Background: an optimization exercise with open tools, aiming at small area, a short achievable clock period and few clock cycles. Do not read the settings as production practice. Only simulation tests tie the RTL to the original design; equivalence was not proved. Some runs may be left out. An edit can pass the tests and still lose a function that they never use.

Figure 1. PDN straps and rails (run 1).
Pins as bars on the die edge. Tap cells in grey.
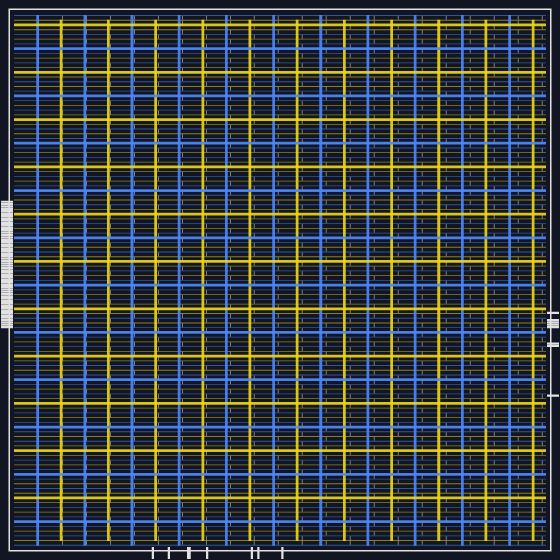
Figure 2. Placed cells, one colour a class (run 1).
The bar under the picture is 100 microns long.
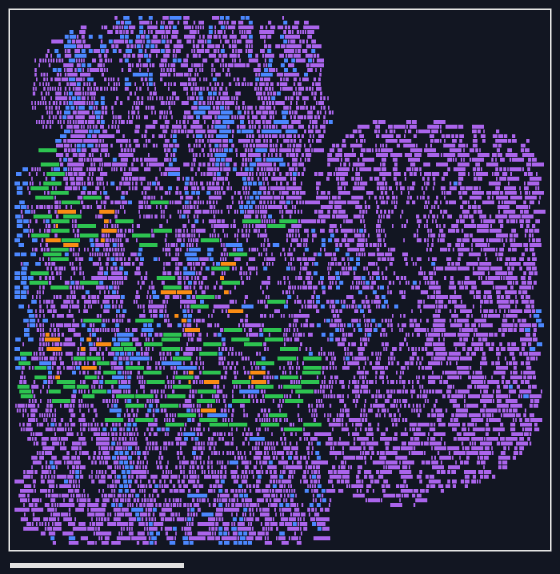
Figure 3. Clock distribution (run 1).
The bar under the picture is 100 microns long.
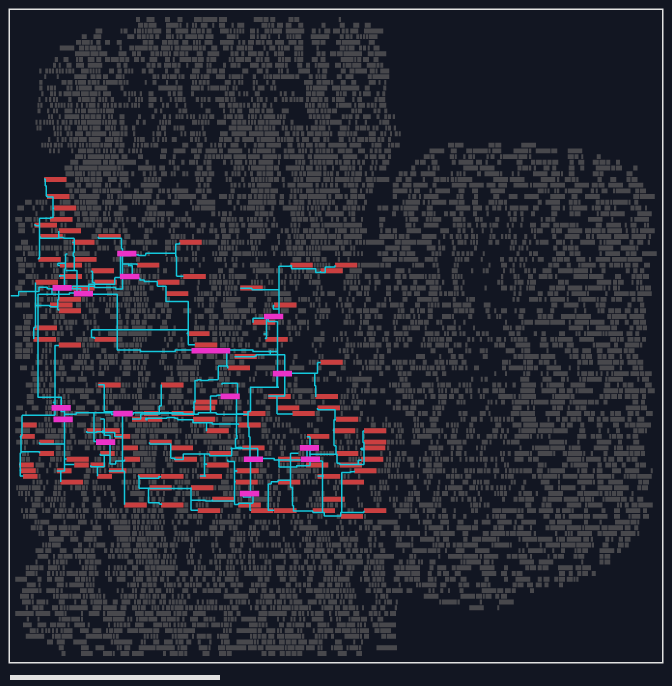
==> flow/design.v, too long to show whole: its modules and the start of the top module <==
// module FPTrig: 201 lines
// module mul24: 1956 lines
module FPTrig(
    input clock,
    input reset,
    input start,
    input [1:0] func,
    input [31:0] a_in,
    output reg [31:0] result,
    output reg done
    );
  // ...
==> flow/flow/run.sh <==
#!/bin/bash
# The standard layout (standard.sh, standard synthesis included) with
# a larger setup margin for the resizer's timing repair, so that it keeps
# shortening paths below the 20 ns clock. Full make output goes to flow.log.
set -euo pipefail
bash standard.sh SETUP_SLACK_MARGIN=11 finish > flow.log 2>&1
==> flow/standard.sh <==
#!/bin/bash
# synth_recipe.tcl (not shown) runs the flow's synth.tcl, then flattens the netlist and writes it again
# the make line also repeats each setting of config.mk as NAME=value (left out here)
make -C /OpenROAD-flow-scripts/flow DESIGN_CONFIG=/design/flow/config.mk WORK_HOME=/design/flow/orfs CLKGATE_MAP_FILE= SYNTH_SCRIPT=/design/flow/synth_recipe.tcl "${@:-finish}"
==> flow/config.mk <==
export PLATFORM = sky130hd
export DESIGN_NAME = FPTrig
export DESIGN_NICKNAME = FPTrig
export VERILOG_FILES = /design/flow/design.v
export SDC_FILE = /design/flow/constraint.sdc
export NUM_CORES = 4
export LEC_CHECK = 0
export ABC_AREA = 1
export CAP_MARGIN = 20
export CORE_MARGIN = 2
export CORE_UTILIZATION = 40
export SLEW_MARGIN = 20
==> flow/constraint.sdc <==
create_clock -name core_clock -period 20.0 [get_ports {clock}]
set_input_delay 4.0000 -clock core_clock [delete_from_list [all_inputs] [get_ports {clock}]]
set_output_delay 4.0000 -clock core_clock [all_outputs]
set_load 0.01 [all_outputs]
==> notes.md, run 1 <==
Final period util=0.555; outcome=complete, no violations; layout cells sized above 1=0.189; grt peak-use layer=met2; synth unique cells=67; FFs w/ async S/R, synth=0; Critical path buffers and inverters=13; TritonCTS buffer count=17; DR pass1 iterations=7; # Post-CTS Setup Buffers=roughly 290; met3 Usage GRT=0.0947; crit path kind=register to register; Die Area=approximately 96000 sq um; Worst Hold Path Cells=2; CTS tree=yes; cell area after synthesis=around 38000 sq um; final worst setup slack=8.90 ns; Max Cap Viol=0; FF-to-FF path depth=~80; mux cell area share after synthesis=0.000266; pre-CTS setup slack=about 4.7 ns; Max Transition Viols Final=0; Adder-Cell Fraction of Synth Area=0.246; Avg WL per Cell=approximately 25 microns; largest net degree at the start of global routing=between 50 and 60; RePlAce Congestion=approximately 1.1; vias in the first global route=between 40000 and 50000
Testbench counts for the RTL of run 1, summed over its fixed seeds: cycles 47,984.
-- Figure 1 (at the start) --
- blue: VSS
- yellow: VDD
- met4 straps: 22
- signal pins: 70
- tap cells: 1254
- rows: 112
Die Span X: 311 microns
die span in y: 311 microns

-- Figure 2 (at the start) --
- orange: clock drivers and dummy loads (cells 32)
- purple: all other logic (cells 5373)
- blue: other buffers and delay cells (cells 550)
- green: flops (cells 117)
Seq area share: 0.0708
Rows: 112
core area: 93200 sq um
Design Area, Final: 46800 sq um

-- Figure 3 (at the start) --
- red: flip-flops (count 117)
- magenta: cells driving clock nets (count 17)
- cyan: clock wires (length 2250 microns)
- routed clock nets: 18

==> run 1: metal layers <==
metal | share of wire | wire length, microns
met5 | 0.000055 | 10
met2 | 0.41 | 75500
met4 | 0.071 | 12900
met3 | 0.12 | 22500
met1 | 0.39 | 71400
==> run 1: cell usage in the layout (no fill, tap or decap), types with 247 or more instances in the layout <==
cell,count
a21oi_1,280
buf_4,406
fa_1,248
ha_1,281
inv_1,861
nand2_1,1088
nand3_1,276
nor2_1,319
o21ai_0,247
o22ai_1,278
xor2_1,357
==> run 1: per-stage QoR <==
step,area [sq um],std cells
2_1_floorplan,38200,5756
3_3_place_gp,40000,6899
3_5_place_dp,40000,6899
4_1_cts,45700,7257
5_1_grt,46800,7326
6_report,46800,7328
==> run 1: synthesized netlist by cell type (5+ instances only) <==
master,number
a211oi_1,5
a21o_1,10
a21oi_1,314
a221oi_1,21
a22oi_1,13
a31oi_1,56
and2_1,5
buf_1,26
buf_2,40
buf_4,15
clkbuf_1,196
clkinv_1,14
dfxtp_1,21
dlygate4sd1_1,6
edfxtp_1,96
fa_1,259
ha_1,323
inv_1,907
inv_2,28
nand2_1,1201
nand2_2,15
nand2_4,5
nand3_1,353
nand3_2,5
nand3b_1,15
nand4_1,59
nor2_1,359
nor2_2,9
nor2_4,7
nor3_1,47
nor4_1,50
o211ai_1,52
o21a_1,14
o21ai_0,310
o21ai_1,53
o21bai_1,18
o221ai_1,39
o22ai_1,280
o31ai_1,7
or2_2,20
or3_1,6
xnor2_1,63
xor2_1,371
==> run 1: layout make-up <==
class | instances | area [sq um] | area share
timing repair inverter | 3 | 23.8 | 0.000507
inverter | 950 | 3670 | 0.0784
sequential | 117 | 3310 | 0.0708
tap | 1254 | 1570 | 0.0335
multi-input combinational | 4420 | 32600 | 0.696
clock inverter | 14 | 130 | 0.00278
timing repair buffer | 550 | 5100 | 0.109
antenna | 2 | 5.00 | 0.000107
clock buffer | 18 | 429 | 0.00916
Figure 4. Routed metal, one colour a layer (run 1).
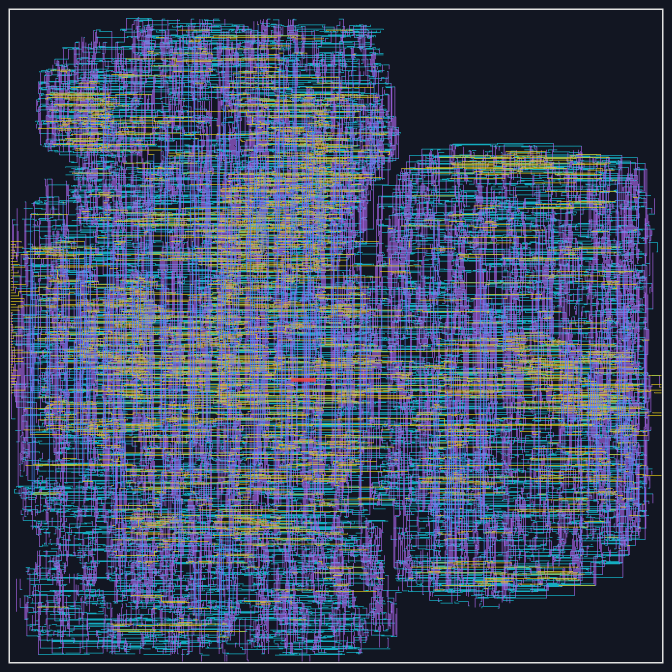

--- run 2 (diff from run 1) ---
--- a/flow/config.mk
+++ b/flow/config.mk
@@ -9,4 +9,6 @@
 export CAP_MARGIN = 20
 export CORE_MARGIN = 2
-export CORE_UTILIZATION = 40
+export CORE_UTILIZATION = 30
+export PLACE_DENSITY = 0.75
 export SLEW_MARGIN = 20
+export TNS_END_PERCENT = 30
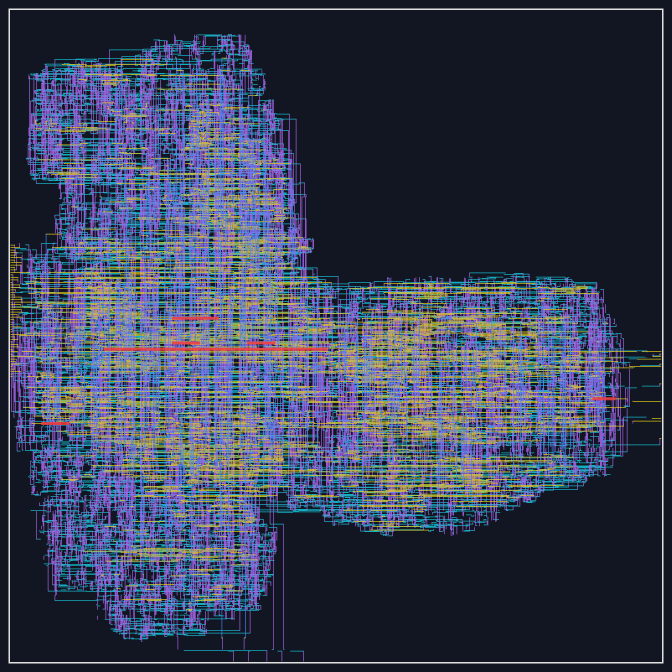
Figure 5: run 2, routed metal, one colour a layer.
- cyan: met1 (wire length 63.9 mm)
- red: met5 (wire length 198 microns)
- purple: met2 (wire length 71.6 mm)
- blue: met4 (wire length 13400 microns)
- yellow: met3 (wire length 25.3 mm)
WL final: 174000 microns
gr usage total: 0.258
Avg WL per Cell: 23.0 microns
vias after detailed routing: 44500

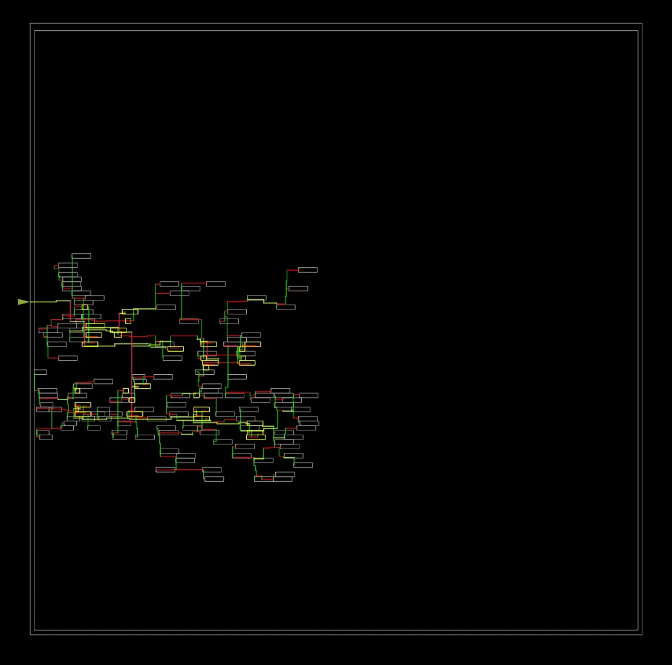
Figure 6: run 2, the clock network.
clk_skew: 0.0181 ns
worst skew pair latency: 0.44 ns
clock buffer count: 17

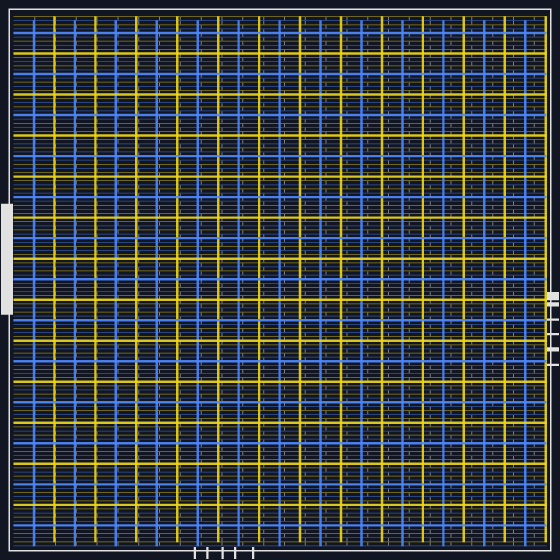
Figure 7: run 2, PDN straps and rails.
Pins as bars on the die edge. Tap cells in grey.
- yellow: VDD
- blue: VSS
- signal pins: 70
- met4 straps: 26
- met5 straps: 25
- tap cells: 1637
core area: 124000 sq um
Die Span X: 358 microns
die span in y: 358 microns

==> run 2 against run 1 <==
Global-route usage shrank 11 points. Utilization down 13 points. Synthesized area did not move. Final cell count grew 3.6%. Synthesized cell count unchanged. Die area rose by 33%. Register-to-register slack worse by 0.15 ns. Worst hold slack got worse by 0.00091 ns. Critical path depth shrank 2. Fmax shrank 1.4%. Critical endpoint unchanged.
==> notes.md, run 2 <==
outcome=complete, no violations (unchanged); CTS tree=yes (unchanged); Final period util=0.563 (was 0.555); Area growth syn-to-layout=22.2% (was 24.6%); fmax=88.8 MHz (was 90.1 MHz); TritonCTS buffer count=17 (unchanged); vias per inst=5.86 (was 6.06); crit path kind=register to register (unchanged); Max Transition Viols Final=0 (unchanged); pre-CTS setup slack=4.87 ns (was 4.67 ns); GR Overflow Total=0 (unchanged); flop and latch count out of synthesis=117 (unchanged); vias in the first global route=41400 (was 42200); Worst slew margin=0.196 (was 0.175); largest stage delay on the critical path=0.55 ns (was 0.44 ns); Worst Hold Class=register to register (unchanged); FFs w/ async S/R, synth=0 (unchanged); clk slew on worst S/H paths=0.06 ns (was 0.07 ns); Initial DRC Count=7020 (was 5917); CP startpoint kind=register (unchanged); Rows=129 (was 112); Final min period=11.26 ns (was 11.10 ns); Clock Tree Root=clkbuf_16 (unchanged); Die Area=128000 sq um (was 96400 sq um); Critical path buffers and inverters=12 (was 13); largest net degree at the start of global routing=65 (was 54); synth cell count leaders=nand2_1 (1201), inv_1 (907), xor2_1 (371), nor2_1 (359), nand3_1 (353) (unchanged); cell area after synthesis=37600 sq um (unchanged); io pins=70 (unchanged); Area contributors post-synth=fa_1 (14%), nand2_1 (12%), ha_1 (11%), inv_1 (9.1%), xor2_1 (8.6%) (unchanged); layout cells sized above 1=0.167 (was 0.189); RePlAce Congestion=1.06 (was 1.08); commonest non-fill, non-tap cell in the layout=nand2_1 (unchanged); CP top delay family=simple AND/OR/NAND/NOR gates (unchanged); Main synth FF type=edfxtp_1 (unchanged); DR pass1 iterations=13 (was 7); Worst Hold Path Cells=2 (unchanged); FF-to-FF path depth=77 (was 79); most numerous cell in the Yosys netlist=nand2_1 (unchanged); Max Cap Viol=0 (unchanged); most frequent cells in the layout=nand2_1 (1097), inv_1 (862), xor2_1 (355) (was nand2_1 (1088), inv_1 (861), buf_4 (406)); Post-synth EDFFs=96 (unchanged); final worst setup slack=8.74 ns (was 8.90 ns); TNS Setup=0 ns (unchanged); Max Buffers Root-to-Sink=2 (unchanged); synth unique cells=67 (unchanged); dominant cell type by area after synthesis=fa_1 (unchanged); initial antenna violation count=12 (was 4)
==> run 2: cell counts after synthesis <==
Identical to the previous run, type by type.
==> run 2: logic make-up after synthesis <==
| kind of cell | synth area share |
|---|---|
| buffers and inverters | 0.128 |
| adders and majority gates | 0.246 |
| xor gates and xnor gates | 0.101 |
| AOI/OAI and AO/OA | 0.189 |
| and+or+nand+nor | 0.248 |
| DFF | 0.0879 |
| muxes | 0.000266 |
| other | 0.000200 |
==> run 2: tightest hold or removal path, delay by kind of cell, from the launching register on <==
kind	cells	cell delay [ns]
AND/OR/NAND/NOR	1	0.03
buffers and inverters	1	0.05
flip-flops	1	0.32
==> run 2: timing repair <==
action / 4_1_cts / 5_1_grt
pin swaps: 125 / 158
gates cloned: 30 / 3
setup endpoints to repair: 96 / 96
hold buffers: 0 / 0
gates resized for setup: 306 / 233
buffers inserted: 172 / 81
==> run 2: stage by stage <==
stage,instance area (sq um),instances,utilization
floorplan,38100,5756,-
global placement,40300,7264,0.325
detailed placement,40400,7264,0.326
CTS,44200,7498,0.356
global route,45900,7583,0.370
finish,45900,7590,0.371
==> run 2: final cells by class <==
| class | instances | area [sq um] | area share |
|---|---|---|---|
| inverter | 950 | 3690 | 0.0804 |
| clock buffer | 17 | 425 | 0.00926 |
| sequential | 117 | 3310 | 0.0721 |
| multi-input combinational | 4422 | 32300 | 0.704 |
| timing repair inverter | 5 | 42.5 | 0.000926 |
| antenna | 7 | 17.5 | 0.000381 |
| timing repair buffer | 420 | 3910 | 0.0852 |
| tap | 1637 | 2050 | 0.0446 |
| clock inverter | 15 | 165 | 0.00360 |
==> run 2: per-layer routing <==
metal	wire [microns]	track usage	vias up
li1	-	-	19400
met1	63900	0.325	20700
met3	25300	0.0870	845
met4	13400	0.152	12
met2	71600	0.381	3552
met5	197	0.00667	-
--- run 3 (diff from run 2) ---
--- a/flow/flow/run.sh
+++ b/flow/flow/run.sh
@@ -4,3 +4,3 @@
 # shortening paths below the 20 ns clock. Full make output goes to flow.log.
 set -euo pipefail
-bash standard.sh SETUP_SLACK_MARGIN=11 finish > flow.log 2>&1
+bash standard.sh SETUP_SLACK_MARGIN=9 finish > flow.log 2>&1
--- a/flow/config.mk
+++ b/flow/config.mk
@@ -10,5 +10,4 @@
 export CORE_MARGIN = 2
 export CORE_UTILIZATION = 30
-export PLACE_DENSITY = 0.75
 export SLEW_MARGIN = 20
 export TNS_END_PERCENT = 30
==> run 3 against run 2 <==
Still clean on timing, DRC and antenna. Critical path depth up 1. Count of clock-buffer cells in the layout up 1. Utilization down 0.052 points. Via count down 2.6%. Largest cell class unchanged.
==> notes.md, run 3 <==
FF-to-FF path depth=78 (was 77); CP top delay family=simple AND/OR/NAND/NOR gates (unchanged); clk slew on worst S/H paths=0.06 ns (about the same); worst skew pair latency=0.45 ns (was 0.44 ns); hold_buf cts=0 (unchanged); Max Transition Viols Final=0 (unchanged); dominant cell type by area after synthesis=fa_1 (unchanged); clk_skew=0.0147 ns (was 0.0181 ns); simple-gate area share of the yosys netlist=0.248 (unchanged); most frequent cells in the layout=nand2_1 (1087), inv_1 (868), xor2_1 (363) (was nand2_1 (1097), inv_1 (862), xor2_1 (355)); Register Area=3300 sq um (was 3310 sq um); Final min period=11.00 ns (was 11.26 ns); Die Span X=358 microns (unchanged); Post-synth EDFFs=96 (unchanged); core area=124000 sq um (unchanged); Area growth syn-to-layout=22.1% (was 22.2%); vias in the first global route=40500 (was 41400); flop and latch count out of synthesis=117 (unchanged); WL final=185000 microns (was 174000 microns); vias per inst=5.71 (was 5.86); largest stage delay on the critical path=0.42 ns (was 0.55 ns); post-synthesis xor/xnor area fraction=0.101 (unchanged); TNS Setup=0 ns (unchanged); CP startpoint kind=register (unchanged); cell area after synthesis=37600 sq um (unchanged); DR pass1 iterations=7 (was 13); Avg WL per Cell=24.4 microns (was 23.0 microns); synth unique cells=67 (unchanged); Initial DRC Count=6157 (was 7020); FFs w/ async S/R, synth=0 (unchanged); crit path kind=register to register (unchanged); fmax=90.9 MHz (was 88.8 MHz); area of the multi-input gates=32100 sq um (was 32300 sq um); Final period util=0.550 (was 0.563); io pins=70 (unchanged); largest family of logic cells by synthesized area=simple AND/OR/NAND/NOR gates (unchanged); Worst slew margin=0.200 (was 0.196); TritonCTS buffer count=17 (unchanged); outcome=complete, no violations (unchanged); Compound-Gate Fraction of Synth Area=0.189 (unchanged); Worst Hold Path Cells=2 (unchanged); Clock Tree Root=clkbuf_16 (unchanged); Area contributors post-synth=fa_1 (14%), nand2_1 (12%), ha_1 (11%), inv_1 (9.1%), xor2_1 (8.6%) (unchanged); Adder-Cell Fraction of Synth Area=0.246 (unchanged); synth cell count leaders=nand2_1 (1201), inv_1 (907), xor2_1 (371), nor2_1 (359), nand3_1 (353) (unchanged); placed cells=7285 (was 7264); initial antenna violation count=8 (was 12)
-- run 3: cell count changes in the layout (fill, tap and decap cells not counted), moves of 7 or more --
cell | previous run | this run
nand2_2 | 95 | 104
buf_12 | 24 | 12
xor2_2 | 13 | 4
nand3_2 | 72 | 79
nor2_2 | 30 | 21
buf_6 | 18 | 29
nand3_4 | 17 | 9
ha_1 | 289 | 297
xor2_1 | 355 | 363
nand2_1 | 1097 | 1087
buf_4 | 298 | 309
-- run 3: kinds of logic after synthesis --
| kind of cell | Yosys count |
|---|---|
| and+or+nand+nor | 2171 |
| buffers and inverters | 1237 |
| AOI/OAI and AO/OA | 1211 |
| adders and majority gates | 583 |
| xor gates and xnor gates | 434 |
| DFF | 117 |
| other | 2 |
| muxes | 1 |
-- run 3: routing by layer --
layer  part of all wire  GRT usage
met1               0.40      0.376
met2               0.42      0.417
met5            0.00024          0
met3               0.11     0.0484
met4              0.062      0.142
-- run 3: final cells by class --
cell class / instances / area share
Multi-Input combinational cell: 4413 / 0.700
Timing Repair Buffer: 436 / 0.0880
Inverter: 950 / 0.0806
Sequential cell: 117 / 0.0720
Tap cell: 1637 / 0.0446
Clock buffer: 18 / 0.00936
Clock inverter: 13 / 0.00398
Timing Repair inverter: 8 / 0.00164
Antenna cell: 1 / 0.0000545
-- run 3: stage by stage --
stage           util  area, sq um  hold WS [ns]  setup slack (ns)
2_1_floorplan      -        37600         0.403              9.02
3_3_place_gp   0.323        40100         0.429              4.26
3_5_place_dp   0.323        40100         0.428              4.16
4_1_cts        0.348        43100         0.435              8.98
5_1_grt        0.370        45900         0.452              8.40
6_report       0.370        45900         0.434              9.00
-- run 3: worst min-delay path, delay by kind of cell (launching register included) --
| family | cells | cell delay [ns] |
|---|---|---|
| and+or+nand+nor | 1 | 0.03 |
| DFF | 1 | 0.32 |
| buffers and inverters | 1 | 0.05 |
-- run 3: timing repair --
| action | 4_1_cts | 5_1_grt |
|---|---|---|
| pin swaps | 89 | 174 |
| buffers inserted | 117 | 125 |
| cloned | 22 | 12 |
| endpoints found under the setup margin | 96 | 91 |
| resized for setup | 289 | 401 |
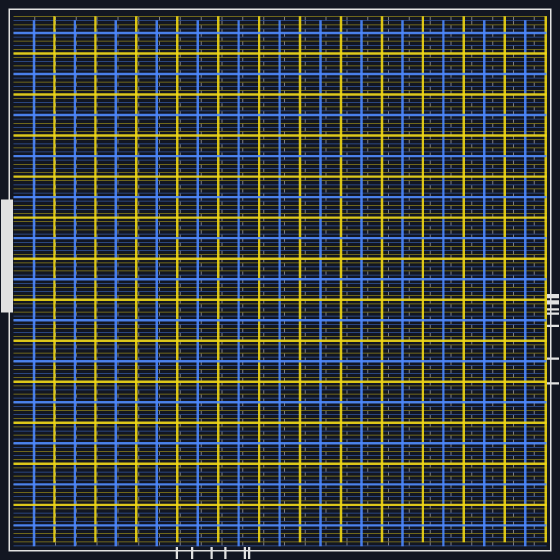
Figure 8: run 3, PDN straps and rails.
Pins as bars on the die edge. Tap cells in grey.
- yellow: VDD
- blue: VSS
- signal pins: 70
- met5 straps: 25
- rows: 129

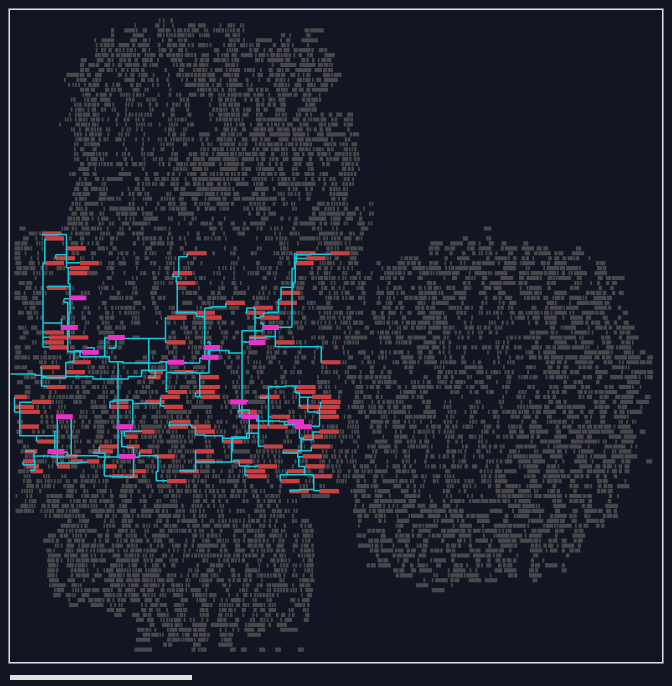
Figure 9: run 3, clock distribution.
The bar under the picture is 100 microns long.
- red: flip-flops (count 117)
- cyan: clock wires (length 2060 microns)
- magenta: cells driving clock nets (count 17)
- routed clock nets: 18

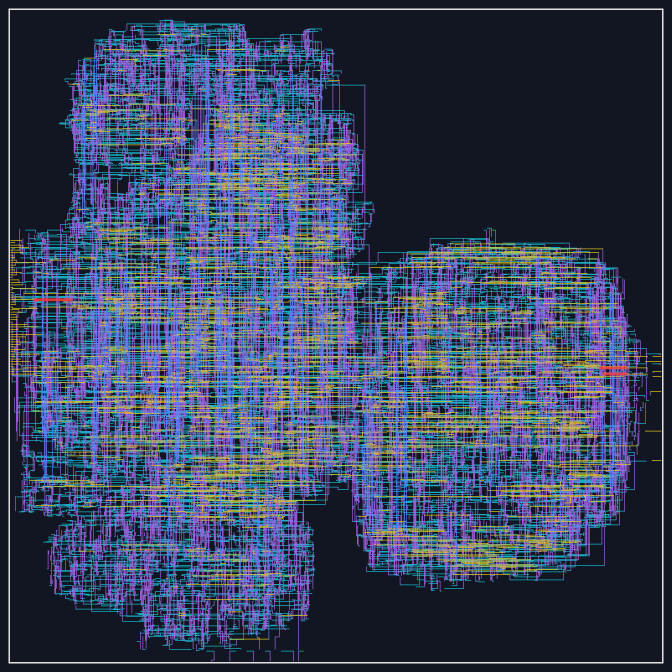
Figure 10: run 3, routed metal, one colour a layer.
- blue: met4 (wire length 11600 microns)
- yellow: met3 (wire length 21.1 mm)
- purple: met2 (wire length 78.5 mm)
- cyan: met1 (wire length 74.2 mm)
- red: met5 (wire length 45.5 microns)

--- run 4 (diff from run 3) ---
--- a/flow/config.mk
+++ b/flow/config.mk
@@ -10,4 +10,5 @@
 export CORE_MARGIN = 2
 export CORE_UTILIZATION = 30
+export PLACE_DENSITY = 0.75
 export SLEW_MARGIN = 20
 export TNS_END_PERCENT = 30
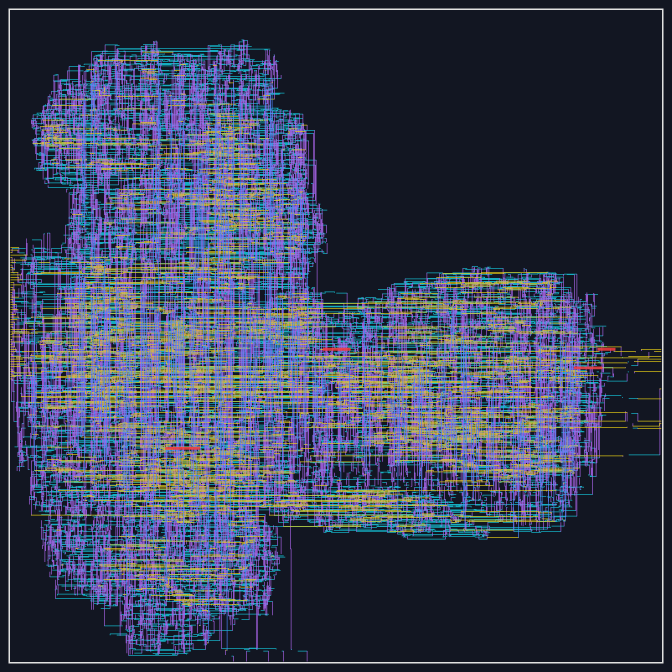
Figure 11: run 4, routed metal, one colour a layer.
- purple: met2 (wire length 72.6 mm)
- red: met5 (wire length 53.4 microns)
- yellow: met3 (wire length 23.8 mm)
- blue: met4 (wire length 13500 microns)
- cyan: met1 (wire length 63.6 mm)
Avg WL per Cell: 22.8 microns
vias after detailed routing: 44400
gr usage total: 0.253
WL final: 174000 microns

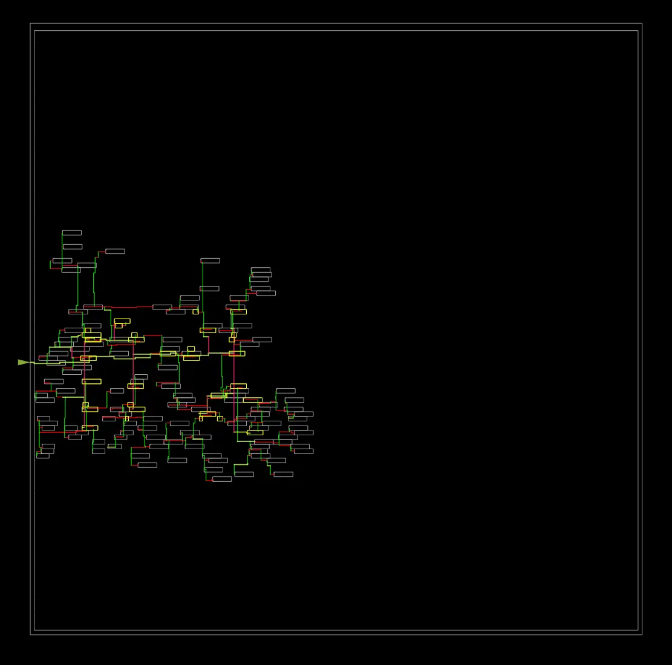
Figure 12: run 4, the clock network.
clk_skew: 0.0171 ns

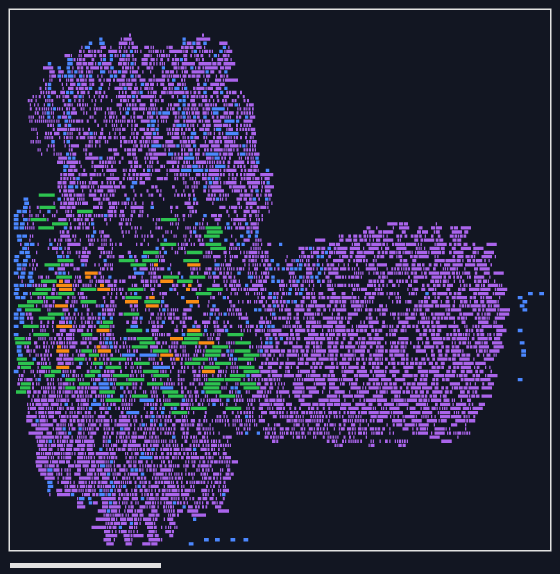
Figure 13: run 4, placed cells, one colour a class.
The bar under the picture is 100 microns long.
- orange: clock drivers and dummy loads (cells 32)
- green: flops (cells 117)
- blue: other buffers and delay cells (cells 438)
- purple: all other logic (cells 5375)
Design Area, Final: 45900 sq um
Seq area share: 0.0720
Finished Core Util: 0.370

==> run 4 against run 3 <==
Worst hold slack better by 0.0076 ns. Routed wire length decreased by 6.3%. Final cell count increased by 0.14%. Largest cell class unchanged.
==> notes.md, run 4 <==
Worst Hold Path Cells=2 (unchanged); Area contributors post-synth=fa_1 (14%), nand2_1 (12%), ha_1 (11%), inv_1 (9.1%), xor2_1 (8.6%) (unchanged); FFs w/ async S/R, synth=0 (unchanged); worst skew pair latency=0.44 ns (was 0.45 ns); die span in y=358 microns (unchanged); cell area after synthesis=37600 sq um (unchanged); Max Transition Viols Final=0 (unchanged); largest stage delay on the critical path=0.38 ns (was 0.42 ns); dominant cell type by area after synthesis=fa_1 (unchanged); Worst slew margin=0.120 (was 0.200); Die Span X=358 microns (unchanged); vias per inst=5.83 (was 5.71); RePlAce Congestion=1.04 (was 1.01); Max Buffers Root-to-Sink=2 (unchanged); io pins=70 (unchanged); DR pass1 iterations=9 (was 7); Adder-Cell Fraction of Synth Area=0.246 (unchanged); Final min period=11.19 ns (was 11.00 ns); Clock Tree Root=clkbuf_16 (unchanged); commonest non-fill, non-tap cell in the layout=nand2_1 (unchanged); CTS tree=yes (unchanged); most frequent cells in the layout=nand2_1 (1095), inv_1 (869), xor2_1 (356) (was nand2_1 (1087), inv_1 (868), xor2_1 (363)); core area=124000 sq um (unchanged); initial antenna violation count=7 (was 8); Initial DRC Count=7262 (was 6157); CP startpoint kind=register (unchanged); simple-gate area share of the yosys netlist=0.248 (unchanged); clk slew on worst S/H paths=0.06 ns (about the same); outcome=complete, no violations (unchanged); largest net degree at the start of global routing=65 (was 53); hold_buf cts=0 (unchanged); layout cells sized above 1=0.166 (was 0.165); Rows=129 (unchanged); crit path kind=register to register (unchanged); synth cell count leaders=nand2_1 (1201), inv_1 (907), xor2_1 (371), nor2_1 (359), nand3_1 (353) (unchanged); largest family of logic cells by synthesized area=simple AND/OR/NAND/NOR gates (unchanged); post-synthesis xor/xnor area fraction=0.101 (unchanged); flop and latch count out of synthesis=117 (unchanged); synth unique cells=67 (unchanged); TNS Setup=0 ns (unchanged); FF-to-FF path depth=78 (unchanged)
## run 4: cell counts after synthesis
Identical to the previous run, type by type.
## run 4: repair_timing
item | CTS | global route
setup buffers | 122 | 135
gates cloned | 21 | 14
gates resized for setup | 287 | 405
endpoints found under the setup margin | 96 | 91
pin swaps | 108 | 199
## run 4: cell type report
type,count,area [sq um],share of cell area
timing repair inverter,7,58.8,0.00128
antenna,5,12.5,0.000273
timing repair buffer,438,3900,0.0851
sequential,117,3310,0.0720
multi-input combinational,4418,32300,0.703
clock inverter,15,191,0.00417
tap,1637,2050,0.0446
inverter,950,3660,0.0798
clock buffer,17,425,0.00927
## run 4: layer usage
metal / part of all wire / track usage / up-vias
li1: - / - / 19400
met5: 0.00031 / 0 / -
met3: 0.14 / 0.0753 / 839
met2: 0.42 / 0.380 / 3459
met1: 0.37 / 0.320 / 20700
met4: 0.078 / 0.152 / 8
## run 4: cells by family (layout without fill, tap and decap cells)
| family | Yosys count | after routing |
|---|---|---|
| other | 2 | 7 |
| AND/OR/NAND/NOR | 2171 | 2185 |
| buffers and inverters | 1237 | 1427 |
| XOR/XNOR | 434 | 434 |
| AO/OA/AOI/OAI | 1211 | 1213 |
| adder cells (fa/ha/maj) | 583 | 583 |
| multiplexers | 1 | 1 |
| flip-flops | 117 | 117 |
## run 4: worst max-delay path: cells and delay by family, from the launching register on
kind,cells,cell delay [ns]
XOR/XNOR,3,0.56
AO/OA/AOI/OAI,13,1.99
adder cells (fa/ha/maj),3,0.85
flip-flops,1,0.38
buffers and inverters,12,1.74
AND/OR/NAND/NOR,47,5.35
## run 4: through the flow
step                cell area, sq um  hold slack [ns]  setup WS (ns)   util  std cells
floorplan                      37600            0.403           9.02      -       5756
global placement               40000            0.426           3.66  0.322       7275
global route                   45900            0.466           8.23  0.370       7599
detailed placement             40000            0.433           3.78  0.322       7275
finish                         45900            0.441           8.81  0.370       7604
CTS                            42900            0.441           9.00  0.346       7450
--- run 5 (diff from run 4) ---
--- a/flow/flow/run.sh
+++ b/flow/flow/run.sh
@@ -4,3 +4,3 @@
 # shortening paths below the 20 ns clock. Full make output goes to flow.log.
 set -euo pipefail
-bash standard.sh SETUP_SLACK_MARGIN=9 finish > flow.log 2>&1
+bash standard.sh SETUP_SLACK_MARGIN=7 finish > flow.log 2>&1
--- a/flow/config.mk
+++ b/flow/config.mk
@@ -10,5 +10,4 @@
 export CORE_MARGIN = 2
 export CORE_UTILIZATION = 30
-export PLACE_DENSITY = 0.75
 export SLEW_MARGIN = 20
 export TNS_END_PERCENT = 30
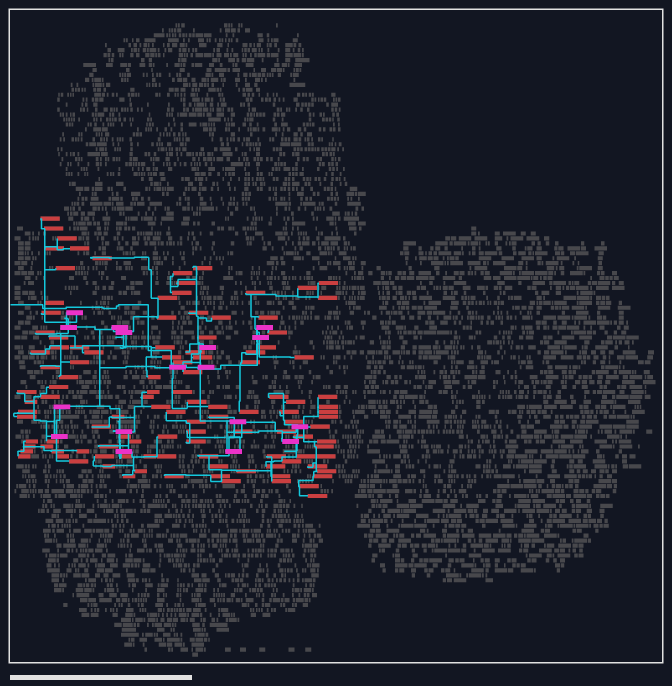
Figure 14: run 5, clock distribution.
The bar under the picture is 100 microns long.
- magenta: cells driving clock nets (count 17)
- red: flip-flops (count 117)
- cyan: clock wires (length 2240 microns)
- routed clock nets: 18

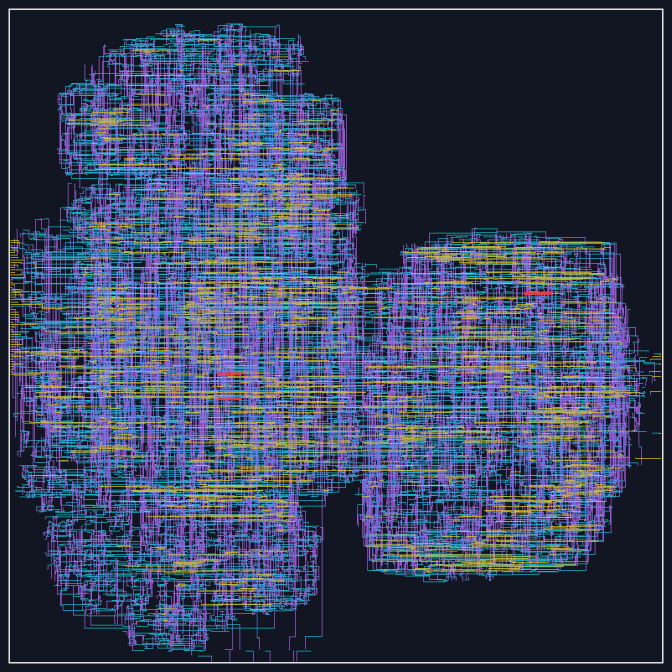
Figure 15: run 5, routed metal, one colour a layer.
- cyan: met1 (wire length 72.6 mm)
- blue: met4 (wire length 8990 microns)
- purple: met2 (wire length 76.2 mm)
- red: met5 (wire length 37.7 microns)
- yellow: met3 (wire length 19400 microns)

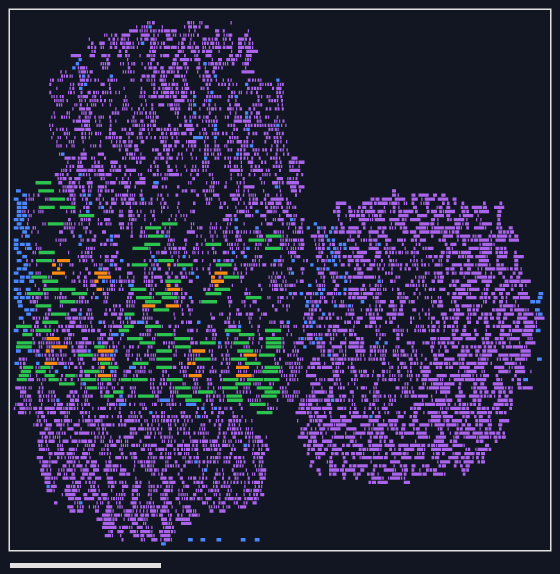
Figure 16: run 5, placed cells, one colour a class.
The bar under the picture is 100 microns long.
- blue: other buffers and delay cells (cells 233)
- green: flops (cells 117)
- purple: all other logic (cells 5366)
- orange: clock drivers and dummy loads (cells 32)
Finished Core Util: 0.337
Design Area, Final: 41800 sq um
Rows: 129

==> run 5 against run 4 <==
Worst hold slack got worse by 0.010 ns. Synthesized area is the same. First-iteration DRC count decreased by 20%. Critical endpoint is now result[30]. Highest routed layer unchanged. Cell area shrank 8.9%. Setup slack worse by 1.1 ns. Synthesized cell count stayed put. Die area unchanged. Non-clock buffer count shrank 205.
==> notes.md, run 5 <==
grt peak-use layer=met2 (unchanged); grt met1 use=0.364 (was 0.320); Max Buffers Root-to-Sink=2 (unchanged); cell area after synthesis=37600 sq um (unchanged); Die Span X=358 microns (unchanged); met3 Usage GRT=0.0476 (was 0.0753); Worst slew margin=0.219 (was 0.120); fin cells=7387 (was 7604); met2 wire length=76200 microns (was 72600 microns); outcome=complete, no violations (unchanged); fmax=81.4 MHz (was 89.4 MHz); met3 routed WL=19400 microns (was 23800 microns); flop and latch count out of synthesis=117 (unchanged); GR Overflow Total=0 (unchanged); clk_skew=0.0123 ns (was 0.0171 ns); Post-synth EDFFs=96 (unchanged); vias per inst=5.68 (was 5.83); RePlAce Congestion=1.02 (was 1.04); hold_buf cts=0 (unchanged); TNS Setup=0 ns (unchanged); gr usage total=0.267 (was 0.253); CP startpoint kind=register (unchanged); Worst Hold Class=register to register (unchanged)
## run 5: cell types whose count changed in the layout (fill, tap and decap cells not counted), sizes merged, moves of 2 or more
cell    change
nand2       -4
inv         -3
bufbuf      -2
clkinv      -2
diode       -3
clkbuf      -6
buf       -197
## run 5: cell type report
| type | instances | area, sq um | area share |
|---|---|---|---|
| multi-input combinational | 4414 | 30200 | 0.723 |
| tap | 1637 | 2050 | 0.0490 |
| antenna | 2 | 5.00 | 0.000120 |
| clock buffer | 17 | 425 | 0.0102 |
| sequential | 117 | 3300 | 0.0790 |
| inverter | 950 | 3610 | 0.0862 |
| timing repair buffer | 233 | 1990 | 0.0477 |
| timing repair inverter | 2 | 12.5 | 0.000299 |
| clock inverter | 15 | 194 | 0.00464 |
## run 5: per-stage QoR
| stage | util | hold slack, ns | setup slack (ns) |
|---|---|---|---|
| floorplan | - | 0.403 | 8.96 |
| CTS | 0.331 | 0.434 | 7.03 |
| global route | 0.337 | 0.449 | 6.94 |
| global placement | 0.323 | 0.420 | 3.79 |
| finish | 0.337 | 0.431 | 7.71 |
| detailed placement | 0.323 | 0.426 | 3.64 |
## run 5: kinds of logic after synthesis
group | share of synthesized area
fa+ha+maj | 0.246
simple gates | 0.248
other cells | 0.000200
mux | 0.000266
buf+inv | 0.128
compound gates | 0.189
xor+xnor | 0.101
flops | 0.0879
## run 5: critical path, delay by kind of cell (launching register included)
family / cells / cell delay, ns
DFF: 1 / 0.41
adders and majority gates: 5 / 1.38
AOI/OAI and AO/OA: 21 / 3.31
xor gates and xnor gates: 4 / 0.71
buffers and inverters: 11 / 1.37
and+or+nand+nor: 37 / 4.81
## run 5: timing repair
action,in CTS,in global routing
cloned,6,8
pin swaps,10,27
endpoints found under the hold margin,0,0
buffers inserted,13,40
gates resized for setup,43,111
endpoints found under the setup margin,96,91
--- run 6 (diff from run 5) ---
--- a/flow/flow/run.sh
+++ b/flow/flow/run.sh
@@ -4,3 +4,3 @@
 # shortening paths below the 20 ns clock. Full make output goes to flow.log.
 set -euo pipefail
-bash standard.sh SETUP_SLACK_MARGIN=7 finish > flow.log 2>&1
+bash standard.sh SETUP_SLACK_MARGIN=8 finish > flow.log 2>&1
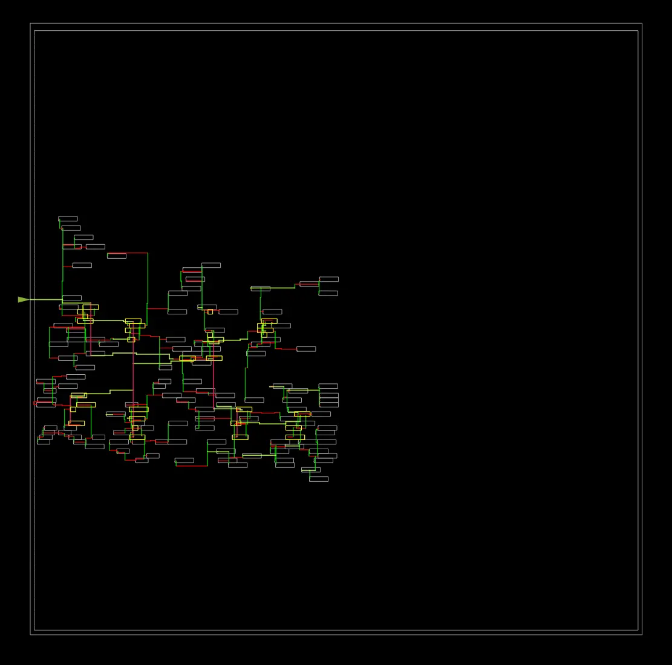
Figure 17: run 6, the clock network.
Clock Sinks: 117
clk_skew: 0.00996 ns
worst skew pair latency: 0.45 ns
TritonCTS buffer count: 17

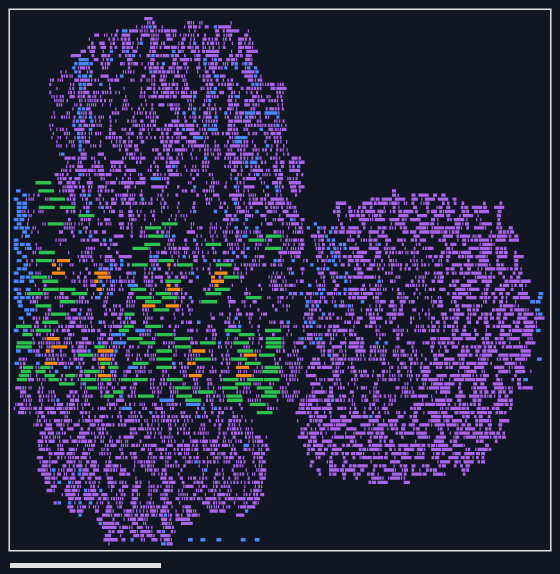
Figure 18: run 6, placed cells, one colour a class.
The bar under the picture is 100 microns long.
- blue: other buffers and delay cells (cells 331)
- purple: all other logic (cells 5369)
- orange: clock drivers and dummy loads (cells 32)
- green: flops (cells 117)
Finished Core Util: 0.353
Design Area, Final: 43800 sq um
Seq area share: 0.0755

==> run 6 against run 5 <==
Critical path depth is 10 lower. Routed wire length is 1.4% higher. Fmax is 6.3% higher. Die area stayed put. Worst hold slack hardly changed. Final cell count is 1.3% higher.
==> notes.md, run 6 <==
Worst slew margin=0.217 (was 0.219); outcome=complete, no violations (unchanged); layout cells sized above 1=0.114 (was 0.0719); vias after detailed routing=42600 (was 42000); area of the multi-input gates=31200 sq um (was 30200 sq um); GR Overflow Total=0 (unchanged); commonest non-fill, non-tap cell in the layout=nand2_1 (unchanged); WP depth=68 (was 78); Max Cap Viol=0 (unchanged); gr usage total=0.268 (was 0.267); Post-synth EDFFs=96 (unchanged); fin cells=7486 (was 7387); largest stage delay on the critical path=0.55 ns (was 0.41 ns); Clock Tree Root=clkbuf_16 (unchanged); Avg WL per Cell=24.0 microns (about the same); DR pass1 iterations=7 (was 6); vias per inst=5.69 (was 5.68); TNS Setup=0 ns (unchanged); Rows=129 (unchanged); antenna cells=0 (was 2); Register Area=3300 sq um (unchanged); Initial DRC Count=6138 (was 5805); Worst Hold Class=register to register (unchanged); core area=124000 sq um (unchanged); CP startpoint kind=register (unchanged); clk slew on worst S/H paths=0.06 ns (about the same); largest net degree at the start of global routing=65 (unchanged); die span in y=358 microns (unchanged); FFs w/ async S/R, synth=0 (unchanged); FF-to-FF path depth=68 (was 78); Critical path buffers and inverters=7 (was 11); synth unique cells=67 (unchanged); CTS tree=yes (unchanged); crit path kind=register to register (unchanged); Max Buffers Root-to-Sink=2 (unchanged); RePlAce Congestion=1.02 (unchanged); flop and latch count out of synthesis=117 (unchanged); Main synth FF type=edfxtp_1 (unchanged); WL final=180000 microns (was 177000 microns); dominant cell type by area after synthesis=fa_1 (unchanged); vias in the first global route=39700 (was 39500); CP top delay family=simple AND/OR/NAND/NOR gates (unchanged); Max Transition Viols Final=0 (unchanged); Area growth syn-to-layout=16.4% (was 11.3%); initial antenna violation count=5 (was 9); placed cells=7286 (unchanged); fmax=86.5 MHz (was 81.4 MHz); Final min period=11.56 ns (was 12.29 ns); Die Area=128000 sq um (unchanged); Worst Hold Path Cells=2 (unchanged)
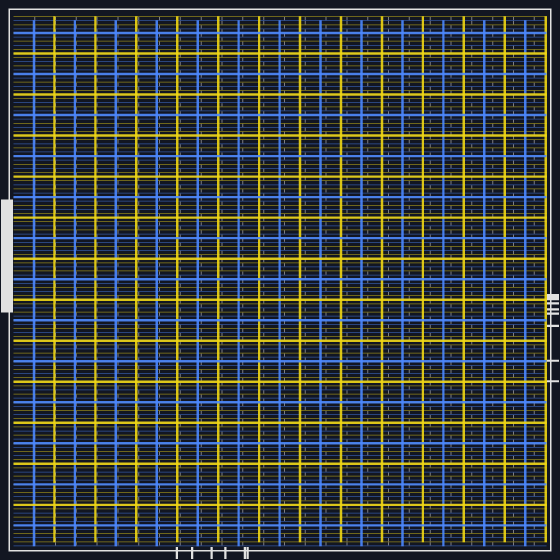
Figure 19: run 6, PDN straps and rails.
Pins as bars on the die edge. Tap cells in grey.
- blue: VSS
- yellow: VDD
- signal pins: 70
- met4 straps: 26
- rows: 129
- met5 straps: 25
- tap cells: 1637

[run 6: final cells by class]
| type | instances | area share |
|---|---|---|
| Clock buffer | 17 | 0.00972 |
| Clock inverter | 15 | 0.00443 |
| Inverter | 950 | 0.0832 |
| Multi-Input combinational cell | 4417 | 0.713 |
| Sequential cell | 117 | 0.0755 |
| Tap cell | 1637 | 0.0468 |
| Timing Repair Buffer | 331 | 0.0671 |
| Timing Repair inverter | 2 | 0.000372 |
[run 6: layer usage]
layer / wire length (microns) / vias up / track usage
met1: 74100 / 20400 / 0.367
li1: - / 19100 / -
met5: 13 / - / 0
met3: 18700 / 501 / 0.0451
met4: 9370 / 2 / 0.117
met2: 77500 / 2600 / 0.415
[run 6: cells by family after synthesis]
| logic type | count (synthesis) | synth area share |
|---|---|---|
| adder cells (fa/ha/maj) | 583 | 0.246 |
| flip-flops | 117 | 0.0879 |
| multiplexers | 1 | 0.000266 |
| XOR/XNOR | 434 | 0.101 |
| AO/OA/AOI/OAI | 1211 | 0.189 |
| buffers and inverters | 1237 | 0.128 |
| other | 2 | 0.000200 |
| AND/OR/NAND/NOR | 2171 | 0.248 |
[run 6: metrics by stage]
step	hold WS, ns	instance area [sq um]	setup WS, ns
after floorplan	0.403	37600	8.96
after global placement	0.420	40100	3.79
after detailed placement	0.426	40100	3.64
after CTS	0.434	41500	8.00
after global routing	0.449	43800	7.84
final	0.431	43800	8.44
[run 6: worst min-delay path: cells and delay by family, from the launching register on]
| family | cells | cell delay (ns) |
|---|---|---|
| DFF | 1 | 0.31 |
| buffers and inverters | 1 | 0.05 |
| and+or+nand+nor | 1 | 0.03 |
[run 6: repair_timing]
item | CTS | global route
gates resized for setup | 116 | 288
buffers inserted | 39 | 108
pin swaps | 20 | 113
gates cloned | 8 | 13
setup endpoints to repair | 96 | 91
hold buffers | 0 | 0
--- run 7 (diff from run 6) ---
--- a/flow/design.v
+++ b/flow/design.v
@@ -11,4 +11,35 @@
     localparam [31:0] ONE  = 32'h3f800000;
     localparam [31:0] PI_2 = 32'h3fc8f5c3;
+    function [4:0] clz24(input [23:0] m);
+        reg [31:0] x;
+        reg [15:0] v0, c0;
+        reg [7:0]  v1;
+        reg [15:0] c1;
+        reg [3:0]  v2;
+        reg [11:0] c2;
+        reg [1:0]  v3;
+        reg [7:0]  c3;
+        integer j;
+        begin
+            x = {m, 8'hff};
+            for (j = 0; j < 16; j = j + 1) begin
+                v0[j] = x[2*j+1] | x[2*j];
+                c0[j] = ~x[2*j+1];
+            end
+            for (j = 0; j < 8; j = j + 1) begin
+                v1[j] = v0[2*j+1] | v0[2*j];
+                c1[2*j +: 2] = v0[2*j+1] ? {1'b0, c0[2*j+1]} : {1'b1, c0[2*j]};
+            end
+            for (j = 0; j < 4; j = j + 1) begin
+                v2[j] = v1[2*j+1] | v1[2*j];
+                c2[3*j +: 3] = v1[2*j+1] ? {1'b0, c1[2*(2*j+1) +: 2]} : {1'b1, c1[2*(2*j) +: 2]};
+            end
+            for (j = 0; j < 2; j = j + 1) begin
+                v3[j] = v2[2*j+1] | v2[2*j];
+                c3[4*j +: 4] = v2[2*j+1] ? {1'b0, c2[3*(2*j+1) +: 3]} : {1'b1, c2[3*(2*j) +: 3]};
+            end
+            clz24 = v3[1] ? {1'b0, c3[7:4]} : {1'b1, c3[3:0]};
+        end
+    endfunction
     function [31:0] fadd_core(input [31:0] a, input [31:0] b);
         reg        swap;
@@ -16,5 +47,5 @@
         reg [23:0] L, Sx, S;
         reg [24:0] m;
-        reg [4:0]  lz;
+        reg [4:0]  lz, nz;
         begin
             swap = b[30:0] > a[30:0];
@@ -25,4 +56,5 @@
             E  = swap ? b[30:23] : a[30:23];
             m  = (a[31] ^ b[31]) ? {1'b0, L} - {1'b0, S} : {1'b0, L} + {1'b0, S};
+            nz = clz24(m[23:0]);
             if (m[24]) begin
                 fadd_core = {a[31], E + 8'd1, m[23:1]};
@@ -33,5 +65,5 @@
                 lz[1] = m[23:22] == 2'd0;  if (lz[1]) m = m << 2;
                 lz[0] = ~m[23];            if (lz[0]) m = m << 1;
-                fadd_core = {a[31] ^ ((a[31] ^ b[31]) & swap), E - (m[23] ? {3'd0, lz} : 8'd23), m[22:0]};
+                fadd_core = {a[31] ^ ((a[31] ^ b[31]) & swap), E - ((nz == 5'd24) ? 8'd23 : {3'd0, nz}), m[22:0]};
             end
         end
@@ -159,5 +191,5 @@
     wire [31:0] mul_b = ({32{first | sn2 | a2 | ac2}} & X) | ({32{c2}} & A) | ({32{m3}} & result);
     wire [47:0] mul_p;
-    mul24 u_mul(.x({1'b1, mul_a[22:0]}), .z({1'b1, mul_b[22:0]}), .p(mul_p));
+    mul24 u_mul(.x({1'b1, mul_b[22:0]}), .z({1'b1, mul_a[22:0]}), .p(mul_p));
     wire [7:0]  mul_e = mul_a[30:23] + mul_b[30:23] - 8'd126;
     wire [31:0] mul_y = (mul_a[30:0] == 31'b0 || mul_b[30:0] == 31'b0) ? 32'b0 :
--- a/flow/flow/run.sh
+++ b/flow/flow/run.sh
@@ -4,3 +4,3 @@
 # shortening paths below the 20 ns clock. Full make output goes to flow.log.
 set -euo pipefail
-bash standard.sh SETUP_SLACK_MARGIN=8 finish > flow.log 2>&1
+bash standard.sh SETUP_SLACK_MARGIN=11 finish > flow.log 2>&1
--- a/flow/config.mk
+++ b/flow/config.mk
@@ -11,3 +11,2 @@
 export CORE_UTILIZATION = 30
 export SLEW_MARGIN = 20
-export TNS_END_PERCENT = 30
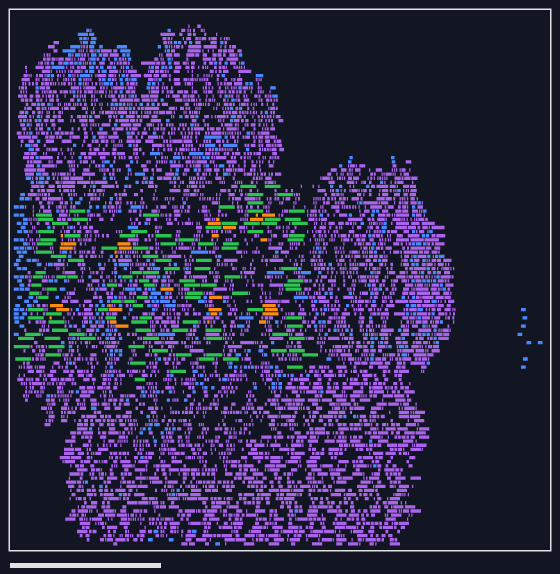
Figure 20: run 7, placed cells, one colour a class.
The bar under the picture is 100 microns long.
- purple: all other logic (cells 5313)
- green: flops (cells 117)
- orange: clock drivers and dummy loads (cells 32)
- blue: other buffers and delay cells (cells 523)
Finished Core Util: 0.386
Design Area, Final: 47800 sq um

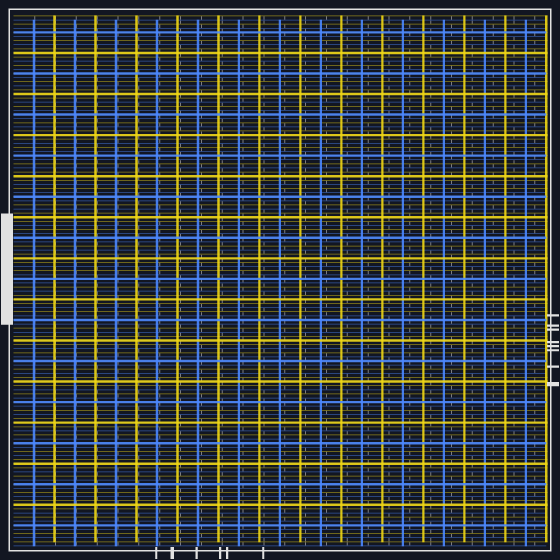
Figure 21: run 7, PDN straps and rails.
Pins as bars on the die edge. Tap cells in grey.
- yellow: VDD
- blue: VSS
- rows: 129
- met5 straps: 25
- tap cells: 1637
- met1 rails: 130

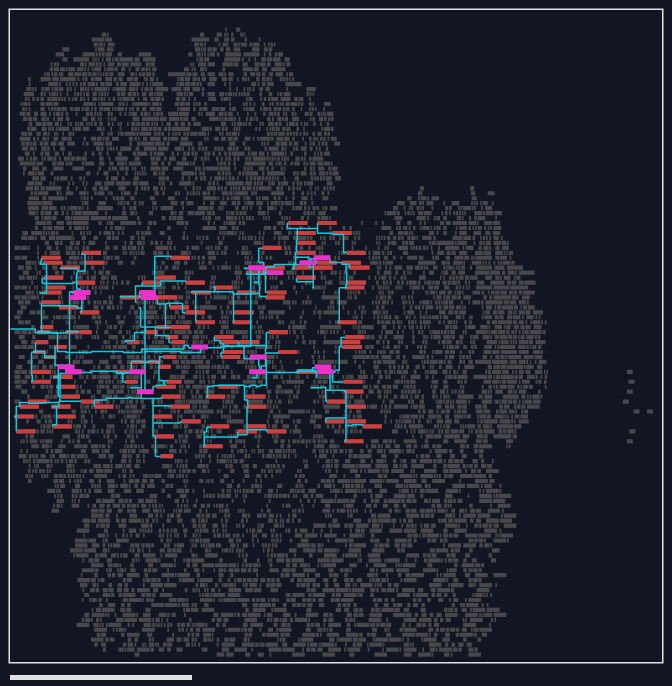
Figure 22: run 7, clock distribution.
The bar under the picture is 100 microns long.
- red: flip-flops (count 117)
- cyan: clock wires (length 1980 microns)
- magenta: cells driving clock nets (count 17)
- routed clock nets: 18
worst skew pair latency: 0.44 ns

==> run 7 against run 6 <==
First-iteration DRC count shrank 0.24%. Final cell count rose by 1.8%. Clock skew increased by 0.0081 ns. Setup slack better by 0.16 ns. Synthesized area decreased by 0.23%. Count of clock-buffer cells in the layout up 11. Routed wire length up 4.7%. Die area down 0.23%. Critical path type unchanged. Largest cell class unchanged.
==> notes.md, run 7 <==
Avg WL per Cell=24.7 microns (was 24.0 microns); io pins=70 (unchanged); Die Span X=358 microns (about the same); crit path kind=register to register (unchanged); core area=124000 sq um (about the same); clk slew on worst S/H paths=0.05 ns (was 0.06 ns); Max Cap Viol=0 (unchanged); Final period util=0.570 (was 0.578); dominant cell type by area after synthesis=fa_1 (unchanged); final hold slack=0.432 ns (was 0.431 ns); fmax=87.7 MHz (was 86.5 MHz); FF-to-FF path depth=75 (was 68); RePlAce Congestion=1.02 (about the same); Max Buffers Root-to-Sink=2 (unchanged); vias in the first global route=41900 (was 39700); grt met1 use=0.386 (was 0.367); Clock Sinks=117 (unchanged); pre-CTS setup slack=5.57 ns (was 3.64 ns); Die Area=128000 sq um (about the same); synth cell count leaders=nand2_1 (1074), inv_1 (895), nand3_1 (388), xor2_1 (377), nor2_1 (354) (was nand2_1 (1201), inv_1 (907), xor2_1 (371), nor2_1 (359), nand3_1 (353)); FFs w/ async S/R, synth=0 (unchanged); most frequent cells in the layout=nand2_1 (948), inv_1 (830), buf_4 (380) (was nand2_1 (1148), inv_1 (891), xor2_1 (363)); GR Util met2=0.402 (was 0.415); outcome=complete, no violations (unchanged); GR Overflow Total=0 (unchanged); die span in y=358 microns (about the same); Worst slew margin=0.149 (was 0.217); largest net degree at the start of global routing=59 (was 65); Clock Tree Root=clkbuf_16 (unchanged); CP startpoint kind=register (unchanged); hold_buf cts=0 (unchanged); Area contributors post-synth=fa_1 (14%), nand2_1 (11%), ha_1 (11%), inv_1 (9.0%), xor2_1 (8.8%) (was fa_1 (14%), nand2_1 (12%), ha_1 (11%), inv_1 (9.1%), xor2_1 (8.6%)); Final min period=11.40 ns (was 11.56 ns); Critical path buffers and inverters=11 (was 7); final worst setup slack=8.60 ns (was 8.44 ns); WL final=188000 microns (was 180000 microns); Initial DRC Count=6123 (was 6138); Register Area=3310 sq um (was 3300 sq um); gr usage total=0.281 (was 0.268); Rows=129 (unchanged); DR pass1 iterations=10 (was 7); area of the multi-input gates=33400 sq um (was 31200 sq um); area post-placement=40500 sq um (was 40100 sq um)
Testbench counts for the RTL of run 7, summed over its fixed seeds: cycles 47,984.
[run 7: cell types whose count changed after synthesis, moves of 17 or more]
cell	before	now
clkbuf_1	196	214
a22oi_1	13	30
nand2_1	1201	1074
nor4_1	50	30
nand3_1	353	388
o21ai_0	310	352
o221ai_1	39	13
[run 7: cell families (layout without fill, tap and decap cells)]
kind of cell	after synthesis	count (layout)	share of synthesized area
and+or+nand+nor	2031	2047	0.232
AOI/OAI and AO/OA	1301	1303	0.204
buffers and inverters	1226	1492	0.126
adders and majority gates	579	579	0.245
xor gates and xnor gates	442	442	0.103
DFF	117	117	0.0881
muxes	3	3	0.000801
other	2	3	0.000200
[run 7: metrics by stage]
step	utilization	std cells
after CTS	0.366	7497
after detailed placement	0.327	7209
after global routing	0.386	7622
after global placement	0.327	7209
after floorplan	-	5701
final	0.386	7623
[run 7: what timing repair did]
action,in CTS,in global routing
setup endpoints to repair,96,96
buffers inserted,228,118
endpoints found under the hold margin,0,0
cloned,28,7
pin swaps,253,309
resized for setup,509,352
[run 7: worst reg2reg max path, delay by kind of cell, from the launching register on]
kind,cells,cell delay [ns]
AO/OA/AOI/OAI,26,3.43
XOR/XNOR,3,0.68
adder cells (fa/ha/maj),10,3.01
buffers and inverters,11,1.04
flip-flops,1,0.36
AND/OR/NAND/NOR,25,2.65
[run 7: layout make-up]
cell class	count	area share
timing repair buffer	523	0.0986
timing repair inverter	6	0.000838
sequential	117	0.0693
multi-input combinational	4376	0.700
clock buffer	28	0.0108
tap	1637	0.0429
clock inverter	4	0.000969
inverter	931	0.0765
antenna	1	0.0000524
[run 7: layer usage]
layer  vias up  routed length, microns
met5         -                      27
met2      3226                   76300
met3       630                   25800
met4         4                   10400
li1      19500                       -
met1     21000                   75600
Figure 23. Routed metal, one colour a layer (run 7).
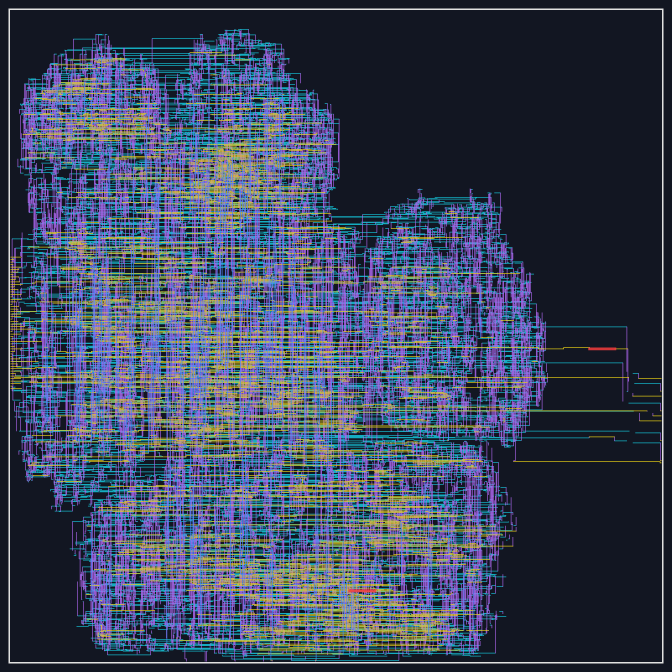

--- run 8 (diff from run 7) ---
--- a/flow/design.v
+++ b/flow/design.v
@@ -70,18 +70,14 @@
     endfunction
     function [31:0] faddsub(input [31:0] a, input [31:0] b, input sub);
-        reg [31:0] bb;
-        reg a0, b0;
+        reg [31:0] bb, sv;
+        reg a0, b0, ra, rz;
         begin
             bb = {b[31] ^ sub, b[30:0]};
             a0 = a[30:0] == 31'd0;
             b0 = b[30:0] == 31'd0;
-            if (sub ? b0 : (b0 & ~a0))
-                faddsub = a;
-            else if (sub && a == b)
-                faddsub = 32'd0;
-            else if (a0)
-                faddsub = bb;
-            else
-                faddsub = fadd_core(a, bb);
+            ra = sub ? b0 : (b0 & ~a0);
+            rz = sub && a == b;
+            sv = ra ? a : (rz ? 32'd0 : bb);
+            faddsub = (ra | rz | a0) ? sv : fadd_core(a, bb);
         end
     endfunction
--- a/flow/config.mk
+++ b/flow/config.mk
@@ -11,2 +11,3 @@
 export CORE_UTILIZATION = 30
 export SLEW_MARGIN = 20
+export TNS_END_PERCENT = 30
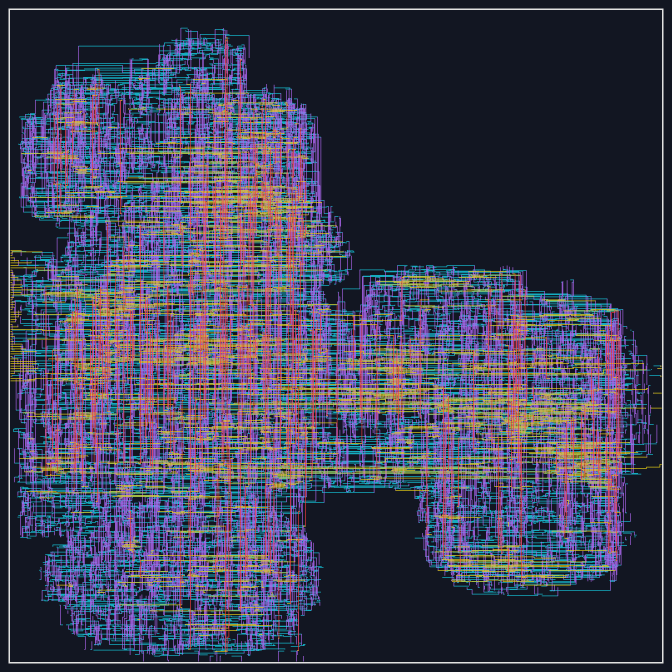
Figure 24: run 8, routed metal, one colour a layer.
- yellow: met3 (wire length 21.2 mm)
- red: met4 (wire length 11900 microns)
- purple: met2 (wire length 76.4 mm)
- cyan: met1 (wire length 71.5 mm)

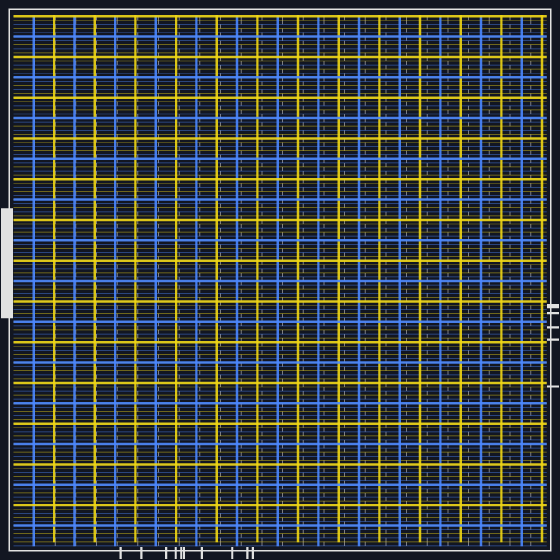
Figure 25: run 8, PDN straps and rails.
Pins as bars on the die edge. Tap cells in grey.
- yellow: VDD
- blue: VSS
- met1 rails: 131
- met5 straps: 26
- met4 straps: 26
- tap cells: 1650
die span in y: 360 microns
Die Span X: 360 microns
core area: 126000 sq um

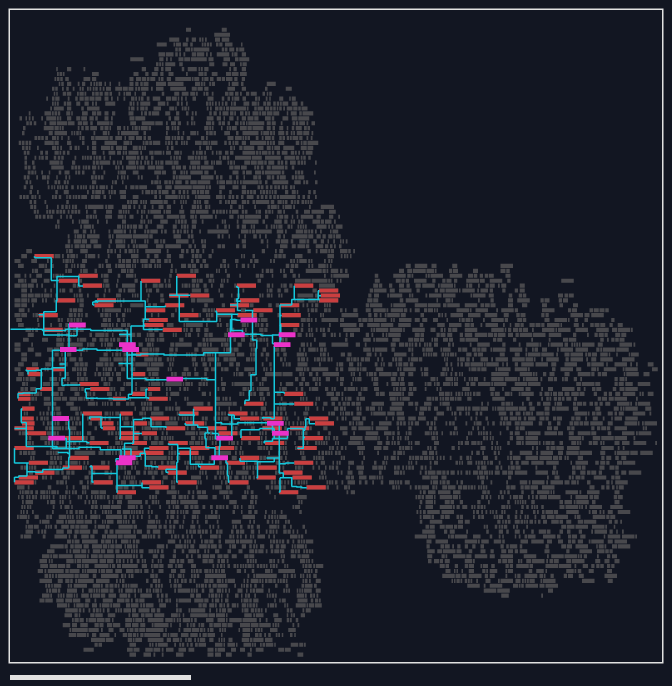
Figure 26: run 8, clock distribution.
The bar under the picture is 100 microns long.
- magenta: cells driving clock nets (count 17)
- cyan: clock wires (length 2080 microns)
- red: flip-flops (count 117)
- routed clock nets: 18
worst skew pair latency: 0.45 ns

==> run 8 against run 7 <==
Count of clock-buffer cells in the layout down 7. Cell area down 0.99%. Sequential share of layout area up 0.080 points. Flip-flop and latch count unchanged. Register-to-register slack worse by 0.27 ns. Fmax down 2.3%.
==> notes.md, run 8 <==
outcome=complete, no violations (unchanged); Compound-Gate Fraction of Synth Area=0.191 (was 0.204); Clock Sinks=117 (unchanged); CTS tree=yes (unchanged); Area contributors post-synth=fa_1 (14%), nand2_1 (11%), ha_1 (10%), inv_1 (9.1%), xor2_1 (8.5%) (was fa_1 (14%), nand2_1 (11%), ha_1 (11%), inv_1 (9.0%), xor2_1 (8.8%)); placed cells=7307 (was 7209); dominant cell type by area after synthesis=fa_1 (unchanged); largest family of logic cells by synthesized area=simple AND/OR/NAND/NOR gates (was adder cells); RePlAce Congestion=1.00 (was 1.02); Avg WL per Cell=23.6 microns (was 24.7 microns); largest stage delay on the critical path=0.43 ns (was 0.46 ns); initial antenna violation count=1 (was 4); clk slew on worst S/H paths=0.06 ns (was 0.05 ns); CP startpoint kind=register (unchanged); commonest non-fill, non-tap cell in the layout=nand2_1 (unchanged); Adder-Cell Fraction of Synth Area=0.241 (was 0.245); Final min period=11.66 ns (was 11.40 ns); Final period util=0.583 (was 0.570); Max Buffers Root-to-Sink=2 (unchanged); Worst slew margin=0.133 (was 0.149); WP depth=91 (was 75); post-synthesis xor/xnor area fraction=0.101 (was 0.103); Initial DRC Count=5519 (was 6123); clk_skew=0.0106 ns (was 0.0181 ns); fmax=85.7 MHz (was 87.7 MHz); Max Transition Viols Final=0 (unchanged); gr usage total=0.260 (was 0.281)
Testbench counts for the RTL of run 8, summed over its fixed seeds: cycles 47,984.
run 8: kinds of logic after synthesis:
family | count (synthesis)
AND/OR/NAND/NOR | 2163
buffers and inverters | 1257
AO/OA/AOI/OAI | 1234
adder cells (fa/ha/maj) | 579
XOR/XNOR | 438
flip-flops | 117
other | 2
run 8: per-layer routing:
layer	share of wire	GRT usage	up-vias
met5	0	0	-
met3	0.12	0.0697	655
met1	0.40	0.339	20900
li1	-	-	19600
met2	0.42	0.391	2848
met4	0.066	0.139	0
run 8: through the flow:
step	setup WS, ns	util	hold slack (ns)
after floorplan	9.68	-	0.403
after global placement	6.25	0.323	0.419
after detailed placement	6.06	0.323	0.428
after CTS	8.58	0.346	0.435
after global routing	7.62	0.376	0.456
final	8.34	0.376	0.433
run 8: timing repair:
item | 4_1_cts | 5_1_grt
setup buffers | 105 | 177
pin swaps | 105 | 201
gates cloned | 18 | 19
endpoints found under the hold margin | 0 | 0
endpoints found under the setup margin | 96 | 96
resized for setup | 283 | 445
run 8: tightest hold or removal path, stage by stage (launching register included):
cell	delay, ns
dfxtp_1	0.30
inv_1	0.06
nor2_1	0.04
run 8: layout make-up:
class	instances	area, sq um	share of cell area
repair inverters	3	22.5	0.000476
repair buffers	470	4380	0.0926
clock buffers	21	526	0.0111
diodes	3	7.51	0.000159
flip-flops and latches	117	3310	0.0701
clock inverters	11	104	0.00220
inverters	958	3750	0.0792
multi-input cells	4430	33100	0.701
well taps	1650	2060	0.0436

==> screenshots <==
The clock network.
Plate I
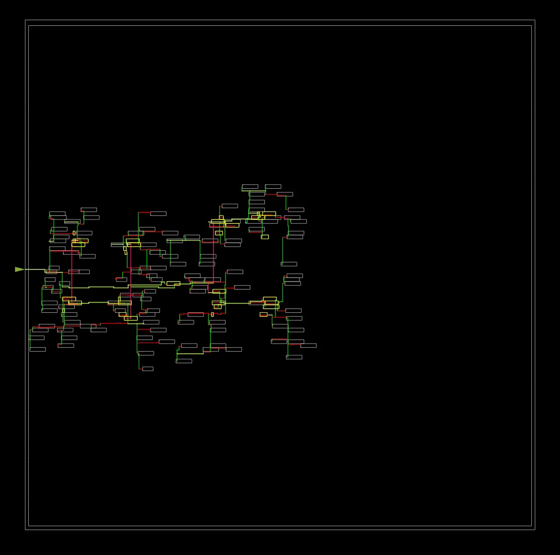
Plate II
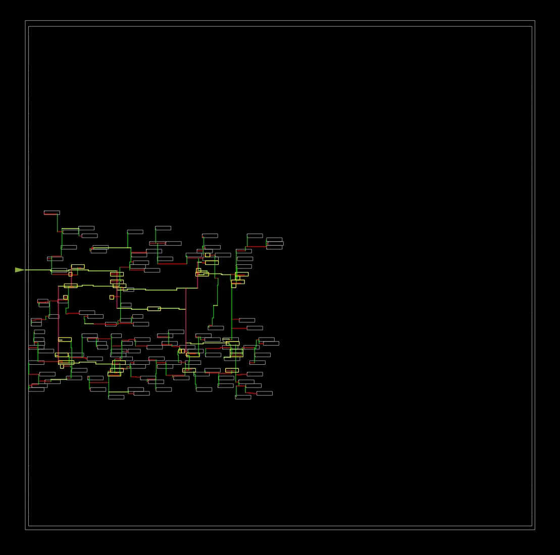
| from | picture |
|---|---|
| run 7 | Plate I |
| run 8 | Plate II |
The one with the most clock buffers is Plate I.

-- re-timing with driven ports --
The results above use ideal ports. As a check the final layouts listed here were re-extracted and re-timed, cells and wires unchanged. Step 1 sets driving cells, clkbuf_16 on the clock port and buf_2 on the other inputs (assumed; they add their load-dependent delay and slew). Step 2 adds t to the input delays and takes it off the output delays; t is the mean of the earliest and latest rising clock arrival at the registers after step 1. Input paths then give back, and output paths get back, about the clock's delay inside the block. Three values: ideal, step 1, step 2; two values: the first two.
run | t (ns) | setup WS [ns] | hold slack, ns
run 1 | 0.495 | 8.896 / 8.896 / 8.896 | 0.437 / 0.437 / 0.437
run 2 | 0.482 | 8.742 / 8.742 / 8.742 | 0.436 / 0.436 / 0.436
run 3 | 0.481 | 9.004 / 9.004 / 9.004 | 0.434 / 0.434 / 0.434
run 4 | 0.474 | 8.811 / 8.811 / 8.811 | 0.441 / 0.441 / 0.441
run 5 | 0.496 | 7.712 / 7.712 / 7.712 | 0.431 / 0.431 / 0.431
run 6 | 0.490 | 8.442 / 8.442 / 8.442 | 0.431 / 0.431 / 0.431
run 7 | 0.481 | 8.603 / 8.603 / 8.603 | 0.432 / 0.432 / 0.432
run 8 | 0.490 | 8.336 / 8.336 / 8.336 | 0.433 / 0.433 / 0.433
After both steps every run listed still meets setup and hold.
